Context: an optimization exercise on an open-source flow, tuned for small area, a short achievable clock period and few clock cycles per item. The choices shown serve that exercise and are no tape-out recipe.
Where RTL was checked, it was by simulation tests only, not by an equivalence proof against the original.
Not every run is shown, and edits may drop behaviour that the tests do not exercise.
The RTL of run 12 was laid out without a check of its function.

Run 1, clock tree after CTS:
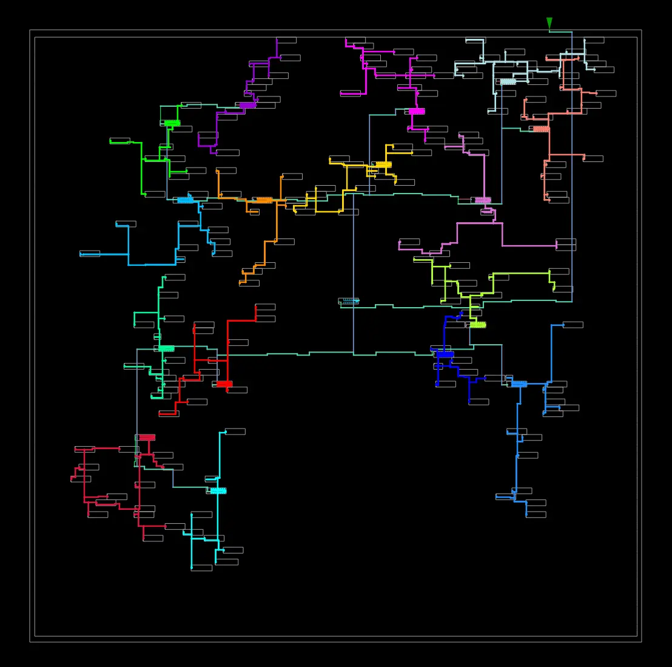
Run 1, sizing map:
Drawn at 2 px/um.
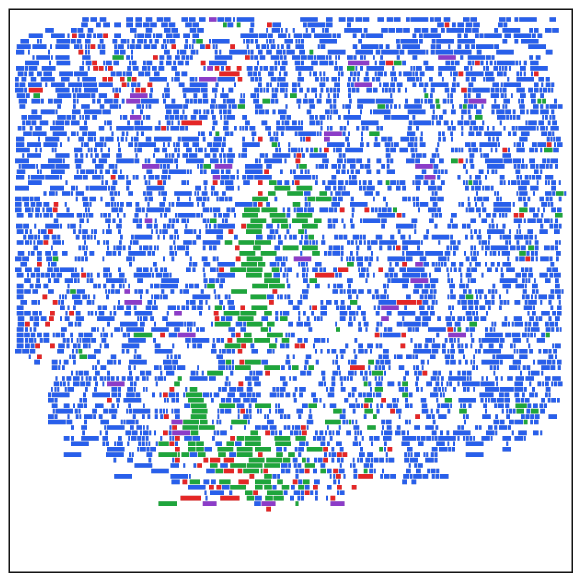
Run 1, nets reached from selected ports:
Drawn at 2 px/um.
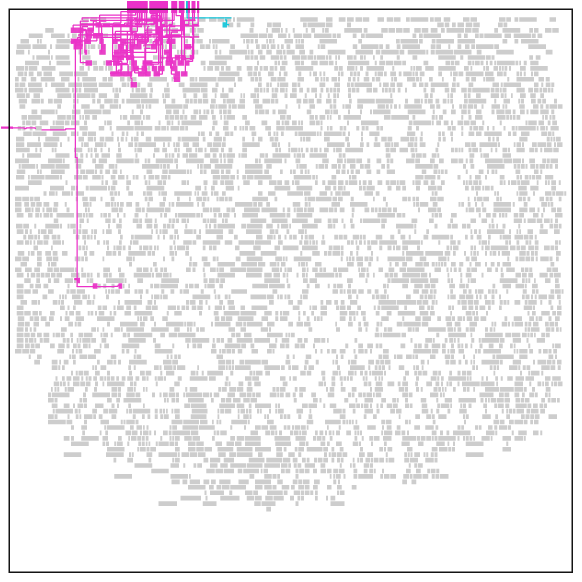
Run 1, placement by cell class:
Drawn at 1.5 px/um.
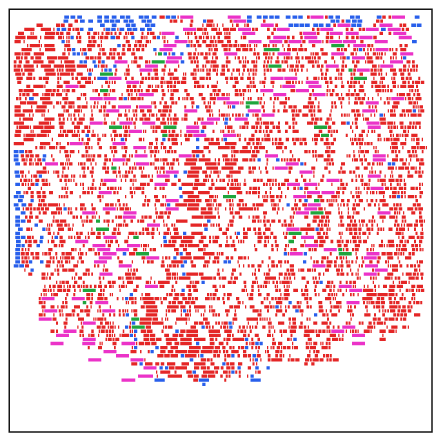
==> flow/design.v <==
module mul(
    input                                    clk,
    input                                    rst,
	input                                    clear_pipeline,	
	input                                    mul_initial,
	input  [(3)-1:0]                             mul_para,
	input  [(32)-1:0]                         mul_rs0,
	input  [(32)-1:0]                         mul_rs1,
	output                                   mul_ready,
	output                                   mul_finished,
	output [(32)-1:0]                         mul_data,	
	input                                    mul_ack
);
    function [($clog2(32+1))-1:0] highest_pos(input [(32)-1:0] d);
	integer i;
	begin
	    highest_pos = 0;
	    for (i=0;i<32;i=i+1)
		    if ( d[i] )
	            highest_pos = i;
	end
	endfunction
	function [($clog2(32+1))-1:0] sumbits(input [(32)-1:0] d);
	integer i;
	begin
	    sumbits = 0;
		for (i=0;i<32;i=i+1)
		    sumbits = sumbits + d[i];
	end
	endfunction
	reg                           calc_flag;
	reg  [(3)-1:0]                    calc_para;
	reg                           calc_sign_xor,calc_sign_rs0;
	reg  [(32)-1:0]                calc_a,calc_b,calc_x,calc_y;
	reg  [($clog2(32+1))-1:0]      calc_a_pos,calc_b_pos;
	wire                          calc_over;
	wire [(32)-1:0]                calc_a_in,calc_b_in,calc_x_in,calc_y_in;	
	reg                           write_flag;
	reg  [(32)-1:0]                write_data;
    wire                          write_over;
	wire [(32)-1:0]              rs0_word = mul_rs0;
	wire [(32)-1:0]              rs1_word = mul_rs1;
	wire                        rs0_sign = mul_para[2] ? (~mul_para[0] & rs0_word[31]) : ( (mul_para[1:0]!=2'b11) & rs0_word[31] );
	wire                        rs1_sign = mul_para[2] ? (~mul_para[0] & rs1_word[31]) : ( ~mul_para[1] & rs1_word[31] );	
	wire [(32)-1:0]              rs0_data = rs0_sign ? ( ~rs0_word + 1'b1 ) : rs0_word;
	wire [(32)-1:0]              rs1_data = rs1_sign ? ( ~rs1_word + 1'b1 ) : rs1_word;	
    wire                      mul_direct = mul_para[2] ? ((rs1_word==0)|(rs0_data<rs1_data)) : ((rs0_word==0)|(rs1_word==0));	
    wire                     mul_is_busy = calc_flag|(write_flag & ~write_over);
	assign                     mul_ready = ~mul_is_busy;
	wire                      calc_start = mul_initial & ~mul_direct & ~mul_is_busy & ~clear_pipeline;	
	wire                     write_start = mul_initial &  mul_direct & ~mul_is_busy & ~clear_pipeline;
	always @ ( posedge clk or posedge  rst ) if (   rst   )  calc_flag <= 0;  else
	if ( calc_start )
	    calc_flag <= 1'b1;
	else if ( calc_over|clear_pipeline )
	    calc_flag <= 1'b0;
	else;
	always @ ( posedge clk or posedge  rst ) if (   rst   )  calc_para <= 0;  else
	if ( calc_start|write_start )
	    calc_para <= mul_para[2:0];
	else;
	always @ ( posedge clk or posedge  rst ) if (   rst   )  calc_sign_xor <= 0;  else
	if ( calc_start|write_start )
	    calc_sign_xor <= (mul_para[2]&(rs1_word==0)) ? 0 : (rs0_sign^rs1_sign);
	else;
	always @ ( posedge clk or posedge  rst ) if (   rst   )  calc_sign_rs0 <= 0;  else
	if ( calc_start|write_start )
	    calc_sign_rs0 <= rs0_sign;
    else;
	wire                num_less_compare = sumbits(rs0_data)<sumbits(rs1_data);
	always @ ( posedge clk or posedge  rst ) if (   rst   )  calc_a <= 0;  else
	if ( calc_start|write_start )
	    if ( mul_para[2] )
		    calc_a <= rs0_data;
		else
		    calc_a <= num_less_compare ? rs1_data : rs0_data;
	else if ( calc_flag )
	    calc_a <= calc_a_in;
	else;
	always @ ( posedge clk or posedge  rst ) if (   rst   )  calc_b <= 0;  else
	if ( calc_start|write_start )
	    if ( mul_para[2] )
		    calc_b <= rs1_data;
		else
		    calc_b <= num_less_compare ? rs0_data : rs1_data;
	else if ( calc_flag )
	    calc_b <= calc_b_in;
	else;
	always @ ( posedge clk or posedge  rst ) if (   rst   )  calc_x <= 0;  else
	if ( calc_start|write_start )
	    if ( mul_para[2] )
		    calc_x <= ( rs1_word==0 ) ? 32'hffffffff : 0;
		else
		    calc_x <= 0;
	else if ( calc_flag )
	    calc_x <= calc_x_in;
	else;
	always @ ( posedge clk or posedge  rst ) if (   rst   )  calc_y <= 0;  else
	if ( calc_start|write_start )
	    calc_y <= 0;
	else if ( calc_flag )
	    calc_y <= calc_y_in;
	else;
    wire [(32)-1:0]              pos_a_in = calc_flag ? calc_a_in : rs0_data;
    wire [(5)-1:0]                 pos_a_out = highest_pos(pos_a_in);
    wire [(32)-1:0]              pos_b_in = calc_flag ? calc_b_in : rs1_data;
    wire [(5)-1:0]                 pos_b_out = highest_pos(pos_b_in);
    always @ ( posedge clk or posedge  rst ) if (   rst   )  calc_a_pos <= 0;  else
	if ( calc_start|write_start )
        if ( mul_para[2] )
            calc_a_pos <= pos_a_out;
        else 
            calc_a_pos <= num_less_compare ? pos_b_out : pos_a_out;
	else if ( calc_flag )
	    calc_a_pos <= pos_a_out;
    else;
    always @ ( posedge clk or posedge  rst ) if (   rst   )  calc_b_pos <= 0;  else
	if ( calc_start|write_start )
        if ( mul_para[2] )
            calc_b_pos <= pos_b_out;
        else 
            calc_b_pos <= num_less_compare ? pos_a_out : pos_b_out;
	else if ( calc_flag )
	    calc_b_pos <= pos_b_out;
    else;
	wire [($clog2(32+1))-1:0] calc_ab_gap = calc_a_pos - calc_b_pos;
	wire [($clog2(32))-1:0]  calc_ab_diff = calc_ab_gap;
	wire [(2*32)-1:0]           mul_shift = calc_a<<calc_b_pos;
	wire                        sub_sign = calc_para[2] ? 1'b1 : calc_sign_xor;
	wire [(32)-1:0]           low_add_in0 = calc_para[2] ? calc_a : calc_x;
	wire [(32)-1:0]           low_add_in1 = calc_para[2] ? ( calc_b<<calc_ab_diff ) : mul_shift;
    wire [(32+1)-1:0]         low_add_out = sub_sign ? (low_add_in0 - low_add_in1) : (low_add_in0 + low_add_in1);
	wire                       carry_bit = low_add_out[32];
	wire                    high_add_bit = calc_para[2] ? 1'b0 : carry_bit;
    wire [(32)-1:0]          high_add_in0 = calc_para[2] ? calc_a : calc_y;
    wire [(32)-1:0]          high_add_in1 = calc_para[2] ? ( ( calc_b<<calc_ab_diff )>>1 ) : (mul_shift>>32);
    wire [(32)-1:0]          high_add_out = sub_sign ? (high_add_in0 - high_add_in1 - high_add_bit) : (high_add_in0 + high_add_in1 + high_add_bit);
	assign                     calc_a_in = calc_para[2] ?  ( carry_bit ? high_add_out : low_add_out ) : calc_a;
	assign                     calc_b_in = calc_para[2] ? calc_b : ( calc_b ^ (1'b1<<calc_b_pos) );
	assign                     calc_x_in = calc_para[2] ? ( calc_x|( (1'b1<<calc_ab_diff)>>carry_bit ) ) : low_add_out;
	assign                     calc_y_in = calc_para[2] ? calc_y : high_add_out;
	assign                     calc_over = calc_flag & ( calc_para[2] ? ( calc_a_in<calc_b ) : (calc_b_in==0) );
	always @ ( posedge clk or posedge  rst ) if (   rst   )  write_flag <= 0;  else
	if( write_start|(calc_over & ~clear_pipeline) )
	    write_flag <= 1'b1;
	else if ( write_over|clear_pipeline )
	    write_flag <= 1'b0;
	else;
	always @*
	if ( write_flag )
	    case(calc_para)
	    3'h0          :  write_data = calc_x;
	    3'h1,3'h2,3'h3:  write_data = calc_y;
        3'h4,3'h5     :  write_data = calc_sign_xor ? (~calc_x+1'b1) : calc_x;
        3'h6,3'h7     :  write_data = calc_sign_rs0 ? (~calc_a+1'b1) : calc_a;
        endcase
	else
	    write_data = 0;
	reg  [(1*32)-1:0] mulbuf_data;
	reg  [($clog2(1+1))-1:0]       mulbuf_length;
	wire [(1*32)-1:0] primary_data   = mulbuf_data|(write_data<<(mulbuf_length*32));
	wire [($clog2(1+1))-1:0]       primary_length = (mulbuf_length==1) ? 1 : (mulbuf_length + write_flag);
    assign write_over = write_flag & (mulbuf_length<1);
    assign mul_finished   = primary_length!=0;
    assign mul_data       = primary_data;
    always @ ( posedge clk or posedge  rst ) if (   rst   )  mulbuf_data <= 0;  else
    if ( clear_pipeline )	
	    mulbuf_data <= 0;
	else
	    mulbuf_data <= primary_data>>(mul_ack*32);
	always @ ( posedge clk or posedge  rst ) if (   rst   )  mulbuf_length <= 0;  else
	if ( clear_pipeline )
	    mulbuf_length <= 0;
	else
	    mulbuf_length <= primary_length - mul_ack;
endmodule
==> flow/run.sh <==
#!/bin/bash
# synth_recipe.tcl (not shown) runs the flow's synth.tcl, then flattens the netlist and writes it again
# the make line also repeats each setting of config.mk as NAME=value (left out here)
make -C /OpenROAD-flow-scripts/flow DESIGN_CONFIG=/design/flow/config.mk WORK_HOME=/design/flow/orfs CLKGATE_MAP_FILE= SYNTH_SCRIPT=/design/flow/synth_recipe.tcl finish
==> flow/config.mk <==
export PLATFORM = sky130hd
export DESIGN_NAME = mul
export DESIGN_NICKNAME = mul
export VERILOG_FILES = /design/flow/design.v
export SDC_FILE = /design/flow/constraint.sdc
export NUM_CORES = 4
export LEC_CHECK = 0
export CAP_MARGIN = 20
export CORE_MARGIN = 2
export CORE_UTILIZATION = 40
export SLEW_MARGIN = 20
==> flow/constraint.sdc <==
create_clock -name core_clock -period 13.0 [get_ports {clk}]
set_input_delay 2.6000 -clock core_clock [delete_from_list [all_inputs] [get_ports {clk}]]
set_output_delay 2.6000 -clock core_clock [all_outputs]
set_load 0.01 [all_outputs]
==> impl_metrics.ini, run 1 <==
[setup_path]
slowest_delay_ns = 0.68
critPathBufInv = 1
critPathCaptureType = flip-flop
path_max_fanout = 8

[layout]
syn_to_final_growth_pct = 10.1
final_cell_mix = nand2_1 (436), o21ai_0 (307), nor2_1 (294), a21oi_1 (286), inv_1 (241)

[global_routing]
grt-ovfl-total = 0
track_usage = 0.382

[synthesis]
ys_seq_area_frac = 0.145
synth_edf_count = 0
syn-num-nets = 4402
avgSynthCellArea_um2 = 7.54
netlist_area_um2 = 30600
synth_warnings = 1

[routing]
drc = 0
drt-initial-drc-count = 4957

[sta]
maxSlewViolCount = 0
fin_skew_ns = 0.0145
fin_ws_ns = 0.636
tns_ns = 0
hold_violations = 0
fin_crit_sh = 0.951
max_freq_mhz = 80.9

[placed_design]
place.gp.congestion = 1.10
hpwl_um = 119000

[floorplan]
coreArea_um2 = 75900
start_util = 0.404
fp.dieH_um = 281

[min_path]
hold_class = reg -> reg

[status]
status = finished clean
Notes on 'clock tree after CTS' above:
# clock sinks: 178
# H-tree levels: 4

Notes on 'sizing map' above:
_6 and larger: drawn in purple, cells 34. _2 cells: drawn in green, cells 217. _3 and _4 cells: drawn in red, cells 161. _0 and _1 cells: drawn in blue, cells 3660.

Notes on 'nets reached from selected ports' above:
`mul_rs0`: drawn in magenta, bits 32, direction input, edge 31 top, 1 left, end cells 70, buffers 32, wire 1720 um. `mul_finished`: drawn in cyan, bits 1, direction output, edge top, end cells 1, buffers 1, wire 30.2 um.

Notes on 'placement by cell class' above:
flops: drawn in magenta, cells 178, share of their area 14%. clock drivers and dummy loads: drawn in green, cells 32, share of their area 1.9%. other buffers and delay cells: drawn in blue, cells 252, share of their area 6.8%. combinational and other logic: drawn in red, cells 3610, share of their area 78%.

## run 1: cells by family (layout without fill, tap and decap cells)
family	after synthesis	after routing	synth area share
and+or+nand+nor	1306	1306	0.202
AOI/OAI and AO/OA	1302	1302	0.279
muxes	223	223	0.107
DFF	178	178	0.145
adders and majority gates	265	265	0.121
other	0	3	0
buffers and inverters	524	531	0.0674
xor gates and xnor gates	267	267	0.0778
## run 1: sequential cells by signal, summed over array words and instances, names as in the netlist
register	count
calc_sign_rs0	1
calc_sign_xor	1
mulbuf_length	1
calc_y	32
mulbuf_data	32
calc_b_pos	5
write_flag	1
calc_x	32
calc_a_pos	5
calc_para	3
calc_flag	1
calc_b	32
calc_a	32
## run 1: what timing repair did
item	in CTS	in global routing
endpoints found under the setup margin	0	2
buffers inserted	0	2
hold buffers	0	0
resized for setup	0	8
## run 1: per-layer routing
metal | wire, um | track usage | vias to the layer above
met3 | 17600 | 0.0996 | 597
li1 | - | - | 14900
met5 | 13 | 0 | -
met1 | 56800 | 0.471 | 16200
met2 | 64300 | 0.570 | 2352
met4 | 13900 | 0.287 | 2
## run 1: cell type report
cell class | count | share of cell area
antenna | 3 | 0.000222
tap | 1030 | 0.0382
inverter | 247 | 0.0277
clock buffer | 17 | 0.0126
sequential | 178 | 0.132
multi-input combinational | 3363 | 0.718
clock inverter | 15 | 0.00552
timing repair buffer | 252 | 0.0653
## run 1: worst min-delay path: cells and delay by family, from the launching register on
| kind | cells | cell delay (ns) |
|---|---|---|
| DFF | 1 | 0.34 |
| AOI/OAI and AO/OA | 1 | 0.06 |
| and+or+nand+nor | 1 | 0.04 |
## run 1: synthesized netlist by cell type, types with 32 or more instances
cell | instances | area share
nand2b_1 | 59 | 0.012
o21a_1 | 42 | 0.010
nor3_1 | 102 | 0.017
nand2_1 | 437 | 0.054
clkbuf_1 | 197 | 0.024
mux2_2 | 54 | 0.020
mux2i_1 | 78 | 0.025
mux4_2 | 76 | 0.056
inv_1 | 242 | 0.030
o31ai_1 | 65 | 0.016
o21ai_0 | 308 | 0.050
or3_1 | 36 | 0.0073
a21oi_1 | 287 | 0.047
a211oi_1 | 47 | 0.012
o22ai_1 | 36 | 0.0073
nand4_1 | 38 | 0.0078
a21o_1 | 85 | 0.021
o211ai_1 | 78 | 0.019
xor2_1 | 96 | 0.027
a31oi_1 | 59 | 0.012
dfrtp_1 | 178 | 0.15
nor2b_1 | 78 | 0.016
ha_1 | 211 | 0.086
and3_1 | 32 | 0.0065
fa_1 | 54 | 0.035
nor2_1 | 298 | 0.036
nand3_1 | 104 | 0.017
buf_1 | 41 | 0.0050
xnor2_1 | 168 | 0.048
## run 1: final timing paths
check	end	slack [ns]	startpoint	depth (start not counted)
hold reg to reg	calc_y[27]	0.48	calc_y[27]	2
min in group asynchronous	mulbuf_length	2.64	rst	2
hold / removal	calc_y[27]	0.48	calc_y[27]	2
setup / recovery	write_flag	0.64	calc_a_pos[3]	48
setup reg to reg	write_flag	0.64	calc_a_pos[3]	48
max in group asynchronous	calc_y[3]	8.91	rst	3
## run 1: through the flow
stage          hold WS (ns)  cells
3_3_place_gp          0.453   5068
5_1_grt               0.508   5102
3_5_place_dp          0.464   5068
6_report              0.481   5105
4_1_cts               0.481   5100
2_1_floorplan         0.442   4065
--- run 2 (diff from run 1) ---
==> flow/design.v (replaced) <==
module mul(
    input             clk,
    input             rst,
    input             clear_pipeline,
    input             mul_initial,
    input      [2:0]  mul_para,
    input      [31:0] mul_rs0,
    input      [31:0] mul_rs1,
    output            mul_ready,
    output            mul_finished,
    output     [31:0] mul_data,
    input             mul_ack
);
    function [5:0] lzc(input [31:0] d);
        integer i;
        begin
            lzc = 6'd32;
            for (i = 0; i < 32; i = i + 1)
                if (d[i])
                    lzc = 6'd31 - i;
        end
    endfunction
    localparam S_IDLE = 2'd0, S_PREP = 2'd1, S_ITER = 2'd2, S_WB = 2'd3;
    reg  [1:0]  state;
    reg         fin;
    reg  [2:0]  op;
    reg  [31:0] A, X, Y;
    reg  [4:0]  cnt;
    reg         neg;
    assign mul_ready    = (state == S_IDLE) | (state == S_WB);
    assign mul_finished = fin;
    assign mul_data     = Y;
    wire accept = mul_initial & mul_ready & ~clear_pipeline;
    wire y_free = ~fin | mul_ack;
    wire is_div = op[2];
    wire sA = is_div ? (~op[0] & A[31]) : ((op[1:0] != 2'b11) & A[31]);
    wire sB = is_div ? (~op[0] & X[31]) : (~op[1] & X[31]);
    wire [31:0] mA = sA ? (~A + 32'd1) : A;
    wire [31:0] mB = sB ? (~X + 32'd1) : X;
    wire [5:0]  lzA = lzc(mA);
    wire [5:0]  lzB = lzc(mB);
    wire        swap   = lzA > lzB;
    wire [31:0] mcand  = swap ? mB : mA;
    wire [31:0] mplr   = swap ? mA : mB;
    wire [5:0]  lzm    = swap ? lzA : lzB;
    wire        m_zero = lzm[5];
    wire        d_zero = (X == 32'd0);
    wire [6:0]  sdiff  = {1'b0, lzB} - {1'b0, lzA};
    wire        d_less = sdiff[6];
    wire [31:0] sh_in  = is_div ? mB : mplr;
    wire [4:0]  sh_amt = is_div ? sdiff[4:0] : {lzm[4:2], 2'b00};
    wire [31:0] sh_out = sh_in << sh_amt;
    wire        direct = is_div ? (d_zero | d_less) : m_zero;
    wire [31:0] direct_res = ~is_div ? 32'd0 :
                             op[1]   ? A :
                             d_zero  ? 32'hffffffff : 32'd0;
    wire [3:0]  dig = X[31:28];
    wire [35:0] pp  = ({36{dig[0]}} & {4'd0, A})
                    + ({36{dig[1]}} & {3'd0, A, 1'b0})
                    + ({36{dig[2]}} & {2'd0, A, 2'b0})
                    + ({36{dig[3]}} & {1'd0, A, 3'b0});
    wire [36:0] m_lo = {1'b0, Y, 4'b0} + {1'b0, pp};
    wire [27:0] m_hi = X[27:0] + {27'd0, m_lo[36]};
    wire [32:0] d_diff = {1'b0, Y} - {1'b0, A};
    wire        d_ge   = ~d_diff[32];
    wire        sel_x  = is_div ? ~op[1] : (op[1:0] != 2'b00);
    wire [31:0] wb_v   = sel_x ? X : Y;
    wire        wb_cin = neg & ((~is_div & sel_x) ? (Y == 32'd0) : 1'b1);
    wire [31:0] wb_res = (wb_v ^ {32{neg}}) + {31'd0, wb_cin};
    always @(posedge clk or posedge rst)
        if (rst) begin
            state <= S_IDLE;
            fin   <= 1'b0;
        end else if (clear_pipeline) begin
            state <= S_IDLE;
            fin   <= 1'b0;
        end else begin
            case (state)
            S_IDLE: begin
                if (mul_ack) fin <= 1'b0;
                if (accept) state <= S_PREP;
            end
            S_PREP:
                if (y_free) begin
                    fin   <= direct;
                    state <= direct ? S_IDLE : S_ITER;
                end
            S_ITER:
                if (cnt == 5'd0) state <= S_WB;
            S_WB: begin
                fin   <= 1'b1;
                state <= accept ? S_PREP : S_IDLE;
            end
            endcase
        end
    always @(posedge clk) begin
        if (mul_ready) begin
            op <= mul_para;
            A  <= mul_rs0;
            X  <= mul_rs1;
        end
        case (state)
        S_PREP:
            if (y_free) begin
                neg <= is_div ? (op[1] ? sA : (sA ^ sB)) : (sA ^ sB);
                if (direct) begin
                    Y <= direct_res;
                end else if (is_div) begin
                    A   <= sh_out;
                    X   <= 32'd0;
                    Y   <= mA;
                    cnt <= sdiff[4:0];
                end else begin
                    A   <= mcand;
                    X   <= sh_out;
                    Y   <= 32'd0;
                    cnt <= {2'b00, 3'd7 - lzm[4:2]};
                end
            end
        S_ITER: begin
            cnt <= cnt - 5'd1;
            if (is_div) begin
                A <= A >> 1;
                X <= {X[30:0], d_ge};
                if (d_ge) Y <= d_diff[31:0];
            end else begin
                X <= {m_hi, m_lo[35:32]};
                Y <= m_lo[31:0];
            end
        end
        S_WB:
            Y <= wb_res;
        default: ;
        endcase
    end
endmodule
Run 2, clock tree after CTS:
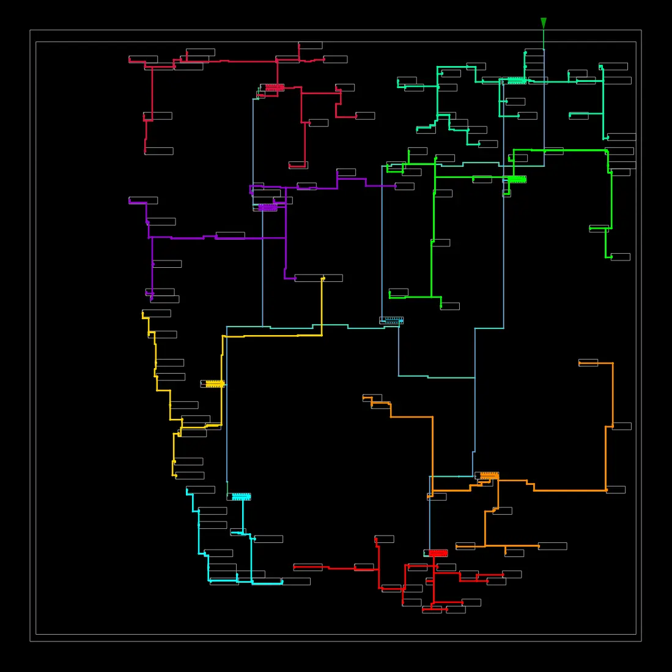
# clock sinks: 108
# H-tree levels: 3
CTS Buf Count: 9
CTS root buf: clkbuf_16

Run 2, sizing map:
Drawn at 3 px/um.
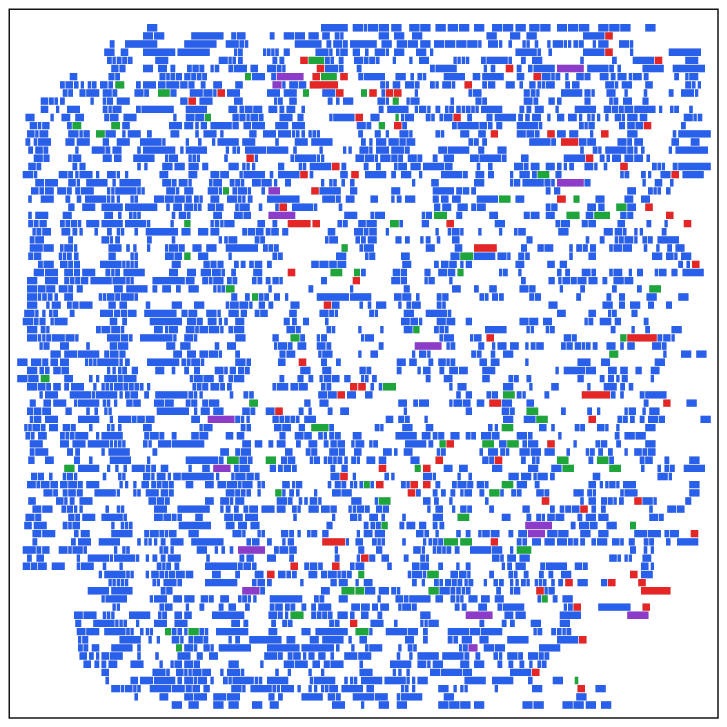
_2 cells: drawn in green, cells 79. _3 and _4 cells: drawn in red, cells 90. _0 and _1 cells: drawn in blue, cells 2829. _6 and larger: drawn in purple, cells 16.

==> run 2 against run 1 <==
Still clean on timing, DRC and antenna. Die area shrank 30%. Design area decreased by 30%. First-iteration DRC count down 29%. Sequential cell count fell by 70. Clock-buffer cell count shrank 8. Largest cell class unchanged. Highest routed layer is now met4.
==> impl_metrics.ini, run 2 <==
[setup_path]
reg2reg_depth = 40
ff2ff_setup_slack_ns = 2.90
rr_endpoint = X[30]

[placed_design]
place.gp.congestion = 1.09
placed_cells = 3686

[sta]
fin_crit_sh = 0.777
tns_ns = 0
fin_skew_ns = 0.0234

[global_routing]
track_usage = 0.388
grt-ovfl-total = 0

[min_path]
hold_class = reg -> reg

[floorplan]
start_util = 0.406
coreArea_um2 = 52900

[synthesis]
netlist.area_leader.share = 0.0722
ys_seq_area_frac = 0.120
synthMostInstantiatedCell = nand2_1
avgSynthCellArea_um2 = 7.07
netlist_area_um2 = 21500
synth_area_leaders = ha_1 (7.2%), xnor2_1 (6.8%), a21oi_1 (6.2%)
synth_edf_count = 41
yosysTopAreaCell = ha_1
synth_common_cells = nand2_1 (352), nor2_1 (298), a21oi_1 (265), o21ai_0 (222), clkbuf_1 (173)

[cts]
cts_setup_buffers = 0
postCtsHoldBufs = 0

[layout]
top_regs = A (32), X (32), Y (32)
final_cell_mix = nand2_1 (351), nor2_1 (292), a21oi_1 (265), o21ai_0 (221), xnor2_1 (167)

[routing]
drt-initial-drc-count = 3522

[status]
status = finished clean
Testbench counts for the RTL of run 2, summed over its fixed seeds: cycles 79,704, items 12,000.
-- run 2: cell types whose count changed after synthesis, moves of 46 or more --
cell	change
nand2_1	-85
o31ai_1	-46
dfxtp_1	+64
ha_1	-87
dfrtp_1	-175
o21ai_0	-86
inv_1	-105
nor2b_1	-60
xor2_1	-46
mux4_2	-76
-- run 2: layer usage --
layer	share of wire	routed length (um)	up-vias	GRT usage
met4	0.070	7780	0	0.250
li1	-	-	11000	-
met2	0.44	48600	1768	0.600
met5	0	0	-	0
met1	0.40	44100	12200	0.497
met3	0.10	11100	403	0.0695
-- run 2: metrics by stage --
stage / instance area [um^2] / hold WS, ns
6_report: 23500 / 0.627
5_1_grt: 23500 / 0.658
4_1_cts: 23500 / 0.623
3_5_place_dp: 23200 / 0.597
3_3_place_gp: 23100 / 0.585
2_1_floorplan: 21500 / 0.542
-- run 2: kinds of logic after synthesis --
logic type / count (synthesis) / share of synthesized area
mux: 137 / 0.0651
compound gates: 967 / 0.294
flops: 108 / 0.120
simple gates: 1052 / 0.231
xor+xnor: 217 / 0.0885
fa+ha+maj: 188 / 0.132
buf+inv: 371 / 0.0685
-- run 2: worst min-delay path by stage --
| stage | from | endpoint | depth (start not counted) | slack, ns |
|---|---|---|---|---|
| 3_3_place_gp | state[1] | state[1] | 2 | 0.58 |
| 2_1_floorplan | state[1] | state[1] | 2 | 0.54 |
| 4_1_cts | state[1] | state[1] | 2 | 0.62 |
| 5_1_grt | state[1] | state[1] | 2 | 0.66 |
| 6_report | state[1] | state[1] | 2 | 0.63 |
| 3_5_place_dp | state[1] | state[1] | 2 | 0.60 |
-- run 2: critical path: cells and delay by family, from the launching register on --
| kind | cells | cell delay, ns |
|---|---|---|
| and+or+nand+nor | 13 | 2.23 |
| AOI/OAI and AO/OA | 16 | 4.07 |
| xor gates and xnor gates | 2 | 0.27 |
| adders and majority gates | 7 | 2.49 |
| buffers and inverters | 2 | 0.51 |
| DFF | 1 | 0.32 |
-- run 2: area by class of cell --
cell class,instances,area (um^2)
Multi-Input combinational cell,2561,17500
Clock buffer,9,225
Sequential cell,108,2590
Timing Repair Buffer,186,1670
Inverter,143,537
Clock inverter,7,86.3
Tap cell,688,861
Antenna cell,4,10.0
Fill cell,5479,29400
--- run 3 (diff from run 2) ---
--- a/flow/design.v
+++ b/flow/design.v
@@ -27,7 +27,8 @@
     reg  [31:0] A, X, Y;
     reg  [4:0]  cnt;
     reg         neg;
-    assign mul_ready    = (state == S_IDLE) | (state == S_WB);
+    wire   last         = (cnt == 5'd0);
+    assign mul_ready    = (state == S_IDLE) | (state == S_WB) | ((state == S_ITER) & last & ~neg);
     assign mul_finished = fin;
     assign mul_data     = Y;
     wire accept = mul_initial & mul_ready & ~clear_pipeline;
@@ -60,7 +61,8 @@
                     + ({36{dig[2]}} & {2'd0, A, 2'b0})
                     + ({36{dig[3]}} & {1'd0, A, 3'b0});
     wire [36:0] m_lo = {1'b0, Y, 4'b0} + {1'b0, pp};
-    wire [27:0] m_hi = X[27:0] + {27'd0, m_lo[36]};
+    wire [27:0] x_inc = X[27:0] + 28'd1;
+    wire [27:0] m_hi = m_lo[36] ? x_inc : X[27:0];
     wire [32:0] d_diff = {1'b0, Y} - {1'b0, A};
     wire        d_ge   = ~d_diff[32];
     wire        sel_x  = is_div ? ~op[1] : (op[1:0] != 2'b00);
@@ -86,7 +88,14 @@
                     state <= direct ? S_IDLE : S_ITER;
                 end
             S_ITER:
-                if (cnt == 5'd0) state <= S_WB;
+                if (last) begin
+                    if (neg) begin
+                        state <= S_WB;
+                    end else begin
+                        fin   <= 1'b1;
+                        state <= accept ? S_PREP : S_IDLE;
+                    end
+                end
             S_WB: begin
                 fin   <= 1'b1;
                 state <= accept ? S_PREP : S_IDLE;
@@ -94,11 +103,6 @@
             endcase
         end
     always @(posedge clk) begin
-        if (mul_ready) begin
-            op <= mul_para;
-            A  <= mul_rs0;
-            X  <= mul_rs1;
-        end
         case (state)
         S_PREP:
             if (y_free) begin
@@ -122,15 +126,26 @@
             if (is_div) begin
                 A <= A >> 1;
                 X <= {X[30:0], d_ge};
-                if (d_ge) Y <= d_diff[31:0];
+                if (last & ~neg & ~op[1])
+                    Y <= {X[30:0], d_ge};
+                else if (d_ge)
+                    Y <= d_diff[31:0];
             end else begin
                 X <= {m_hi, m_lo[35:32]};
-                Y <= m_lo[31:0];
+                if (last & ~neg & sel_x)
+                    Y <= {m_hi, m_lo[35:32]};
+                else
+                    Y <= m_lo[31:0];
             end
         end
         S_WB:
             Y <= wb_res;
         default: ;
         endcase
+        if (mul_ready) begin
+            op <= mul_para;
+            A  <= mul_rs0;
+            X  <= mul_rs1;
+        end
     end
 endmodule
Run 3, nets reached from selected ports:
Drawn at 2 px/um.
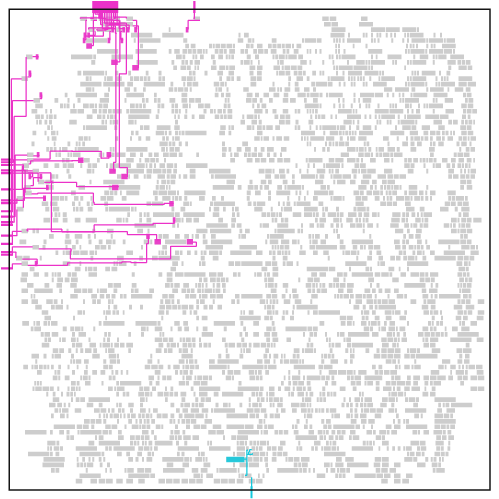
`mul_rs0`: drawn in magenta, bits 32, direction input, edge 17 left, 15 top, end cells 32, buffers 32, wire 1510 um. `mul_finished`: drawn in cyan, bits 1, direction output, edge bottom, end cells 1, buffers 1, wire 27.8 um.

Run 3, placement by cell class:
Drawn at 1.5 px/um.
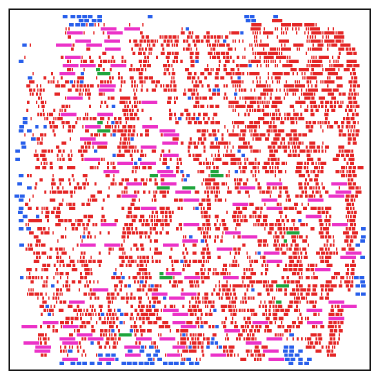
other buffers and delay cells: drawn in blue, cells 178, share of their area 6.9%. combinational and other logic: drawn in red, cells 2738, share of their area 78%. clock drivers and dummy loads: drawn in green, cells 16, share of their area 1.3%. flops: drawn in magenta, cells 108, share of their area 14%.

==> run 3 against run 2 <==
Utilization down 0.26 points. Non-clock buffer count down 8. Die area up 3.4%. Worst hold slack worse by 0.020 ns. Cell count up 2.3%. Largest cell class unchanged. Highest routed layer is now met5.
==> impl_metrics.ini, run 3 <==
[status]
status = finished clean

[synthesis]
netlist_area_um2 = 22200
synth_common_cells = nand2_1 (355), nor2_1 (305), a21oi_1 (235), o21ai_0 (194), clkbuf_1 (182)
synth_area_leaders = edfxtp_1 (14%), ha_1 (6.9%), xnor2_1 (6.5%)
synth-async-reset-ratio = 0.0278
netlist.area_leader.share = 0.142
synth_edf_count = 105
ys_seq_area_frac = 0.145
avgSynthCellArea_um2 = 7.24
synthMostInstantiatedCell = nand2_1
yosysTopAreaCell = edfxtp_1

[global_routing]
track_usage = 0.444
grt-ovfl-total = 0
grt_first_pass_wirelength_um = 182000
antenna_found_initial = 7

[cts]
postCtsHoldBufs = 0
cts_sinks = 108
root_buffer = clkbuf_16
clockBufferDepth = 2
cts_setup_buffers = 0
htree_levels = 3
cts_buffers = 9

[layout]
seq_area_um2 = 3230
final_cell_mix = nand2_1 (353), nor2_1 (299), a21oi_1 (234), o21ai_0 (193), xnor2_1 (163)
top_regs = A (32), X (32), Y (32)
n_fill_cell = 5653
multi_input_area_um2 = 17600

[sta]
tns_ns = 0
fin_crit_sh = 0.725
fin_skew_ns = 0.0285
maxSlewViolCount = 0

[floorplan]
coreArea_um2 = 55000
start_util = 0.404
io-pin-count = 106

[routing]
vias_per_cell = 7.03
num_vias = 26600

[min_path]
hold_class = reg -> reg

[setup_path]
slowest_delay_ns = 0.74
Testbench counts for the RTL of run 3, summed over its fixed seeds: cycles 73,847, items 12,000.
==> run 3: cells by family after synthesis <==
family | after synthesis | synth area share
flip-flops | 108 | 0.145
adder cells (fa/ha/maj) | 186 | 0.126
XOR/XNOR | 229 | 0.0903
multiplexers | 95 | 0.0443
buffers and inverters | 377 | 0.0659
AO/OA/AOI/OAI | 954 | 0.286
AND/OR/NAND/NOR | 1121 | 0.242
==> run 3: metrics by stage <==
| step | std cells | hold slack, ns | cell area (um^2) |
|---|---|---|---|
| after floorplan | 3070 | 0.575 | 22200 |
| final | 3793 | 0.607 | 24300 |
| after CTS | 3788 | 0.603 | 24200 |
| after detailed placement | 3772 | 0.578 | 23900 |
| after global placement | 3772 | 0.583 | 23900 |
| after global routing | 3788 | 0.652 | 24300 |
==> run 3: cell type report <==
type / instances / area share
multi-input cells: 2585 / 0.726
flip-flops and latches: 108 / 0.133
repair buffers: 178 / 0.0659
well taps: 748 / 0.0385
inverters: 153 / 0.0238
clock buffers: 9 / 0.00928
clock inverters: 7 / 0.00330
diodes: 5 / 0.000515
==> run 3: path summary, 6_finish.rpt <==
kind,startpoint,end,slack [ns],depth (start not counted)
max in group asynchronous,rst,state[1],10.53,2
min reg2reg,fin,fin,0.61,2
max,X[28],Y[27],3.57,29
max reg2reg,X[28],Y[27],3.57,29
min,fin,fin,0.61,2
min in group asynchronous,rst,state[0],2.33,2
==> run 3: layer usage <==
layer	wire (um)	vias to the layer above	track usage
li1	-	11200	-
met1	46700	12600	0.540
met5	68	-	0.00173
met3	16800	611	0.127
met4	13200	8	0.365
met2	53100	2261	0.649
==> run 3: worst max-delay path: cells and delay by family (launching register included) <==
kind	cells	cell delay (ns)
AOI/OAI and AO/OA	12	3.58
and+or+nand+nor	7	1.55
buffers and inverters	3	0.80
adders and majority gates	5	2.11
xor gates and xnor gates	2	0.33
DFF	1	0.74
## Run 4: files that changed since run 3, shown whole
==> flow/design.v <==
module mul(
    input             clk,
    input             rst,
    input             clear_pipeline,
    input             mul_initial,
    input      [2:0]  mul_para,
    input      [31:0] mul_rs0,
    input      [31:0] mul_rs1,
    output            mul_ready,
    output            mul_finished,
    output     [31:0] mul_data,
    input             mul_ack
);
    function [5:0] lzc(input [31:0] x);
        reg [15:0] v0; reg [15:0] c0;
        reg [7:0]  v1; reg [15:0] c1;
        reg [3:0]  v2; reg [11:0] c2;
        reg [1:0]  v3; reg [7:0]  c3;
        reg        v4; reg [4:0]  c4;
        integer i;
        begin
            for (i = 0; i < 16; i = i + 1) begin
                v0[i] = x[2*i+1] | x[2*i];
                c0[i] = ~x[2*i+1];
            end
            for (i = 0; i < 8; i = i + 1) begin
                v1[i] = v0[2*i+1] | v0[2*i];
                c1[2*i +: 2] = v0[2*i+1] ? {1'b0, c0[2*i+1]} : {1'b1, c0[2*i]};
            end
            for (i = 0; i < 4; i = i + 1) begin
                v2[i] = v1[2*i+1] | v1[2*i];
                c2[3*i +: 3] = v1[2*i+1] ? {1'b0, c1[2*(2*i+1) +: 2]} : {1'b1, c1[2*(2*i) +: 2]};
            end
            for (i = 0; i < 2; i = i + 1) begin
                v3[i] = v2[2*i+1] | v2[2*i];
                c3[4*i +: 4] = v2[2*i+1] ? {1'b0, c2[3*(2*i+1) +: 3]} : {1'b1, c2[3*(2*i) +: 3]};
            end
            v4 = v3[1] | v3[0];
            c4 = v3[1] ? {1'b0, c3[7:4]} : {1'b1, c3[3:0]};
            lzc = v4 ? {1'b0, c4} : 6'd32;
        end
    endfunction
    localparam S_IDLE = 2'd0, S_ITER = 2'd1, S_WB = 2'd2;
    reg  [1:0]  state;
    reg         fin;
    reg  [2:0]  op;
    reg         neg;
    reg  [32:0] A;
    reg  [31:0] X, Y, OUT;
    reg  [3:0]  cnt;
    reg         first;       
    wire last     = (cnt == 4'd0);
    wire is_div   = op[2];
    wire out_free = ~fin | mul_ack;
    assign mul_ready    = (state == S_IDLE) |
                          (~fin & ((state == S_WB) | ((state == S_ITER) & last & ~neg)));
    assign mul_finished = fin;
    assign mul_data     = OUT;
    wire accept = mul_initial & mul_ready & ~clear_pipeline;
    wire        i_div = mul_para[2];
    wire        sA = i_div ? (~mul_para[0] & mul_rs0[31]) : ((mul_para[1:0] != 2'b11) & mul_rs0[31]);
    wire        sB = i_div ? (~mul_para[0] & mul_rs1[31]) : (~mul_para[1] & mul_rs1[31]);
    wire [32:0] eA = {sA, mul_rs0};
    wire [32:0] eB = {sB, mul_rs1};
    wire [32:0] nA = 33'd0 - eA;
    wire [32:0] nB = 33'd0 - eB;
    wire [31:0] mA = sA ? nA[31:0] : mul_rs0;
    wire [31:0] mB = sB ? nB[31:0] : mul_rs1;
    wire        pA = &(mul_rs0[31:1] | ~mul_rs0[30:0]);
    wire        pB = &(mul_rs1[31:1] | ~mul_rs1[30:0]);
    wire [5:0]  lzA = sA ? lzc(~mul_rs0) - {5'd0, pA} : lzc(mul_rs0);
    wire [5:0]  lzB = sB ? lzc(~mul_rs1) - {5'd0, pB} : lzc(mul_rs1);
    wire        swap   = lzA > lzB;
    wire        m_neg  = sA ^ sB;
    wire [32:0] mcand  = swap ? (sA ? nB : eB) : (sB ? nA : eA);
    wire [31:0] mplr   = swap ? mA : mB;
    wire [5:0]  lzm    = swap ? lzA : lzB;
    wire        m_zero = lzm[5];
    wire        d_zero = (mul_rs1 == 32'd0);
    wire [6:0]  sdiff  = {1'b0, lzB} - {1'b0, lzA};
    wire        d_less = sdiff[6];
    wire [31:0] sh_in  = i_div ? mB : mplr;
    wire [4:0]  sh_amt = i_div ? (sdiff[4:0] | 5'd1) : {lzm[4:3], 3'b000};
    wire        fill   = ~i_div & m_neg;
    wire [32:0] sh_out = ({1'b0, sh_in} << sh_amt) | ({33{fill}} & ~({33{1'b1}} << sh_amt));
    wire        i_direct = i_div ? (d_zero | d_less) : m_zero;
    wire [31:0] direct_res = ~i_div      ? 32'd0 :
                             mul_para[1] ? mul_rs0 :
                             d_zero      ? 32'hffffffff : 32'd0;
    wire        i_neg = i_div & (mul_para[1] ? sA : (sA ^ sB));
    wire [8:0]  bq = {X[31:24], X[23] & ~last};
    localparam [63:0] SEXT = 64'h0 - (64'd85 << 34);
    reg  [63:0] pp_sum;
    integer k;
    always @* begin
        pp_sum = {X[23:0], Y, 8'b0} + SEXT + ({63'd0, first} << 40);
        for (k = 0; k < 4; k = k + 1) begin : booth
            reg one, two, ng;
            reg [34:0] row;
            one = bq[2*k+1] ^ bq[2*k];
            two = (bq[2*k+2] & ~bq[2*k+1] & ~bq[2*k]) | (~bq[2*k+2] & bq[2*k+1] & bq[2*k]);
            ng  = bq[2*k+2];
            row = ({35{one}} & {A[32], A[32], A}) | ({35{two}} & {A[32], A, 1'b0});
            row = row ^ {35{ng}};
            pp_sum = pp_sum + ({28'd0, ~row[34], row[33:0]} << (2*k)) + ({63'd0, ng} << (2*k));
        end
    end
    wire [63:0] m_sum = pp_sum;
    wire [31:0] m_hi  = m_sum[63:32];
    wire [33:0] d_diff1 = {2'b0, Y} - {1'b0, A};
    wire        d_ge1   = ~d_diff1[33];
    wire [31:0] d_y1    = d_ge1 ? d_diff1[31:0] : Y;
    wire [32:0] d_diff2 = {1'b0, d_y1} - {1'b0, A[32:1]};
    wire        d_ge2   = ~d_diff2[32];
    wire [31:0] d_y2    = d_ge2 ? d_diff2[31:0] : d_y1;
    wire [31:0] d_q     = {X[29:0], d_ge1, d_ge2};
    wire        sel_x   = is_div ? ~op[1] : (op[1:0] != 2'b00);
    wire [31:0] it_x    = is_div ? d_q  : m_hi;
    wire [31:0] it_y    = is_div ? d_y2 : m_sum[31:0];
    wire [31:0] it_res  = sel_x ? it_x : it_y;
    wire [31:0] wb_v   = sel_x ? X : Y;
    wire        wb_cin = neg & ((~is_div & sel_x) ? (Y == 32'd0) : 1'b1);
    wire [31:0] wb_res = (wb_v ^ {32{neg}}) + {31'd0, wb_cin};
    wire it_done = (state == S_ITER) & last;
    wire wr_it   = it_done & ~neg & out_free;           
    wire wr_wb   = (state == S_WB) & out_free;          
    wire out_wr  = wr_it | wr_wb;
    wire wr_dir  = accept & i_direct & out_free & ~out_wr;
    always @(posedge clk or posedge rst)
        if (rst) begin
            state <= S_IDLE;
            fin   <= 1'b0;
        end else if (clear_pipeline) begin
            state <= S_IDLE;
            fin   <= 1'b0;
        end else begin
            if (out_wr | wr_dir)
                fin <= 1'b1;
            else if (mul_ack)
                fin <= 1'b0;
            if (accept)
                state <= ~i_direct ? S_ITER : wr_dir ? S_IDLE : S_WB;
            else if (it_done)
                state <= wr_it ? S_IDLE : S_WB;
            else if (wr_wb)
                state <= S_IDLE;
        end
    always @(posedge clk) begin
        if (state == S_ITER) begin
            cnt   <= cnt - 4'd1;
            first <= 1'b0;
            A   <= is_div ? (A >> 2) : A;
            X   <= it_x;
            Y   <= it_y;
        end
        if (out_wr)
            OUT <= wr_it ? it_res : wb_res;
        if (accept) begin
            op  <= mul_para;
            neg <= i_neg & ~i_direct;
            A   <= i_div ? sh_out : mcand;
            X   <= i_direct ? direct_res : i_div ? 32'd0 : sh_out[31:0];
            Y   <= i_direct ? direct_res : i_div ? mA : (lzm[2:0] == 3'd0) ? mcand[31:0] : 32'd0;
            first <= ~i_div & m_neg & (lzm[2:0] != 3'd0);
            cnt <= i_div ? sdiff[4:1] : {2'b00, 2'd3 - lzm[4:3]};
            if (wr_dir)
                OUT <= direct_res;
        end
    end
endmodule
==> flow/config.mk <==
export PLATFORM = sky130hd
export DESIGN_NAME = mul
export DESIGN_NICKNAME = mul
export VERILOG_FILES = /design/flow/design.v
export SDC_FILE = /design/flow/constraint.sdc
export NUM_CORES = 4
export LEC_CHECK = 0
export ABC_AREA = 1
export CAP_MARGIN = 20
export CORE_MARGIN = 2
export CORE_UTILIZATION = 45
export SETUP_SLACK_MARGIN = 5
export SLEW_MARGIN = 20
export TNS_END_PERCENT = 100
Run 4, placement by cell class:
Drawn at 1.5 px/um.
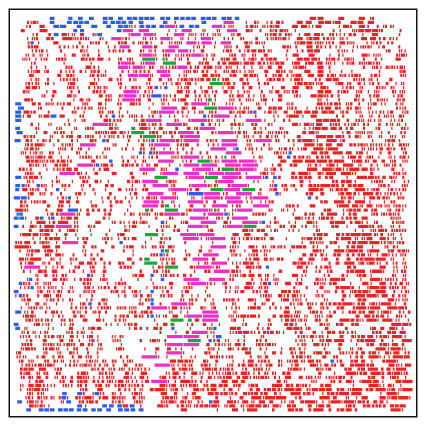
combinational and other logic: drawn in red, cells 4737, share of their area 82%. clock drivers and dummy loads: drawn in green, cells 32, share of their area 1.7%. other buffers and delay cells: drawn in blue, cells 163, share of their area 4.7%. flops: drawn in magenta, cells 141, share of their area 12%.

Run 4, pin placement:
Drawn at 1.5 px/um. Pins as bars across the die edge, other pins in gray.
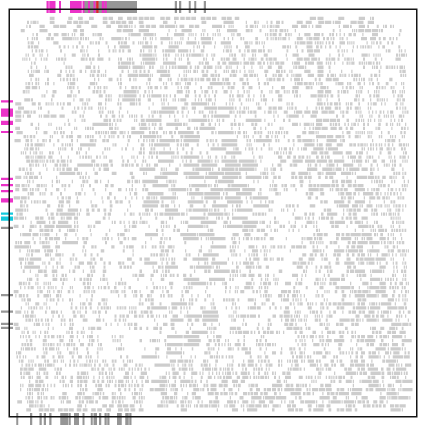
`mul_rs0`: drawn in magenta, pins 32, direction input, edge 19 top, 13 left. `mul_para`: drawn in cyan, pins 3, direction input, edge left. `mul_finished`: drawn in red, pins 1, direction output, edge top.

==> run 4 against run 3 <==
Still clean. First-iteration DRC count is 0.75% higher. Via count is 40% higher. Critical path depth is 3 lower. Routed wire length is 28% higher. Design area is 42% higher. Largest cell class unchanged. Highest routed layer unchanged.
==> impl_metrics.ini, run 4 <==
[synthesis]
synth_common_cells = nand2_1 (1103), inv_1 (609), o21ai_0 (459), nor2_1 (418), a21oi_1 (333)
netlist_area_um2 = 32000
synth_area_leaders = nand2_1 (13%), edfxtp_1 (9.9%), ha_1 (9.1%)
synth-async-reset-ratio = 0.0213
netlist.area_leader.share = 0.129
synth_edf_count = 106
synthMostInstantiatedCell = nand2_1

[layout]
multi_input_area_um2 = 24500
seq_area_um2 = 3900
n_fill_cell = 7522
final_cell_mix = nand2_1 (1100), inv_1 (603), o21ai_0 (451), nor2_1 (413), a21oi_1 (331)
stdcell_area_um2 = 34400

[cts]
root_buffer = clkbuf_16
cts_sinks = 141
htree_levels = 4
cts_buffers = 17
clockBufferDepth = 2
postCtsHoldBufs = 0

[sta]
fin_skew_ns = 0.0231
hold_ws_ns = 0.545
tns_ns = 0
maxSlewViolCount = 0
fin_crit_sh = 0.613

[floorplan]
io-pin-count = 106
start_util = 0.456
coreArea_um2 = 70300

[routing]
num_vias = 37300

[global_routing]
track_usage = 0.440
grt-ovfl-total = 0
grt_first_pass_wirelength_um = 239000

[placed_design]
placed_area_um2 = 33400

[status]
status = finished clean
Testbench counts for the RTL of run 4, summed over its fixed seeds: cycles 36,821, items 12,000.
run 4: worst max-delay path: stages:
cell and delay [ns]:
clkdlybuf4s50_1 0.70, nand2_1 0.15, inv_1 0.08, nand3_1 0.17
o221ai_1 0.33, a21oi_1 0.15, a21oi_1 0.17, ha_1 0.23
nand3_2 0.12, o21ai_0 0.42, nand2_1 0.23, ha_1 0.43
and3_1 0.26, nand2_4 0.17, nand2_8 0.29, nand3_2 0.18
nand2_2 0.27, nor2_4 0.07, buf_12 0.15, buf_4 0.14
nor2_4 0.26, nand3_1 0.12, nand2_1 0.15, inv_1 0.08
nand3_1 0.12, nand3_1 0.09
run 4: metrics by stage:
stage | utilization | std cells
final | 0.490 | 6015
after detailed placement | 0.475 | 5952
after global placement | 0.475 | 5952
after floorplan | - | 5105
after CTS | 0.485 | 5990
after global routing | 0.490 | 6013
run 4: metal layers:
layer  global-route usage  part of all wire  wire length [um]
met1                0.529              0.37             62000
met2                0.698              0.44             73000
met3               0.0756             0.095             15900
met4                0.346             0.095             15900
met5                    0           0.00015                25
run 4: final cells by class:
class	count	area share
Antenna cell	2	0.000145
Clock buffer	21	0.0141
Clock inverter	11	0.00269
Inverter	693	0.0767
Multi-Input combinational cell	4039	0.712
Sequential cell	141	0.113
Tap cell	940	0.0342
Timing Repair Buffer	163	0.0454
Timing Repair inverter	5	0.00102
run 4: logic make-up (layout without fill, tap and decap cells):
kind of cell	after synthesis	in the layout	share of synthesized area
compound gates	1243	1243	0.223
xor+xnor	297	297	0.0812
fa+ha+maj	333	333	0.153
buf+inv	930	893	0.119
flops	141	141	0.122
mux	1	1	0.000313
other cells	0	2	0
simple gates	2160	2165	0.302
run 4: final timing paths:
path,startpoint,end,depth (start not counted)
max in group asynchronous,rst,fin,2
worst max-delay path,mul_rs0[6],X[31],26
worst min-delay path,OUT[10],OUT[10],2
worst min register to register,OUT[10],OUT[10],2
worst max register to register,cnt[0],OUT[28],37
min in group asynchronous,rst,state[0],2
run 4: repair_timing:
action                     CTS  global route
gates cloned                 5             5
buffers inserted             1            16
gates resized for setup     18            47
pin swaps                    3             3
hold endpoints to repair     0             0
setup endpoints to repair  115           128
--- run 5 (diff from run 4) ---
--- a/flow/design.v
+++ b/flow/design.v
@@ -46,14 +46,14 @@
     reg  [2:0]  op;
     reg         neg;
     reg  [32:0] A;
-    reg  [31:0] X, Y, OUT;
+    reg  [31:0] X, Y, OUT, OUT2;
+    reg         v2;          
     reg  [3:0]  cnt;
     reg         first;       
     wire last     = (cnt == 4'd0);
     wire is_div   = op[2];
-    wire out_free = ~fin | mul_ack;
     assign mul_ready    = (state == S_IDLE) |
-                          (~fin & ((state == S_WB) | ((state == S_ITER) & last & ~neg)));
+                          (~v2 & ((state == S_WB) | ((state == S_ITER) & last & ~neg)));
     assign mul_finished = fin;
     assign mul_data     = OUT;
     wire accept = mul_initial & mul_ready & ~clear_pipeline;
@@ -119,32 +119,44 @@
     wire [31:0] it_y    = is_div ? d_y2 : m_sum[31:0];
     wire [31:0] it_res  = sel_x ? it_x : it_y;
     wire [31:0] wb_v   = sel_x ? X : Y;
-    wire        wb_cin = neg & ((~is_div & sel_x) ? (Y == 32'd0) : 1'b1);
-    wire [31:0] wb_res = (wb_v ^ {32{neg}}) + {31'd0, wb_cin};
-    wire it_done = (state == S_ITER) & last;
-    wire wr_it   = it_done & ~neg & out_free;           
-    wire wr_wb   = (state == S_WB) & out_free;          
-    wire out_wr  = wr_it | wr_wb;
-    wire wr_dir  = accept & i_direct & out_free & ~out_wr;
+    wire [31:0] wb_res = (wb_v ^ {32{neg}}) + {31'd0, neg};
+    wire       occ0    = ~fin | (~v2 & mul_ack);
+    wire       occ2    = v2 & ~mul_ack;
+    wire       occ1    = ~occ0 & ~occ2;
+    wire       it_done = (state == S_ITER) & last;
+    wire       res1    = (it_done & ~neg) | (state == S_WB);         
+    wire [31:0] res1_v = (state == S_WB) ? wb_res : it_res;
+    wire       push1   = res1 & ~occ2;
+    wire       push2   = accept & i_direct & ~occ2 & ~(occ1 & push1);  
     always @(posedge clk or posedge rst)
         if (rst) begin
             state <= S_IDLE;
             fin   <= 1'b0;
+            v2    <= 1'b0;
         end else if (clear_pipeline) begin
             state <= S_IDLE;
             fin   <= 1'b0;
+            v2    <= 1'b0;
         end else begin
-            if (out_wr | wr_dir)
-                fin <= 1'b1;
-            else if (mul_ack)
-                fin <= 1'b0;
+            fin <= ~occ0 | push1 | push2;
+            v2  <= occ2 | (occ1 & (push1 | push2)) | (push1 & push2);
             if (accept)
-                state <= ~i_direct ? S_ITER : wr_dir ? S_IDLE : S_WB;
+                state <= ~i_direct ? S_ITER : push2 ? S_IDLE : S_WB;
             else if (it_done)
-                state <= wr_it ? S_IDLE : S_WB;
-            else if (wr_wb)
+                state <= push1 ? S_IDLE : S_WB;
+            else if (push1)
                 state <= S_IDLE;
         end
+    always @(posedge clk) begin
+        if (occ0)
+            OUT <= push1 ? res1_v : direct_res;
+        else if (mul_ack)
+            OUT <= OUT2;
+        if (occ1)
+            OUT2 <= push1 ? res1_v : direct_res;
+        else if (occ0)
+            OUT2 <= direct_res;
+    end
     always @(posedge clk) begin
         if (state == S_ITER) begin
             cnt   <= cnt - 4'd1;
@@ -153,8 +165,6 @@
             X   <= it_x;
             Y   <= it_y;
         end
-        if (out_wr)
-            OUT <= wr_it ? it_res : wb_res;
         if (accept) begin
             op  <= mul_para;
             neg <= i_neg & ~i_direct;
@@ -163,8 +173,6 @@
             Y   <= i_direct ? direct_res : i_div ? mA : (lzm[2:0] == 3'd0) ? mcand[31:0] : 32'd0;
             first <= ~i_div & m_neg & (lzm[2:0] != 3'd0);
             cnt <= i_div ? sdiff[4:1] : {2'b00, 2'd3 - lzm[4:3]};
-            if (wr_dir)
-                OUT <= direct_res;
         end
     end
 endmodule
==> flow/flow/run.sh (new file) <==
#!/bin/bash
set -euo pipefail
export BUFFER_PORTS_ARGS="-buffer_cell sky130_fd_sc_hd__buf_4"
bash standard.sh synth > synth.log 2>&1
bash standard.sh > layout.log 2>&1
==> flow/standard.sh (new file) <==
#!/bin/bash
# synth_recipe.tcl (not shown) runs the flow's synth.tcl, then flattens the netlist and writes it again
# the make line also repeats each setting of config.mk as NAME=value (left out here)
make -C /OpenROAD-flow-scripts/flow DESIGN_CONFIG=/design/flow/config.mk WORK_HOME=/design/flow/orfs CLKGATE_MAP_FILE= SYNTH_SCRIPT=/design/flow/synth_recipe.tcl "${@:-finish}"
removed: flow/run.sh
Run 5, placement by cell class:
Drawn at 1.5 px/um.
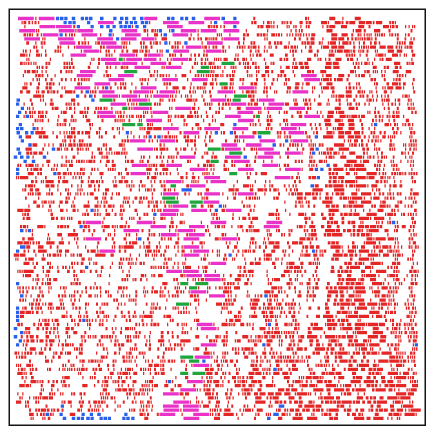
clock drivers and dummy loads: drawn in green, cells 32, share of their area 1.9%. other buffers and delay cells: drawn in blue, cells 160, share of their area 3.6%. combinational and other logic: drawn in red, cells 4840, share of their area 79%. flops: drawn in magenta, cells 174, share of their area 15%.

Run 5, nets reached from selected ports:
Drawn at 2 px/um.
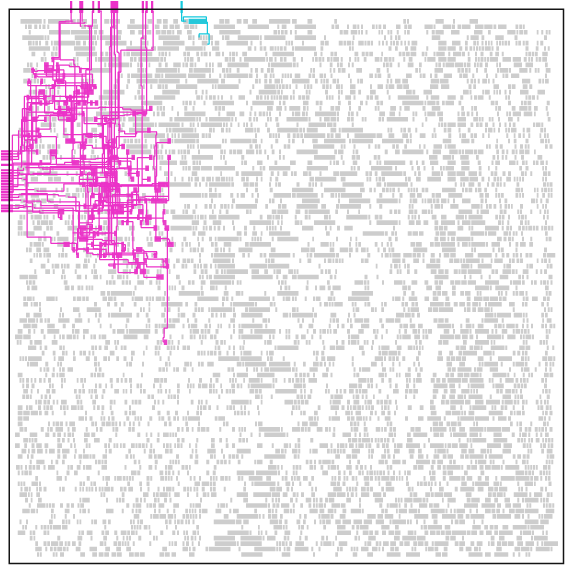
`mul_rs0`: drawn in magenta, bits 32, direction input, edge 20 left, 12 top, end cells 186, buffers 32, wire 4750 um. `mul_finished`: drawn in cyan, bits 1, direction output, edge top, end cells 1, buffers 1, wire 43.2 um.

==> run 5 against run 4 <==
Routed wire length is 1.2% higher. Largest cell class unchanged. Non-clock buffer count down 3. Synthesized cell count up 2.8%.
==> impl_metrics.ini, run 5 <==
[setup_path]
critPathSlowestCell = fa_1
reg2reg_depth = 30
worst_ep_required_time_ns = 13.24
slowest_delay_ns = 0.56
rr_endpoint = OUT2[21]
critPathMostFrequentCell = nand2_1
r2r_start = cnt[0]

[synthesis]
postSynthCellCount = 5247
synth-async-reset-ratio = 0.0230
synthMostInstantiatedCell = nand2_1
synth-compound-area-share = 0.214
netlist_area_um2 = 33400
synth_common_cells = nand2_1 (1167), inv_1 (598), nor2_1 (478), o21ai_0 (439), a21oi_1 (389)
synth.area.mux_share = 0.000300
netlist.area_leader.share = 0.153
synth_fa_ha_area_frac = 0.147
synth_area_leaders = edfxtp_1 (15%), nand2_1 (13%), ha_1 (8.8%)
yosys.area_share.xor_xnor = 0.0738
synth_top_family_by_area = simple AND/OR/NAND/NOR gates
synth-simple-area-share = 0.299
synth_edf_count = 170

[sta]
fin_crit_sh = 0.601
hold_ws_ns = 0.525
max_freq_mhz = 128
fin_skew_ns = 0.0312
maxSlewViolCount = 0
max_slew.worst_pin.slew_ns = 1.37
tns_ns = 0

[cts]
clockBufferDepth = 2
htree_levels = 4
clk_pin_slew_ns = 0.10
cts_buffers = 17
root_buffer = clkbuf_16
cts_sinks = 174

[floorplan]
start_util = 0.456
io-pin-count = 106
coreArea_um2 = 73200

[placed_design]
place.gp.congestion = 1.13
placed_area_um2 = 34700
placed_cells = 6125

[status]
status = finished clean

[layout]
final_cell_mix = nand2_1 (1161), inv_1 (593), nor2_1 (474), o21ai_0 (424), a21oi_1 (389)
stdcell_area_um2 = 35500
finalNonFillerCells = 6171

[routing]
num_vias = 38400

[min_path]
holdPathEnd = OUT[7]
hp-start = OUT2[7]
hold_depth = 2

[global_routing]
grt_first_pass_wirelength_um = 243000
track_usage = 0.430
Testbench counts for the RTL of run 5, summed over its fixed seeds: cycles 33,427, items 12,000.
## run 5: routing by layer
| layer | global-route usage | vias to the layer above | wire length, um |
|---|---|---|---|
| li1 | - | 17500 | - |
| met1 | 0.524 | 18100 | 63500 |
| met2 | 0.673 | 2282 | 74700 |
| met3 | 0.0769 | 530 | 15600 |
| met4 | 0.330 | 6 | 15100 |
| met5 | 0.00375 | - | 63 |
## run 5: final cells by class
type | instances | area (um^2)
Fill cell | 7912 | 37700
Inverter | 686 | 2600
Timing Repair Buffer | 160 | 1220
Multi-Input combinational cell | 4153 | 24600
Timing Repair inverter | 1 | 5.00
Clock inverter | 15 | 213
Clock buffer | 17 | 425
Antenna cell | 6 | 15.0
Sequential cell | 174 | 5200
Tap cell | 959 | 1200
## run 5: repair_timing
action	CTS	global route
gates cloned	0	2
gates resized for setup	3	35
endpoints found under the setup margin	23	155
hold buffers	0	0
pin swaps	0	5
setup buffers	0	4
## run 5: worst max-delay path by stage
stage	startpoint	end	slack, ns	depth (start not counted)
4_1_cts	mul_rs1[6]	Y[24]	5.00	26
2_1_floorplan	mul_rs1[6]	A[21]	6.46	30
5_1_grt	cnt[0]	OUT2[18]	4.97	32
3_3_place_gp	mul_rs0[10]	Y[24]	4.04	27
6_report	cnt[0]	OUT2[21]	5.19	30
3_5_place_dp	mul_rs0[10]	Y[24]	4.17	27
## run 5: metrics by stage
step	utilization	setup slack [ns]
floorplan	-	6.46
global placement	0.474	4.04
detailed placement	0.474	4.17
CTS	0.483	5.00
global route	0.485	4.97
finish	0.485	5.19
## run 5: cell families (layout without fill, tap and decap cells)
logic type,after synthesis,after routing
adders and majority gates,333,333
AOI/OAI and AO/OA,1255,1255
xor gates and xnor gates,281,281
other,0,6
buffers and inverters,921,879
DFF,174,174
muxes,1,1
and+or+nand+nor,2282,2283
## run 5: critical path, delay by kind of cell (launching register included)
| kind | cells | cell delay [ns] |
|---|---|---|
| flops | 1 | 0.39 |
| simple gates | 10 | 1.69 |
| xor+xnor | 2 | 0.43 |
| compound gates | 7 | 2.21 |
| fa+ha+maj | 5 | 2.16 |
| buf+inv | 6 | 0.68 |
--- run 6 (diff from run 5) ---
==> flow/run.sh (new file) <==
#!/bin/bash
# synth_recipe.tcl (not shown) runs the flow's synth.tcl, then flattens the netlist and writes it again
# the make line also repeats each setting of config.mk as NAME=value (left out here)
make -C /OpenROAD-flow-scripts/flow DESIGN_CONFIG=/design/flow/config.mk WORK_HOME=/design/flow/orfs CLKGATE_MAP_FILE= SYNTH_SCRIPT=/design/flow/synth_recipe.tcl finish
removed: flow/flow/run.sh
removed: flow/standard.sh
Run 6, nets reached from selected ports:
Drawn at 2 px/um.
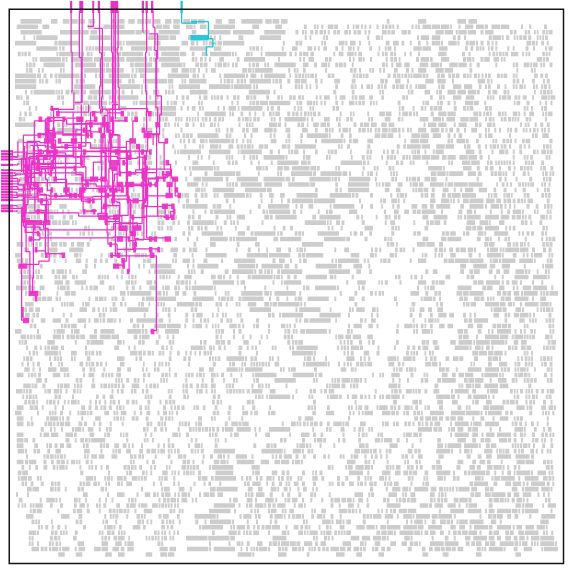
`mul_finished`: drawn in cyan, bits 1, direction output, edge top, end cells 1, buffers 1, wire 46.4 um. `mul_rs0`: drawn in magenta, bits 32, direction input, edge 20 left, 12 top, end cells 186, buffers 32, wire 4180 um.

Run 6, placement by cell class:
Drawn at 1.5 px/um.
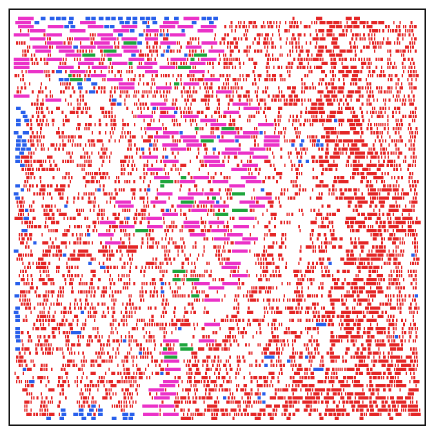
clock drivers and dummy loads: drawn in green, cells 31, share of their area 1.7%. flops: drawn in magenta, cells 174, share of their area 15%. combinational and other logic: drawn in red, cells 4841, share of their area 79%. other buffers and delay cells: drawn in blue, cells 171, share of their area 4.7%.

==> run 6 against run 5 <==
Still clean on timing, DRC and antenna. Worst setup slack got worse by 0.044 ns. Design area grew 1.0%. Routed wire length shrank 1.6%. Non-clock buffer count rose by 11. Clock skew down 0.0086 ns. First-iteration DRC count fell by 4.0%. Synthesized cell count did not move. Fmax decreased by 0.57%. Critical endpoint is now X[31].
==> impl_metrics.ini, run 6 <==
[status]
status = finished clean

[synthesis]
synth_edf_count = 170
synthMostInstantiatedCell = nand2_1
netlist_area_um2 = 33400
synth-async-reset-ratio = 0.0230
ys_seq_area_frac = 0.156
yosys_register_bits = 174
netlist.area_leader.share = 0.153
postSynthCellCount = 5247
synth_area_leaders = edfxtp_1 (15%), nand2_1 (13%), ha_1 (8.8%)
synth_common_cells = nand2_1 (1167), inv_1 (598), nor2_1 (478), o21ai_0 (439), a21oi_1 (389)

[routing]
num_vias = 37900
ant_nets = 0
drc = 0
routedWlPerCell_um = 26.9

[layout]
final_common_cell = nand2_1
regMostFlops = A
syn_to_final_growth_pct = 7.51
stdcell_area_um2 = 35900
largest_register_ffs = 33
final_nets = 5610
final_cell_mix = nand2_1 (1163), inv_1 (593), nor2_1 (471), o21ai_0 (427), a21oi_1 (388)

[sta]
slew_headroom = 0.136
setup_violations = 0
fin_skew_ns = 0.0226
max_freq_mhz = 127
fin_crit_sh = 0.604
max_slew.worst_pin.slew_ns = 1.28
tns_ns = 0
hold_ws_ns = 0.525
maxSlewViolCount = 0
min_period_ns = 7.86

[placed_design]
place.gp.congestion = 1.09
hpwl_um = 135000
placed_area_um2 = 35000

[floorplan]
start_util = 0.456
io-pin-count = 106
coreArea_um2 = 73200

[cts]
cts_buffers = 17
postCtsHoldBufs = 0
clk_pin_slew_ns = 0.09
root_buffer = clkbuf_16
cts_sinks = 174
clockBufferDepth = 2
htree_levels = 4

[setup_path]
cp.arrival_ns = 8.19
worst_ep_required_time_ns = 13.33

[global_routing]
grt_max_degree = 92
track_usage = 0.422
grtUsageMet3 = 0.0744
antenna_found_initial = 9
grt_first_pass_wirelength_um = 239000
met2_usage = 0.655
grt.busiest_layer = met2
met1_usage = 0.525
[run 6: cell counts after synthesis]
No cell type changed its count.
[run 6: repair_timing]
| action | in CTS | in global routing |
|---|---|---|
| pin swaps | 0 | 4 |
| setup buffers | 0 | 10 |
| setup endpoints to repair | 111 | 132 |
| resized for setup | 10 | 36 |
| gates cloned | 1 | 2 |
[run 6: logic make-up after synthesis]
kind of cell / Yosys count / share of synthesized area
AOI/OAI and AO/OA: 1255 / 0.214
DFF: 174 / 0.156
and+or+nand+nor: 2282 / 0.299
adders and majority gates: 333 / 0.147
xor gates and xnor gates: 281 / 0.0738
muxes: 1 / 0.000300
buffers and inverters: 921 / 0.111
[run 6: path summary, 6_finish.rpt]
check                           slack [ns]  endpoint  cells after the start  startpoint
min in group asynchronous             2.30  state[1]                      2         rst
max in group asynchronous            10.54        v2                      2         rst
worst max register to register        5.26  OUT2[22]                     33      cnt[0]
worst max-delay path                  5.14     X[31]                     22  mul_rs0[8]
worst min-delay path                  0.52   OUT[12]                      2    OUT2[12]
worst min register to register        0.52   OUT[12]                      2    OUT2[12]
[run 6: metal layers]
layer | part of all wire | vias to the layer above | wire length [um]
li1 | - | 17500 | -
met1 | 0.39 | 17800 | 64100
met2 | 0.43 | 2144 | 71300
met3 | 0.093 | 486 | 15500
met4 | 0.092 | 12 | 15200
met5 | 0.00039 | - | 65
[run 6: critical path, stage by stage]
cell	delay, ns
clkdlybuf4s50_1	0.60
inv_1	0.21
o21ai_0	0.12
a2111oi_1	0.50
o2111ai_1	0.24
nor2_1	0.24
ha_1	0.22
ha_1	0.21
xnor2_1	0.08
a22oi_1	0.37
ha_1	0.35
nor2_1	0.11
nor2_1	0.09
nand2_2	0.43
clkinvlp_2	0.69
nand2_1	0.23
nand2_1	0.13
nand2_1	0.08
nand2_1	0.07
nand2_1	0.09
nand3_1	0.28
a21oi_1	0.22
[run 6: metrics by stage]
step / worst slack (ns) / cells / util
2_1_floorplan: 6.46 / 5247 / -
3_3_place_gp: 4.16 / 6131 / 0.478
3_5_place_dp: 3.96 / 6131 / 0.478
4_1_cts: 4.90 / 6163 / 0.487
5_1_grt: 5.02 / 6177 / 0.490
6_report: 5.14 / 6179 / 0.490
[run 6: layout make-up]
cell class	count	area, um^2
Clock inverter	14	170
Tap cell	959	1200
Clock buffer	17	425
Fill cell	7857	37300
Timing Repair Buffer	171	1620
Sequential cell	174	5200
Multi-Input combinational cell	4154	24600
Inverter	686	2600
Antenna cell	3	7.51
Timing Repair inverter	1	5.00
--- run 7 (diff from run 6) ---
==> flow/flow/run.sh (new file) <==
#!/bin/bash
# The standard layout (standard.sh with the settings of config.mk), except
# that the buffers it puts on every input and output port are
# sky130_fd_sc_hd__buf_4 cells rather than the delay cells buffer_ports picks
# by default, and that the timing repair aims at a setup margin of 6.5 ns.
# Each step's full output goes to its own log here.
set -euo pipefail
export BUFFER_PORTS_ARGS="-buffer_cell sky130_fd_sc_hd__buf_4"
sed "s/SETUP_SLACK_MARGIN=[0-9.]*/SETUP_SLACK_MARGIN=6.5/" standard.sh > standard_margin.sh
grep -q "SETUP_SLACK_MARGIN=6.5 " standard_margin.sh
bash standard.sh synth > synth.log 2>&1
bash standard_margin.sh > layout.log 2>&1
==> flow/standard.sh (new file) <==
#!/bin/bash
# synth_recipe.tcl (not shown) runs the flow's synth.tcl, then flattens the netlist and writes it again
# the make line also repeats each setting of config.mk as NAME=value (left out here)
make -C /OpenROAD-flow-scripts/flow DESIGN_CONFIG=/design/flow/config.mk WORK_HOME=/design/flow/orfs CLKGATE_MAP_FILE= SYNTH_SCRIPT=/design/flow/synth_recipe.tcl "${@:-finish}"
removed: flow/run.sh
Run 7, pin placement:
Drawn at 1.5 px/um. Pins as bars across the die edge, other pins in gray.
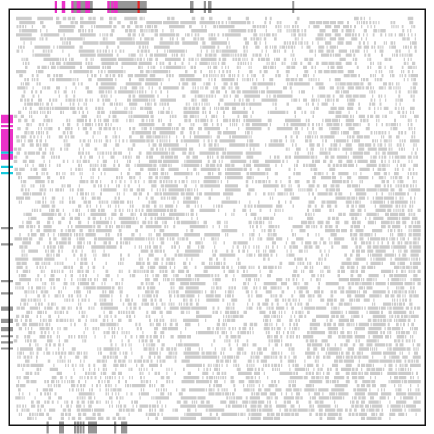
`mul_para`: drawn in cyan, pins 3, direction input, edge left. `mul_rs0`: drawn in magenta, pins 32, direction input, edge 19 left, 13 top. `mul_finished`: drawn in red, pins 1, direction output, edge top.
All pins by edge: 52 top, 35 left, 19 bottom.

Run 7, sizing map:
Drawn at 2 px/um.
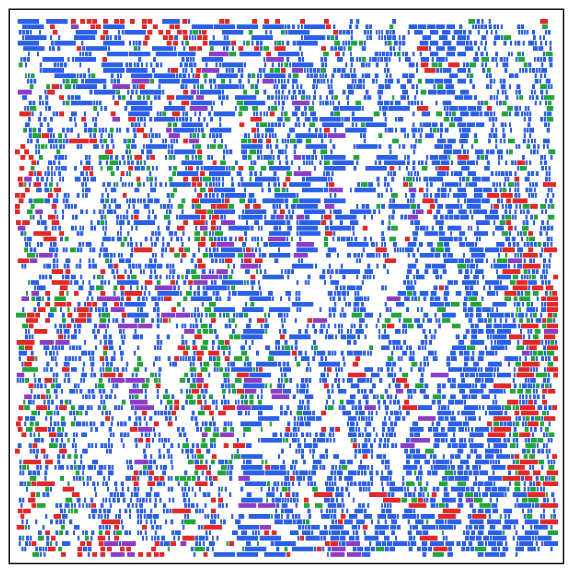
_0 and _1 cells: drawn in blue, cells 4221. _3 and _4 cells: drawn in red, cells 481. _2 cells: drawn in green, cells 576. _6 and larger: drawn in purple, cells 98.

==> run 7 against run 6 <==
Synthesized cell count unchanged. Worst setup slack better by 1.3 ns. Via count grew 4.4%. Clock skew shrank 0.00090 ns. Clock-buffer cell count unchanged. Largest cell class unchanged. Highest routed layer unchanged.
==> impl_metrics.ini, run 7 <==
[status]
status = finished clean

[cts]
clk_pin_slew_ns = 0.09
cts_buffers = 17
cts_sinks = 174

[synthesis]
yosys_register_bits = 174
synth_common_cells = nand2_1 (1167), inv_1 (598), nor2_1 (478), o21ai_0 (439), a21oi_1 (389)
synthMostInstantiatedCell = nand2_1
ys_seq_area_frac = 0.156
synth-async-reset-ratio = 0.0230
netlist_area_um2 = 33400
synth_area_leaders = edfxtp_1 (15%), nand2_1 (13%), ha_1 (8.8%)
netlist.area_leader.share = 0.153
synth_edf_count = 170

[placed_design]
hpwl_um = 137000
place.gp.congestion = 1.13

[layout]
final_common_cell = nand2_1
final_nets = 5768
regMostFlops = A

[global_routing]
met2_usage = 0.688
grt_first_pass_wirelength_um = 250000
grt.busiest_layer = met2
grtUsageMet3 = 0.0916
met1_usage = 0.542

[sta]
fin_skew_ns = 0.0217
hold_ws_ns = 0.527
setup_violations = 0
min_period_ns = 6.55
maxSlewViolCount = 0
max_slew.worst_pin.slew_ns = 1.11
slew_headroom = 0.262
max_freq_mhz = 153
tns_ns = 0

[setup_path]
slowest_delay_ns = 0.53
critPathSlowestCell = fa_1
worst_ep_required_time_ns = 13.22
cp.arrival_ns = 6.77

[routing]
num_vias = 39600
ant_nets = 0
routedWlPerCell_um = 27.8

[floorplan]
start_util = 0.456
==> run 7: cell counts after synthesis <==
No cell type changed its count.
==> run 7: cell families after synthesis <==
logic type                 count (synthesis)  share of synthesized area
AOI/OAI and AO/OA                       1255                      0.214
adders and majority gates                333                      0.147
xor gates and xnor gates                 281                     0.0738
buffers and inverters                    921                      0.111
and+or+nand+nor                         2282                      0.299
DFF                                      174                      0.156
muxes                                      1                   0.000300
==> run 7: worst paths after layout <==
path / depth (start not counted) / slack, ns / end / startpoint
setup / recovery: 30 / 6.45 / OUT2[18] / cnt[3]
hold reg to reg: 2 / 0.53 / OUT[29] / OUT2[29]
min in group asynchronous: 2 / 2.00 / fin / rst
max in group asynchronous: 2 / 10.83 / v2 / rst
setup reg to reg: 30 / 6.45 / OUT2[18] / cnt[3]
hold / removal: 2 / 0.53 / OUT[29] / OUT2[29]
==> run 7: timing repair <==
action | 4_1_cts | 5_1_grt
hold endpoints to repair | 0 | 0
setup endpoints to repair | 167 | 163
hold buffers | 0 | 0
pin swaps | 64 | 157
setup buffers | 67 | 86
gates resized for setup | 380 | 487
cloned | 12 | 7
==> run 7: through the flow <==
stage / setup WS (ns) / utilization / std cells / cell area [um^2]
2_1_floorplan: 6.55 / - / 5247 / 33400
6_report: 6.45 / 0.549 / 6339 / 40200
3_5_place_dp: 4.37 / 0.475 / 6129 / 34700
5_1_grt: 6.33 / 0.549 / 6336 / 40200
4_1_cts: 6.44 / 0.512 / 6240 / 37500
3_3_place_gp: 4.26 / 0.474 / 6128 / 34700
==> run 7: cell type report <==
type	instances	area (um^2)
clock buffer	17	425
inverter	686	2710
multi-input combinational	4159	27500
sequential	174	5200
antenna	4	10.0
timing repair inverter	4	27.5
timing repair buffer	321	2910
clock inverter	15	201
tap	959	1200
fill	7543	33000
==> run 7: metal layers <==
layer  wire (um)  vias to the layer above
met5         147                        -
met4       15900                       12
met3       17200                      624
met2       76800                     2524
met1       66200                    18600
li1            -                    17800
==> run 7: critical path, delay by kind of cell (launching register included) <==
kind            cells  cell delay, ns
xor+xnor            1            0.11
simple gates        9            1.70
flops               1            0.43
buf+inv             6            0.54
fa+ha+maj           4            1.78
compound gates     10            1.68
--- run 8 (diff from run 7) ---
==> flow/flow/run.sh (replaced) <==
#!/bin/bash
# The standard layout (standard.sh with the settings of config.mk), except
# that the buffers it puts on every input and output port are
# sky130_fd_sc_hd__buf_4 cells rather than the delay cells buffer_ports picks
# by default, and that the timing repair aims at a setup margin of 6 ns.
# Each step's full output goes to its own log here.
set -euo pipefail
export BUFFER_PORTS_ARGS="-buffer_cell sky130_fd_sc_hd__buf_4"
sed "s/SETUP_SLACK_MARGIN=[0-9.]*/SETUP_SLACK_MARGIN=6/" standard.sh > standard_margin.sh
grep -q "SETUP_SLACK_MARGIN=6 " standard_margin.sh
bash standard.sh synth > synth.log 2>&1
bash standard_margin.sh > layout.log 2>&1
--- a/flow/config.mk
+++ b/flow/config.mk
@@ -8,7 +8,7 @@
 export ABC_AREA = 1
 export CAP_MARGIN = 20
 export CORE_MARGIN = 2
-export CORE_UTILIZATION = 45
+export CORE_UTILIZATION = 55
 export SETUP_SLACK_MARGIN = 5
 export SLEW_MARGIN = 20
 export TNS_END_PERCENT = 100
Run 8, placement by cell class:
Drawn at 1.5 px/um.
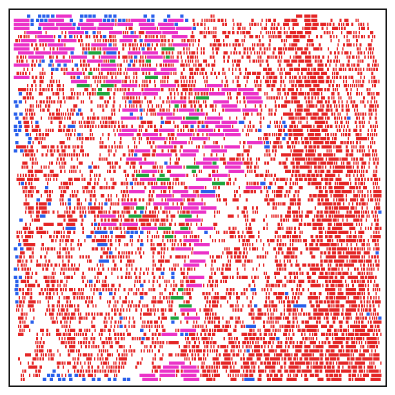
combinational and other logic: drawn in red, cells 4849, share of their area 79%. clock drivers and dummy loads: drawn in green, cells 32, share of their area 1.7%. other buffers and delay cells: drawn in blue, cells 196, share of their area 4.6%. flops: drawn in magenta, cells 174, share of their area 15%.

Run 8, sizing map:
Drawn at 3 px/um.
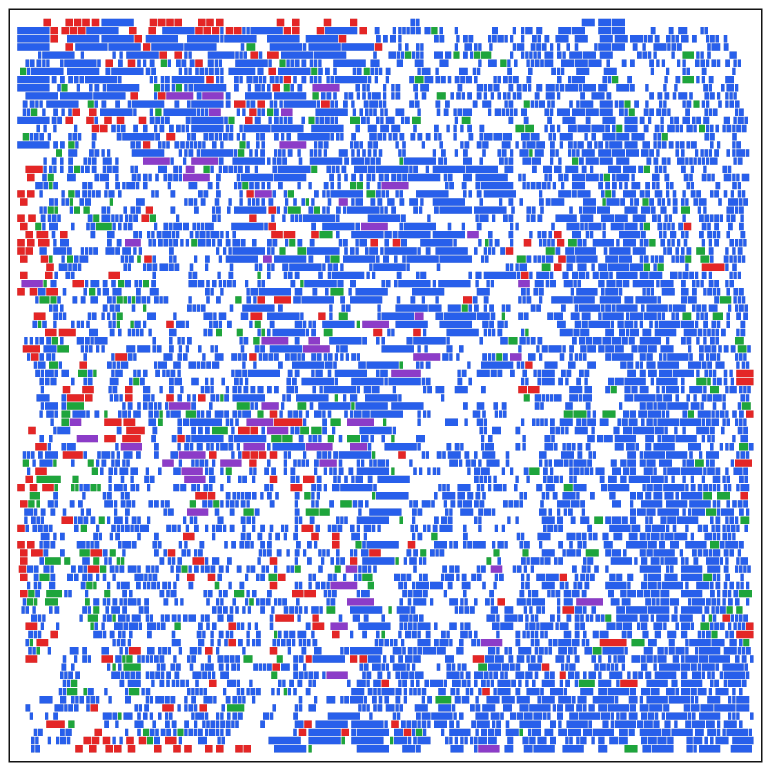
_3 and _4 cells: drawn in red, cells 265. _6 and larger: drawn in purple, cells 54. _0 and _1 cells: drawn in blue, cells 4635. _2 cells: drawn in green, cells 297.

==> run 8 against run 7 <==
Critical path type unchanged. Critical path depth is 1 higher. Design area down 9.6%.
==> impl_metrics.ini, run 8 <==
[placed_design]
place.gp.congestion = 1.11
pre_cts_slack_ns = 4.89
placed_cells = 5942
hpwl_um = 125000

[setup_path]
critPathSlowestCell = fa_1
ff2ff_setup_slack_ns = 6.04
worst_ep_required_time_ns = 13.23
slowest_delay_ns = 0.58
cp.arrival_ns = 7.19

[layout]
final_nets = 5643
drive_gt1_frac = 0.117
postLayoutCoreUtil = 0.604
regMostFlops = A
seq_area_um2 = 5200
final_common_cell = nand2_1
multi_input_area_um2 = 25200
n_fill_cell = 5926

[synthesis]
synth_edf_count = 170
netlist_area_um2 = 33400
synth_area_leaders = edfxtp_1 (15%), nand2_1 (13%), ha_1 (8.8%)
netlist.area_leader.share = 0.153
synthMostInstantiatedCell = nand2_1
yosys_register_bits = 174
synth-async-reset-ratio = 0.0230
synth_common_cells = nand2_1 (1167), inv_1 (598), nor2_1 (478), o21ai_0 (439), a21oi_1 (389)

[routing]
ant_nets = 0
routedWlPerCell_um = 26.5
num_vias = 39300

[cts]
htree_levels = 4
cts_buffers = 17
postCtsHoldBufs = 0
cts_sinks = 174
clk_pin_slew_ns = 0.09

[global_routing]
grt_first_pass_wirelength_um = 228000
met2_usage = 0.730
grt-ovfl-total = 0
met1_usage = 0.579
grt.busiest_layer = met2

[sta]
max_slew.worst_pin.slew_ns = 1.23
fin_ws_ns = 6.04
tns_ns = 0
setup_violations = 0
min_period_ns = 6.96
rsz0062_at_grt = yes
maxSlewViolCount = 0

[status]
status = finished clean
-- run 8: path summary, 6_finish.rpt --
path,to,startpoint,depth (start not counted)
max,OUT[5],cnt[0],31
min,OUT[25],OUT2[25],2
max reg2reg,OUT[5],cnt[0],31
min reg2reg,OUT[25],OUT2[25],2
max in group asynchronous,state[0],rst,2
min in group asynchronous,fin,rst,2
-- run 8: worst max-delay path: cells and delay by family (launching register included) --
| kind | cells | cell delay, ns |
|---|---|---|
| simple gates | 12 | 1.66 |
| xor+xnor | 2 | 0.29 |
| fa+ha+maj | 5 | 2.21 |
| buf+inv | 5 | 0.47 |
| compound gates | 7 | 1.66 |
| flops | 1 | 0.39 |
-- run 8: cell families after synthesis --
group | count (synthesis) | share of synthesized area
compound gates | 1255 | 0.214
xor+xnor | 281 | 0.0738
fa+ha+maj | 333 | 0.147
buf+inv | 921 | 0.111
flops | 174 | 0.156
mux | 1 | 0.000300
simple gates | 2282 | 0.299
-- run 8: area by class of cell --
class	instances	area share
Tap cell	782	0.0269
Sequential cell	174	0.143
Clock inverter	15	0.00458
Timing Repair inverter	4	0.000723
Inverter	686	0.0731
Timing Repair Buffer	196	0.0448
Clock buffer	17	0.0117
Multi-Input combinational cell	4159	0.694
Antenna cell	10	0.000689
-- run 8: what timing repair did --
| action | in CTS | in global routing |
|---|---|---|
| pin swaps | 5 | 20 |
| setup buffers | 2 | 39 |
| resized for setup | 58 | 150 |
| setup endpoints to repair | 159 | 161 |
| gates cloned | 3 | 11 |
-- run 8: per-stage QoR --
step	area (um^2)	hold slack, ns
final	36300	0.533
after global routing	36300	0.538
after CTS	35200	0.535
after detailed placement	34400	0.510
after global placement	34400	0.505
after floorplan	33400	0.495
-- run 8: per-layer routing --
layer	wire [um]	vias up	share of wire
met5	82	-	0.00051
met2	66700	2976	0.42
met3	20500	775	0.13
met1	55900	18000	0.35
li1	-	17500	-
met4	16600	10	0.10
--- run 9 (diff from run 8) ---
--- a/flow/config.mk
+++ b/flow/config.mk
@@ -8,7 +8,8 @@
 export ABC_AREA = 1
 export CAP_MARGIN = 20
 export CORE_MARGIN = 2
-export CORE_UTILIZATION = 55
+export CORE_UTILIZATION = 45
+export PLACE_DENSITY = 0.72
 export SETUP_SLACK_MARGIN = 5
 export SLEW_MARGIN = 20
 export TNS_END_PERCENT = 100
Run 9, clock tree after CTS:
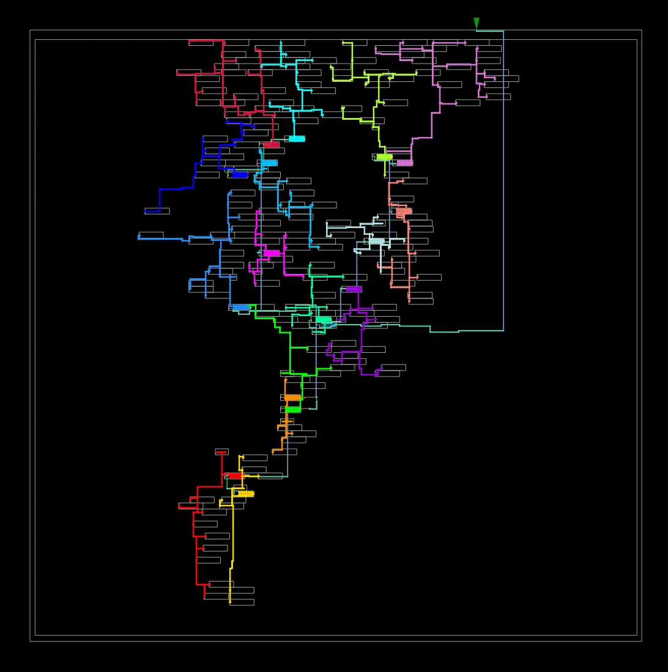
# H-tree levels: 4
CTS Buf Count: 17
# clock sinks: 174

Run 9, nets reached from selected ports:
Drawn at 2 px/um.
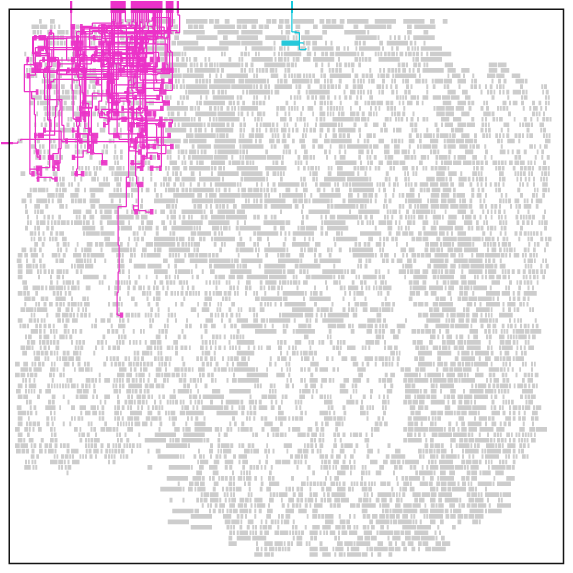
`mul_rs0`: drawn in magenta, bits 32, direction input, edge 31 top, 1 left, end cells 186, buffers 32, wire 4700 um. `mul_finished`: drawn in cyan, bits 1, direction output, edge top, end cells 1, buffers 1, wire 29.9 um.

==> run 9 against run 8 <==
Worst hold slack better by 0.0018 ns. Cell count is 3.0% higher. Synthesized area stayed put. Still clean on timing, DRC and antenna. Via count is 0.50% lower. Critical endpoint is now Y[13]. Clock skew is 0.0019 ns lower. Highest routed layer unchanged. Critical path type is now in -> reg.
==> impl_metrics.ini, run 9 <==
[setup_path]
worst_ep_required_time_ns = 13.22
critPathLaunch = mul_rs0[25]
cp.arrival_ns = 7.22
ff2ff_setup_slack_ns = 6.13
r2r_start = cnt[0]
reg2reg_depth = 30

[synthesis]
synthMostInstantiatedCell = nand2_1
synth_fa_ha_area_frac = 0.147
synth.area.mux_share = 0.000300
synth_top_family_by_area = simple AND/OR/NAND/NOR gates
synth-async-reset-ratio = 0.0230
yosys_register_bits = 174
netlist.area_leader.share = 0.153
synth_common_cells = nand2_1 (1167), inv_1 (598), nor2_1 (478), o21ai_0 (439), a21oi_1 (389)
synth-compound-area-share = 0.214
yosys.area_share.xor_xnor = 0.0738

[layout]
stdcell_area_um2 = 36800
final_nets = 5651
final_common_cell = nand2_1
regMostFlops = A
drive_gt1_frac = 0.117
postLayoutCoreUtil = 0.502

[global_routing]
grt-ovfl-total = 0
grt_first_pass_wirelength_um = 235000

[routing]
met2_length_um = 69500
num_vias = 39100
top_layer = met5
routedWlPerCell_um = 26.4

[min_path]
hold_depth = 2

[sta]
tns_ns = 0
fin_ws_ns = 6.00
maxSlewViolCount = 0

[placed_design]
placed_area_um2 = 34700
pre_cts_slack_ns = 4.75
hpwl_um = 129000

[cts]
clk_pin_slew_ns = 0.09

[status]
status = finished clean
==> run 9: cell counts after synthesis <==
No cell type changed its count.
==> run 9: final cells by class <==
cell class / instances / area, um^2
Timing Repair Buffer: 208 / 1850
Inverter: 686 / 2660
Timing Repair inverter: 1 / 7.51
Tap cell: 959 / 1200
Multi-Input combinational cell: 4158 / 25200
Clock buffer: 17 / 425
Antenna cell: 8 / 20.0
Fill cell: 7624 / 36500
Clock inverter: 15 / 205
Sequential cell: 174 / 5200
==> run 9: logic make-up after synthesis <==
kind of cell,Yosys count
adders and majority gates,333
and+or+nand+nor,2282
buffers and inverters,921
muxes,1
AOI/OAI and AO/OA,1255
xor gates and xnor gates,281
DFF,174
==> run 9: worst min-delay path by stage <==
stage              from       to
3_5_place_dp   OUT2[20]  OUT[20]
4_1_cts        OUT2[30]  OUT[30]
3_3_place_gp   OUT2[10]  OUT[10]
6_report        OUT2[1]   OUT[1]
2_1_floorplan   OUT2[1]   OUT[1]
5_1_grt        OUT2[22]  OUT[22]
==> run 9: worst max-delay path, cell delays in order <==
cell,delay [ns]
buf_4,0.17
nor2_4,0.15
a21oi_1,0.08
a2111oi_4,0.35
o2111ai_2,0.18
nor2_2,0.17
ha_2,0.19
ha_2,0.19
nand3_1,0.08
nand2_1,0.06
nand2_1,0.09
a21oi_4,0.22
inv_1,0.10
ha_4,0.30
inv_1,0.04
o21bai_1,0.17
a21oi_2,0.08
buf_4,0.14
buf_8,0.14
a21boi_4,0.17
bufbuf_16,0.31
o311ai_1,0.90
nor2_1,0.11
o21a_1,0.21
==> run 9: routing by layer <==
| metal | vias to the layer above | GRT usage |
|---|---|---|
| met2 | 2751 | 0.628 |
| met5 | - | 0.00500 |
| met1 | 18100 | 0.501 |
| met4 | 18 | 0.313 |
| li1 | 17600 | - |
| met3 | 665 | 0.103 |
==> run 9: repair_timing <==
action                     CTS  global route
setup buffers               10            42
gates cloned                 4             5
setup endpoints to repair  157           163
resized for setup           56           159
hold endpoints to repair     0             0
pin swaps                   10            32
hold buffers                 0             0
==> run 9: stage by stage <==
stage	instances	hold WS (ns)
floorplan	5247	0.495
global placement	6122	0.504
detailed placement	6122	0.516
CTS	6168	0.533
global route	6219	0.562
finish	6226	0.535
--- run 10 (diff from run 9) ---
--- a/flow/config.mk
+++ b/flow/config.mk
@@ -9,7 +9,6 @@
 export CAP_MARGIN = 20
 export CORE_MARGIN = 2
 export CORE_UTILIZATION = 45
-export PLACE_DENSITY = 0.72
 export SETUP_SLACK_MARGIN = 5
 export SLEW_MARGIN = 20
 export TNS_END_PERCENT = 100
Run 10, clock tree after CTS:
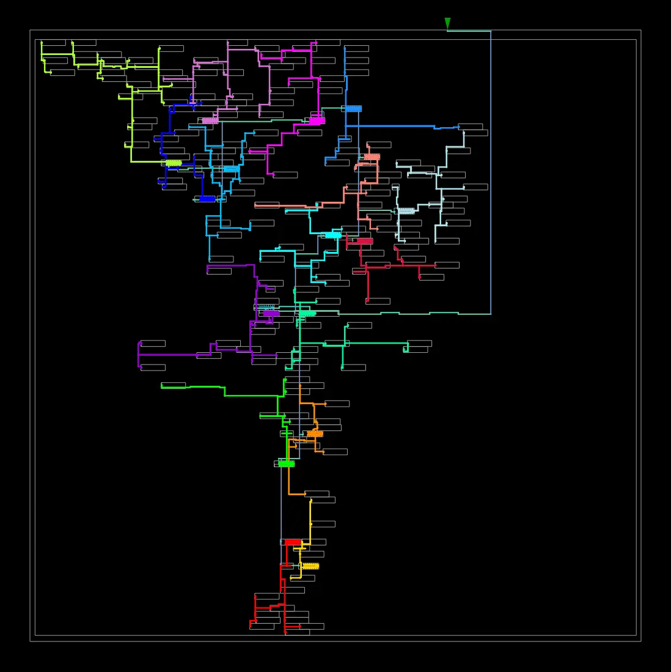
final sequential cell count: 174

Run 10, pin placement:
Drawn at 1.5 px/um. Pins as bars across the die edge, other pins in gray.
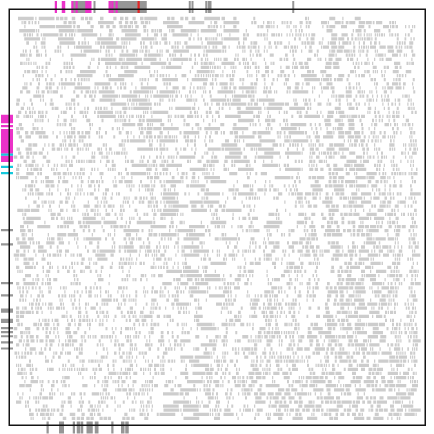
`mul_rs0`: drawn in magenta, pins 32, direction input, edge 20 left, 12 top. `mul_para`: drawn in cyan, pins 3, direction input, edge left. `mul_finished`: drawn in red, pins 1, direction output, edge top.
All pins by edge: 51 top, 36 left, 19 bottom.

==> run 10 against run 9 <==
Still clean. Worst hold slack worse by 0.010 ns. Cell count about the same. Synthesized area unchanged. Via count down 1.2%.
==> impl_metrics.ini, run 10 <==
[status]
status = finished clean

[min_path]
holdPathEnd = OUT[4]
hold_depth = 2
hp-start = OUT2[4]

[synthesis]
synth_common_cells = nand2_1 (1167), inv_1 (598), nor2_1 (478), o21ai_0 (439), a21oi_1 (389)
postSynthCellCount = 5247
synth-async-reset-ratio = 0.0230
synthMostInstantiatedCell = nand2_1
yosys_register_bits = 174
netlist.area_leader.share = 0.153

[setup_path]
rr_endpoint = OUT2[7]
ff2ff_setup_slack_ns = 6.13
slowest_delay_ns = 0.95
worst_ep_required_time_ns = 13.22
critPathMostFrequentCell = nand2_1
reg2reg_depth = 29
critPathSlowestCell = o311ai_1
r2r_start = A[8]
cp_top_family = compound AO/OA/AOI/OAI gates

[layout]
seq_area_um2 = 5200
final_nets = 5658
multi_input_area_um2 = 25500
regMostFlops = A
n_fill_cell = 7826
drive_gt1_frac = 0.128

[routing]
ant_nets = 0
num_vias = 38600
routedWlPerCell_um = 27.6

[cts]
postCtsHoldBufs = 0
htree_levels = 4
cts_sinks = 174
clk_pin_slew_ns = 0.10
cts_buffers = 17

[placed_design]
placed_area_um2 = 34700

[global_routing]
grt_first_pass_wirelength_um = 246000
grt-ovfl-total = 0

[sta]
maxSlewViolCount = 0
tns_ns = 0
max_freq_mhz = 144
==> run 10: cell counts after synthesis <==
No cell type changed its count.
==> run 10: cell type report <==
class | instances | area share
diodes | 4 | 0.000271
clock buffers | 17 | 0.0115
clock inverters | 15 | 0.00577
inverters | 686 | 0.0713
multi-input cells | 4160 | 0.691
flip-flops and latches | 174 | 0.141
well taps | 959 | 0.0325
repair buffers | 210 | 0.0463
repair inverters | 4 | 0.000712
==> run 10: through the flow <==
stage	hold WS, ns	setup slack (ns)	std cells	utilization
6_report	0.524	6.08	6229	0.504
5_1_grt	0.550	5.95	6225	0.504
3_3_place_gp	0.503	4.04	6125	0.474
4_1_cts	0.526	6.00	6180	0.489
3_5_place_dp	0.502	4.17	6125	0.474
2_1_floorplan	0.495	6.46	5247	-
==> run 10: worst max-delay path by stage <==
stage	cells past startpoint	slack, ns	start	end
3_5_place_dp	27	4.17	mul_rs0[10]	Y[24]
6_report	25	6.08	mul_rs0[10]	Y[3]
5_1_grt	32	5.95	cnt[0]	OUT2[5]
2_1_floorplan	30	6.46	mul_rs1[6]	A[21]
4_1_cts	24	6.00	mul_rs0[10]	X[17]
3_3_place_gp	27	4.04	mul_rs0[10]	Y[24]
==> run 10: cells by family (layout without fill, tap and decap cells) <==
kind of cell             after synthesis  count (layout)  synth area share
adder cells (fa/ha/maj)              333             333             0.147
AO/OA/AOI/OAI                       1255            1255             0.214
flip-flops                           174             174             0.156
multiplexers                           1               1          0.000300
XOR/XNOR                             281             281            0.0738
other                                  0               4                 0
buffers and inverters                921             932             0.111
AND/OR/NAND/NOR                     2282            2290             0.299
==> run 10: what timing repair did <==
item                                    4_1_cts  5_1_grt
endpoints found under the setup margin      167      162
pin swaps                                    14       35
cloned                                        6        8
resized for setup                            91      192
setup buffers                                17       37
==> run 10: worst register-to-register path, delay by kind of cell (launching register included) <==
kind	cells	cell delay, ns
flip-flops	1	0.36
AND/OR/NAND/NOR	11	1.44
adder cells (fa/ha/maj)	2	0.98
AO/OA/AOI/OAI	11	2.90
buffers and inverters	5	1.09
==> run 10: routing by layer <==
layer / up-vias / share of wire / global-route usage
met4: 10 / 0.093 / 0.335
li1: 17600 / - / -
met3: 576 / 0.095 / 0.0891
met1: 18200 / 0.37 / 0.525
met5: - / 0.00038 / 0
met2: 2280 / 0.44 / 0.677
--- run 11 (diff from run 10) ---
==> flow/flow/run.sh (replaced) <==
#!/bin/bash
# The standard layout (standard.sh with the settings of config.mk), except
# that the buffers it puts on every input and output port are
# sky130_fd_sc_hd__buf_4 cells rather than the delay cells buffer_ports picks
# by default, and that the timing repair aims at a setup margin of 6.25 ns.
# Each step's full output goes to its own log here.
set -euo pipefail
export BUFFER_PORTS_ARGS="-buffer_cell sky130_fd_sc_hd__buf_4"
sed "s/SETUP_SLACK_MARGIN=[0-9.]*/SETUP_SLACK_MARGIN=6.25/" standard.sh > standard_margin.sh
grep -q "SETUP_SLACK_MARGIN=6.25 " standard_margin.sh
bash standard.sh synth > synth.log 2>&1
bash standard_margin.sh > layout.log 2>&1
Run 11, sizing map:
Drawn at 2 px/um.
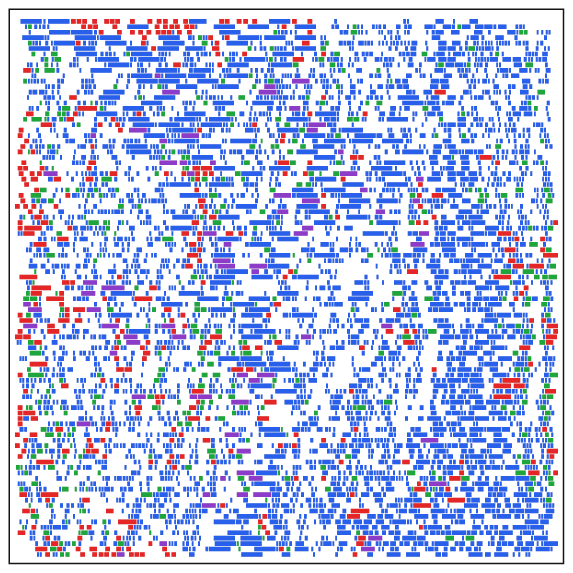
_3 and _4 cells: drawn in red, cells 379. _6 and larger: drawn in purple, cells 74. _2 cells: drawn in green, cells 420. _0 and _1 cells: drawn in blue, cells 4446.

Run 11, placement by cell class:
Drawn at 1.5 px/um.
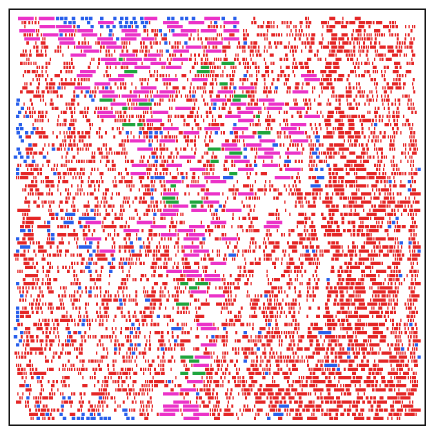
flops: drawn in magenta, cells 174, share of their area 14%. other buffers and delay cells: drawn in blue, cells 262, share of their area 5.9%. clock drivers and dummy loads: drawn in green, cells 32, share of their area 1.7%. combinational and other logic: drawn in red, cells 4851, share of their area 78%.

==> run 11 against run 10 <==
Synthesized cell count stayed put. Clock-buffer cell count stayed put. Synthesized area stayed put. Critical path depth is 1 higher. Routed wire length is 1.1% higher. Critical path type unchanged. Critical endpoint unchanged. Highest routed layer unchanged.
==> impl_metrics.ini, run 11 <==
[synthesis]
yosys_register_bits = 174
synthMostInstantiatedCell = nand2_1
synth-compound-area-share = 0.214
synth-async-reset-ratio = 0.0230
yosys.area_share.xor_xnor = 0.0738
netlist.area_leader.share = 0.153
synth_common_cells = nand2_1 (1167), inv_1 (598), nor2_1 (478), o21ai_0 (439), a21oi_1 (389)
synth_top_family_by_area = simple AND/OR/NAND/NOR gates
synth-simple-area-share = 0.299
postSynthCellCount = 5247
synth_fa_ha_area_frac = 0.147

[cts]
cts_buffers = 17
htree_levels = 4
cts_sinks = 174

[sta]
fin_ws_ns = 6.29
max_freq_mhz = 149
hold_ws_ns = 0.525
maxSlewViolCount = 0
tns_ns = 0

[setup_path]
ff2ff_setup_slack_ns = 6.41
rr_endpoint = OUT[23]
reg2reg_depth = 32
critPathLaunch = mul_rs1[4]
worst_ep_required_time_ns = 13.21
crit_end = Y[3]
r2r_start = cnt[0]

[layout]
final_cell_mix = nand2_1 (1100), inv_1 (577), nor2_1 (443), o21ai_0 (377), nand3_1 (331)
final_nets = 5711
drive_gt1_frac = 0.164
n_fill_cell = 7634

[routing]
ant_nets = 0
num_vias = 39100

[global_routing]
grt_first_pass_wirelength_um = 248000
grt-ovfl-total = 0

[status]
status = finished clean

[placed_design]
placed_cells = 6125
run 11: cell counts after synthesis:
Identical to the previous run, type by type.
run 11: worst min-delay path by stage:
stage          startpoint  endpoint  slack [ns]  depth (start not counted)
3_5_place_dp      OUT2[4]    OUT[4]        0.50                          2
3_3_place_gp     OUT2[25]   OUT[25]        0.50                          2
2_1_floorplan     OUT2[1]    OUT[1]        0.49                          2
6_report          OUT2[4]    OUT[4]        0.52                          2
5_1_grt          OUT2[10]   OUT[10]        0.55                          2
4_1_cts           OUT2[4]    OUT[4]        0.53                          2
run 11: timing repair:
action	4_1_cts	5_1_grt
endpoints found under the setup margin	168	164
setup buffers	42	61
resized for setup	168	351
endpoints found under the hold margin	0	0
gates cloned	12	5
pin swaps	29	87
run 11: logic make-up after synthesis:
kind of cell	after synthesis
AOI/OAI and AO/OA	1255
adders and majority gates	333
xor gates and xnor gates	281
buffers and inverters	921
and+or+nand+nor	2282
muxes	1
DFF	174
run 11: area by class of cell:
type | instances | area [um^2] | share of cell area
multi-input cells | 4162 | 26400 | 0.688
clock buffers | 17 | 425 | 0.0111
clock inverters | 15 | 213 | 0.00555
repair inverters | 3 | 23.8 | 0.000620
repair buffers | 262 | 2210 | 0.0575
inverters | 686 | 2670 | 0.0697
flip-flops and latches | 174 | 5200 | 0.136
well taps | 959 | 1200 | 0.0313
diodes | 6 | 15.0 | 0.000392
run 11: metrics by stage:
step                      instance area (um^2)   util
after floorplan                          33400      -
after global placement                   34700  0.474
after detailed placement                 34700  0.474
after CTS                                36400  0.497
after global routing                     38300  0.523
final                                    38300  0.524
run 11: layer usage:
metal,track usage,up-vias,routed length [um]
li1,-,17700,-
met1,0.527,18400,64000
met2,0.674,2366,75100
met3,0.0943,625,17500
met4,0.357,10,16900
met5,0,-,58
run 11: critical path, stage by stage:
cell and delay (ns):
buf_4 0.14, nand4_1 0.16, inv_2 0.08, a221oi_4 0.28, o21ai_2 0.10, a211oi_2 0.21
nand2_1 0.12, ha_4 0.20, ha_4 0.17, nand3_1 0.08, nand2_1 0.05, nand2_1 0.08
nand2_1 0.07, nand2_2 0.16, inv_2 0.07, ha_4 0.27, inv_2 0.06, o21bai_2 0.06
a21oi_2 0.15, buf_6 0.15, buf_12 0.13, nand2_8 0.11, o311ai_1 0.93, o22ai_1 0.24
nand2_1 0.15, a21oi_1 0.08
--- run 12 (diff from run 11) ---
--- a/flow/design.v
+++ b/flow/design.v
@@ -40,6 +40,16 @@
             lzc = v4 ? {1'b0, c4} : 6'd32;
         end
     endfunction
+    function [11:0] booth_enc(input [8:0] b);
+        integer k;
+        begin
+            for (k = 0; k < 4; k = k + 1) begin
+                booth_enc[8+k] = b[2*k+1] ^ b[2*k];
+                booth_enc[4+k] = (b[2*k+2] & ~b[2*k+1] & ~b[2*k]) | (~b[2*k+2] & b[2*k+1] & b[2*k]);
+                booth_enc[k]   = b[2*k+2];
+            end
+        end
+    endfunction
     localparam S_IDLE = 2'd0, S_ITER = 2'd1, S_WB = 2'd2;
     reg  [1:0]  state;
     reg         fin;
@@ -50,6 +60,7 @@
     reg         v2;          
     reg  [3:0]  cnt;
     reg         first;       
+    reg  [11:0] bsel;        
     wire last     = (cnt == 4'd0);
     wire is_div   = op[2];
     assign mul_ready    = (state == S_IDLE) |
@@ -76,6 +87,9 @@
     wire [31:0] mplr   = swap ? mA : mB;
     wire [5:0]  lzm    = swap ? lzA : lzB;
     wire        m_zero = lzm[5];
+    wire [8:0]  top_bq = (lzm[4:3] == 2'd0) ? {mplr[31:23]} :
+                         (lzm[4:3] == 2'd1) ? {mplr[23:15]} :
+                         (lzm[4:3] == 2'd2) ? {mplr[15:7]}  : {mplr[7:0], 1'b0};
     wire        d_zero = (mul_rs1 == 32'd0);
     wire [6:0]  sdiff  = {1'b0, lzB} - {1'b0, lzA};
     wire        d_less = sdiff[6];
@@ -88,7 +102,7 @@
                              mul_para[1] ? mul_rs0 :
                              d_zero      ? 32'hffffffff : 32'd0;
     wire        i_neg = i_div & (mul_para[1] ? sA : (sA ^ sB));
-    wire [8:0]  bq = {X[31:24], X[23] & ~last};
+    wire [11:0] next_bsel = booth_enc({X[23:16], X[15] & (cnt != 4'd1)});
     localparam [63:0] SEXT = 64'h0 - (64'd85 << 34);
     reg  [63:0] pp_sum;
     integer k;
@@ -97,9 +111,9 @@
         for (k = 0; k < 4; k = k + 1) begin : booth
             reg one, two, ng;
             reg [34:0] row;
-            one = bq[2*k+1] ^ bq[2*k];
-            two = (bq[2*k+2] & ~bq[2*k+1] & ~bq[2*k]) | (~bq[2*k+2] & bq[2*k+1] & bq[2*k]);
-            ng  = bq[2*k+2];
+            one = bsel[8+k];
+            two = bsel[4+k];
+            ng  = bsel[k];
             row = ({35{one}} & {A[32], A[32], A}) | ({35{two}} & {A[32], A, 1'b0});
             row = row ^ {35{ng}};
             pp_sum = pp_sum + ({28'd0, ~row[34], row[33:0]} << (2*k)) + ({63'd0, ng} << (2*k));
@@ -161,6 +175,7 @@
         if (state == S_ITER) begin
             cnt   <= cnt - 4'd1;
             first <= 1'b0;
+            bsel  <= next_bsel;
             A   <= is_div ? (A >> 2) : A;
             X   <= it_x;
             Y   <= it_y;
@@ -172,6 +187,7 @@
             X   <= i_direct ? direct_res : i_div ? 32'd0 : sh_out[31:0];
             Y   <= i_direct ? direct_res : i_div ? mA : (lzm[2:0] == 3'd0) ? mcand[31:0] : 32'd0;
             first <= ~i_div & m_neg & (lzm[2:0] != 3'd0);
+            bsel  <= booth_enc(top_bq);
             cnt <= i_div ? sdiff[4:1] : {2'b00, 2'd3 - lzm[4:3]};
         end
     end
==> flow/flow/run.sh (replaced) <==
#!/bin/bash
# The standard layout (standard.sh with the settings of config.mk), except
# that the buffers it puts on every input and output port are
# sky130_fd_sc_hd__buf_4 cells rather than the delay cells buffer_ports picks
# by default, and that the timing repair aims at a setup margin of 6 ns.
# Each step's full output goes to its own log here.
set -euo pipefail
export BUFFER_PORTS_ARGS="-buffer_cell sky130_fd_sc_hd__buf_4"
sed "s/SETUP_SLACK_MARGIN=[0-9.]*/SETUP_SLACK_MARGIN=6/" standard.sh > standard_margin.sh
grep -q "SETUP_SLACK_MARGIN=6 " standard_margin.sh
bash standard.sh synth > synth.log 2>&1
bash standard_margin.sh > layout.log 2>&1
Run 12, pin placement:
Drawn at 1.5 px/um. Pins as bars across the die edge, other pins in gray.
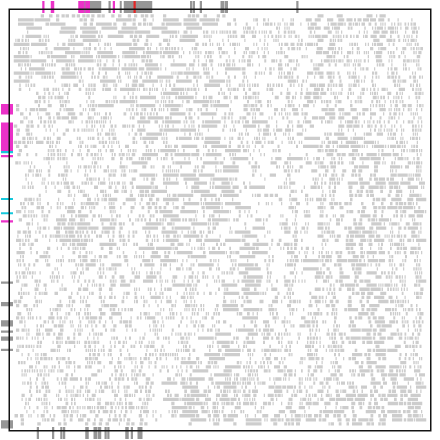
`mul_finished`: drawn in red, pins 1, direction output, edge top. `mul_para`: drawn in cyan, pins 3, direction input, edge left. `mul_rs0`: drawn in magenta, pins 32, direction input, edge 21 left, 11 top.

Run 12, sizing map:
Drawn at 2 px/um.
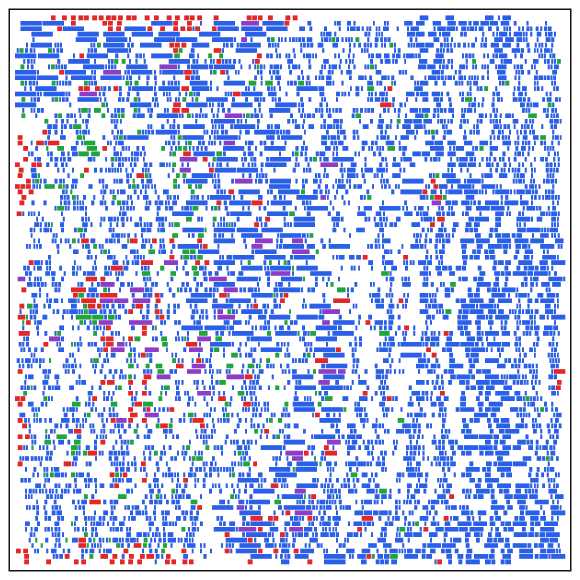
_2 cells: drawn in green, cells 283. _6 and larger: drawn in purple, cells 57. _0 and _1 cells: drawn in blue, cells 4803. _3 and _4 cells: drawn in red, cells 271.

==> run 12 against run 11 <==
Still clean on timing, DRC and antenna. Via count is 1.7% higher. Synthesized area increased by 2.7%. Sequential share of layout area increased by 1.1 points. Die area up 2.7%. Register-to-register slack lost 0.30 ns. Worst setup slack lost 0.18 ns. First-iteration DRC count increased by 3.0%. Critical path depth is 4 higher. Utilization decreased by 2.4 points.
==> impl_metrics.ini, run 12 <==
[sta]
tns_ns = 0
max_freq_mhz = 145
maxSlewViolCount = 0

[setup_path]
slowest_delay_ns = 0.55
reg2reg_depth = 30
r2r_start = Y[0]
ff2ff_setup_slack_ns = 6.11
critPathSlowestCell = edfxtp_1

[cts]
cts_sinks = 186
htree_levels = 4
cts_buffers = 17

[layout]
stdcell_area_um2 = 37800
seq_area_um2 = 5570
multi_input_area_um2 = 26000
n_fill_cell = 8137
final_cell_mix = nand2_1 (1308), inv_1 (580), nor2_1 (428), nand3_1 (385), o21ai_0 (363)
antenna_cells = 0
drive_gt1_frac = 0.113
final_nets = 5812

[min_path]
holdPathEnd = OUT[30]
hold_depth = 2
hp-start = OUT2[30]

[routing]
ant_nets = 0
num_vias = 39700

[placed_design]
placed_area_um2 = 35600

[synthesis]
synth_common_cells = nand2_1 (1340), inv_1 (587), nor2_1 (459), nand3_1 (405), o21ai_0 (404)
postSynthCellCount = 5410
synth-async-reset-ratio = 0.0215
synthMostInstantiatedCell = nand2_1

[global_routing]
grt-ovfl-total = 0

[status]
status = finished clean
## run 12: per-layer routing
metal,share of wire,global-route usage,up-vias
met5,0.00013,0,-
met4,0.094,0.340,4
met3,0.086,0.0618,517
met2,0.43,0.665,2313
met1,0.39,0.547,18800
li1,-,-,18100
## run 12: logic make-up (layout without fill, tap and decap cells)
kind of cell,after synthesis,count (layout),synth area share
muxes,2,2,0.000657
DFF,186,186,0.162
buffers and inverters,908,903,0.105
AOI/OAI and AO/OA,1223,1223,0.205
adders and majority gates,339,339,0.145
xor gates and xnor gates,298,298,0.0761
and+or+nand+nor,2454,2463,0.305
## run 12: cell type report
cell class	count	share of cell area
timing repair buffer	207	0.0469
clock buffer	17	0.0113
sequential	186	0.147
clock inverter	15	0.00496
multi-input combinational	4325	0.689
timing repair inverter	5	0.000993
tap	978	0.0324
inverter	659	0.0678
## run 12: per-stage QoR
| step | worst slack (ns) | util | hold WS (ns) |
|---|---|---|---|
| floorplan | 6.21 | - | 0.495 |
| global placement | 4.26 | 0.470 | 0.501 |
| detailed placement | 4.30 | 0.470 | 0.503 |
| CTS | 6.00 | 0.485 | 0.524 |
| global route | 5.96 | 0.499 | 0.557 |
| finish | 6.11 | 0.499 | 0.520 |
## run 12: how the worst max path moves through the flow
stage / startpoint / to / cells after the start
5_1_grt: A[20] / OUT2[1] / 31
3_5_place_dp: mul_rs0[7] / Y[11] / 25
4_1_cts: mul_rs1[31] / A[22] / 35
2_1_floorplan: mul_rs1[25] / A[14] / 32
6_report: Y[0] / OUT[1] / 30
3_3_place_gp: mul_rs0[6] / Y[5] / 26
## run 12: critical path: cells and delay by family (launching register included)
| family | cells | cell delay, ns |
|---|---|---|
| adders and majority gates | 3 | 1.07 |
| xor gates and xnor gates | 1 | 0.17 |
| DFF | 1 | 0.55 |
| buffers and inverters | 3 | 0.60 |
| and+or+nand+nor | 15 | 2.37 |
| AOI/OAI and AO/OA | 8 | 1.86 |
## run 12: what timing repair did
item | CTS | global route
resized for setup | 124 | 154
setup endpoints to repair | 175 | 173
buffers inserted | 9 | 43
gates cloned | 7 | 10
pin swaps | 7 | 31
endpoints found under the hold margin | 0 | 0

separate check: timing with driven ports:
The flow's constraints put no driver on any port. The routed layouts listed below were extracted and timed again, unchanged, in two steps. Step 1 assumes that a clkbuf_16 drives the clock port and a buf_2 every other input. Step 2 times the ports against the registers' clock, not the clock port: input delays grow and output delays shrink by t, the midpoint of the rising clock arrivals with the driver on. Three values: ideal ports, drivers, drivers and shift; two values: the first two.
run | shift t [ns] | setup WS [ns] | worst setup path after step 2
run 1 | 0.604 | 0.636 / 0.636 / 0.634 | input to register
run 2 | 0.484 | 2.901 / 2.901 / 2.901 | register to register
run 3 | 0.482 | 3.573 / 3.573 / 3.573 | register to register
run 4 | 0.515 | 5.031 / 5.061 / 4.546 | input to register
run 5 | 0.542 | 5.189 / 5.189 / 4.712 | input to register
run 6 | 0.526 | 5.145 / 5.182 / 4.656 | input to register
run 7 | 0.554 | 6.452 / 6.452 / 5.958 | input to register
run 8 | 0.524 | 6.036 / 6.036 / 5.572 | input to register
run 9 | 0.525 | 5.996 / 6.036 / 5.511 | input to register
run 10 | 0.544 | 6.079 / 6.084 / 5.540 | input to register
run 11 | 0.548 | 6.291 / 6.340 / 5.792 | input to register
run 12 | 0.548 | 6.107 / 6.107 / 5.643 | input to register
After both steps every run listed still meets setup and hold. The setup slack of run 10, which loses most, moves by +0.005 ns with the drivers and by -0.539 ns with both steps.
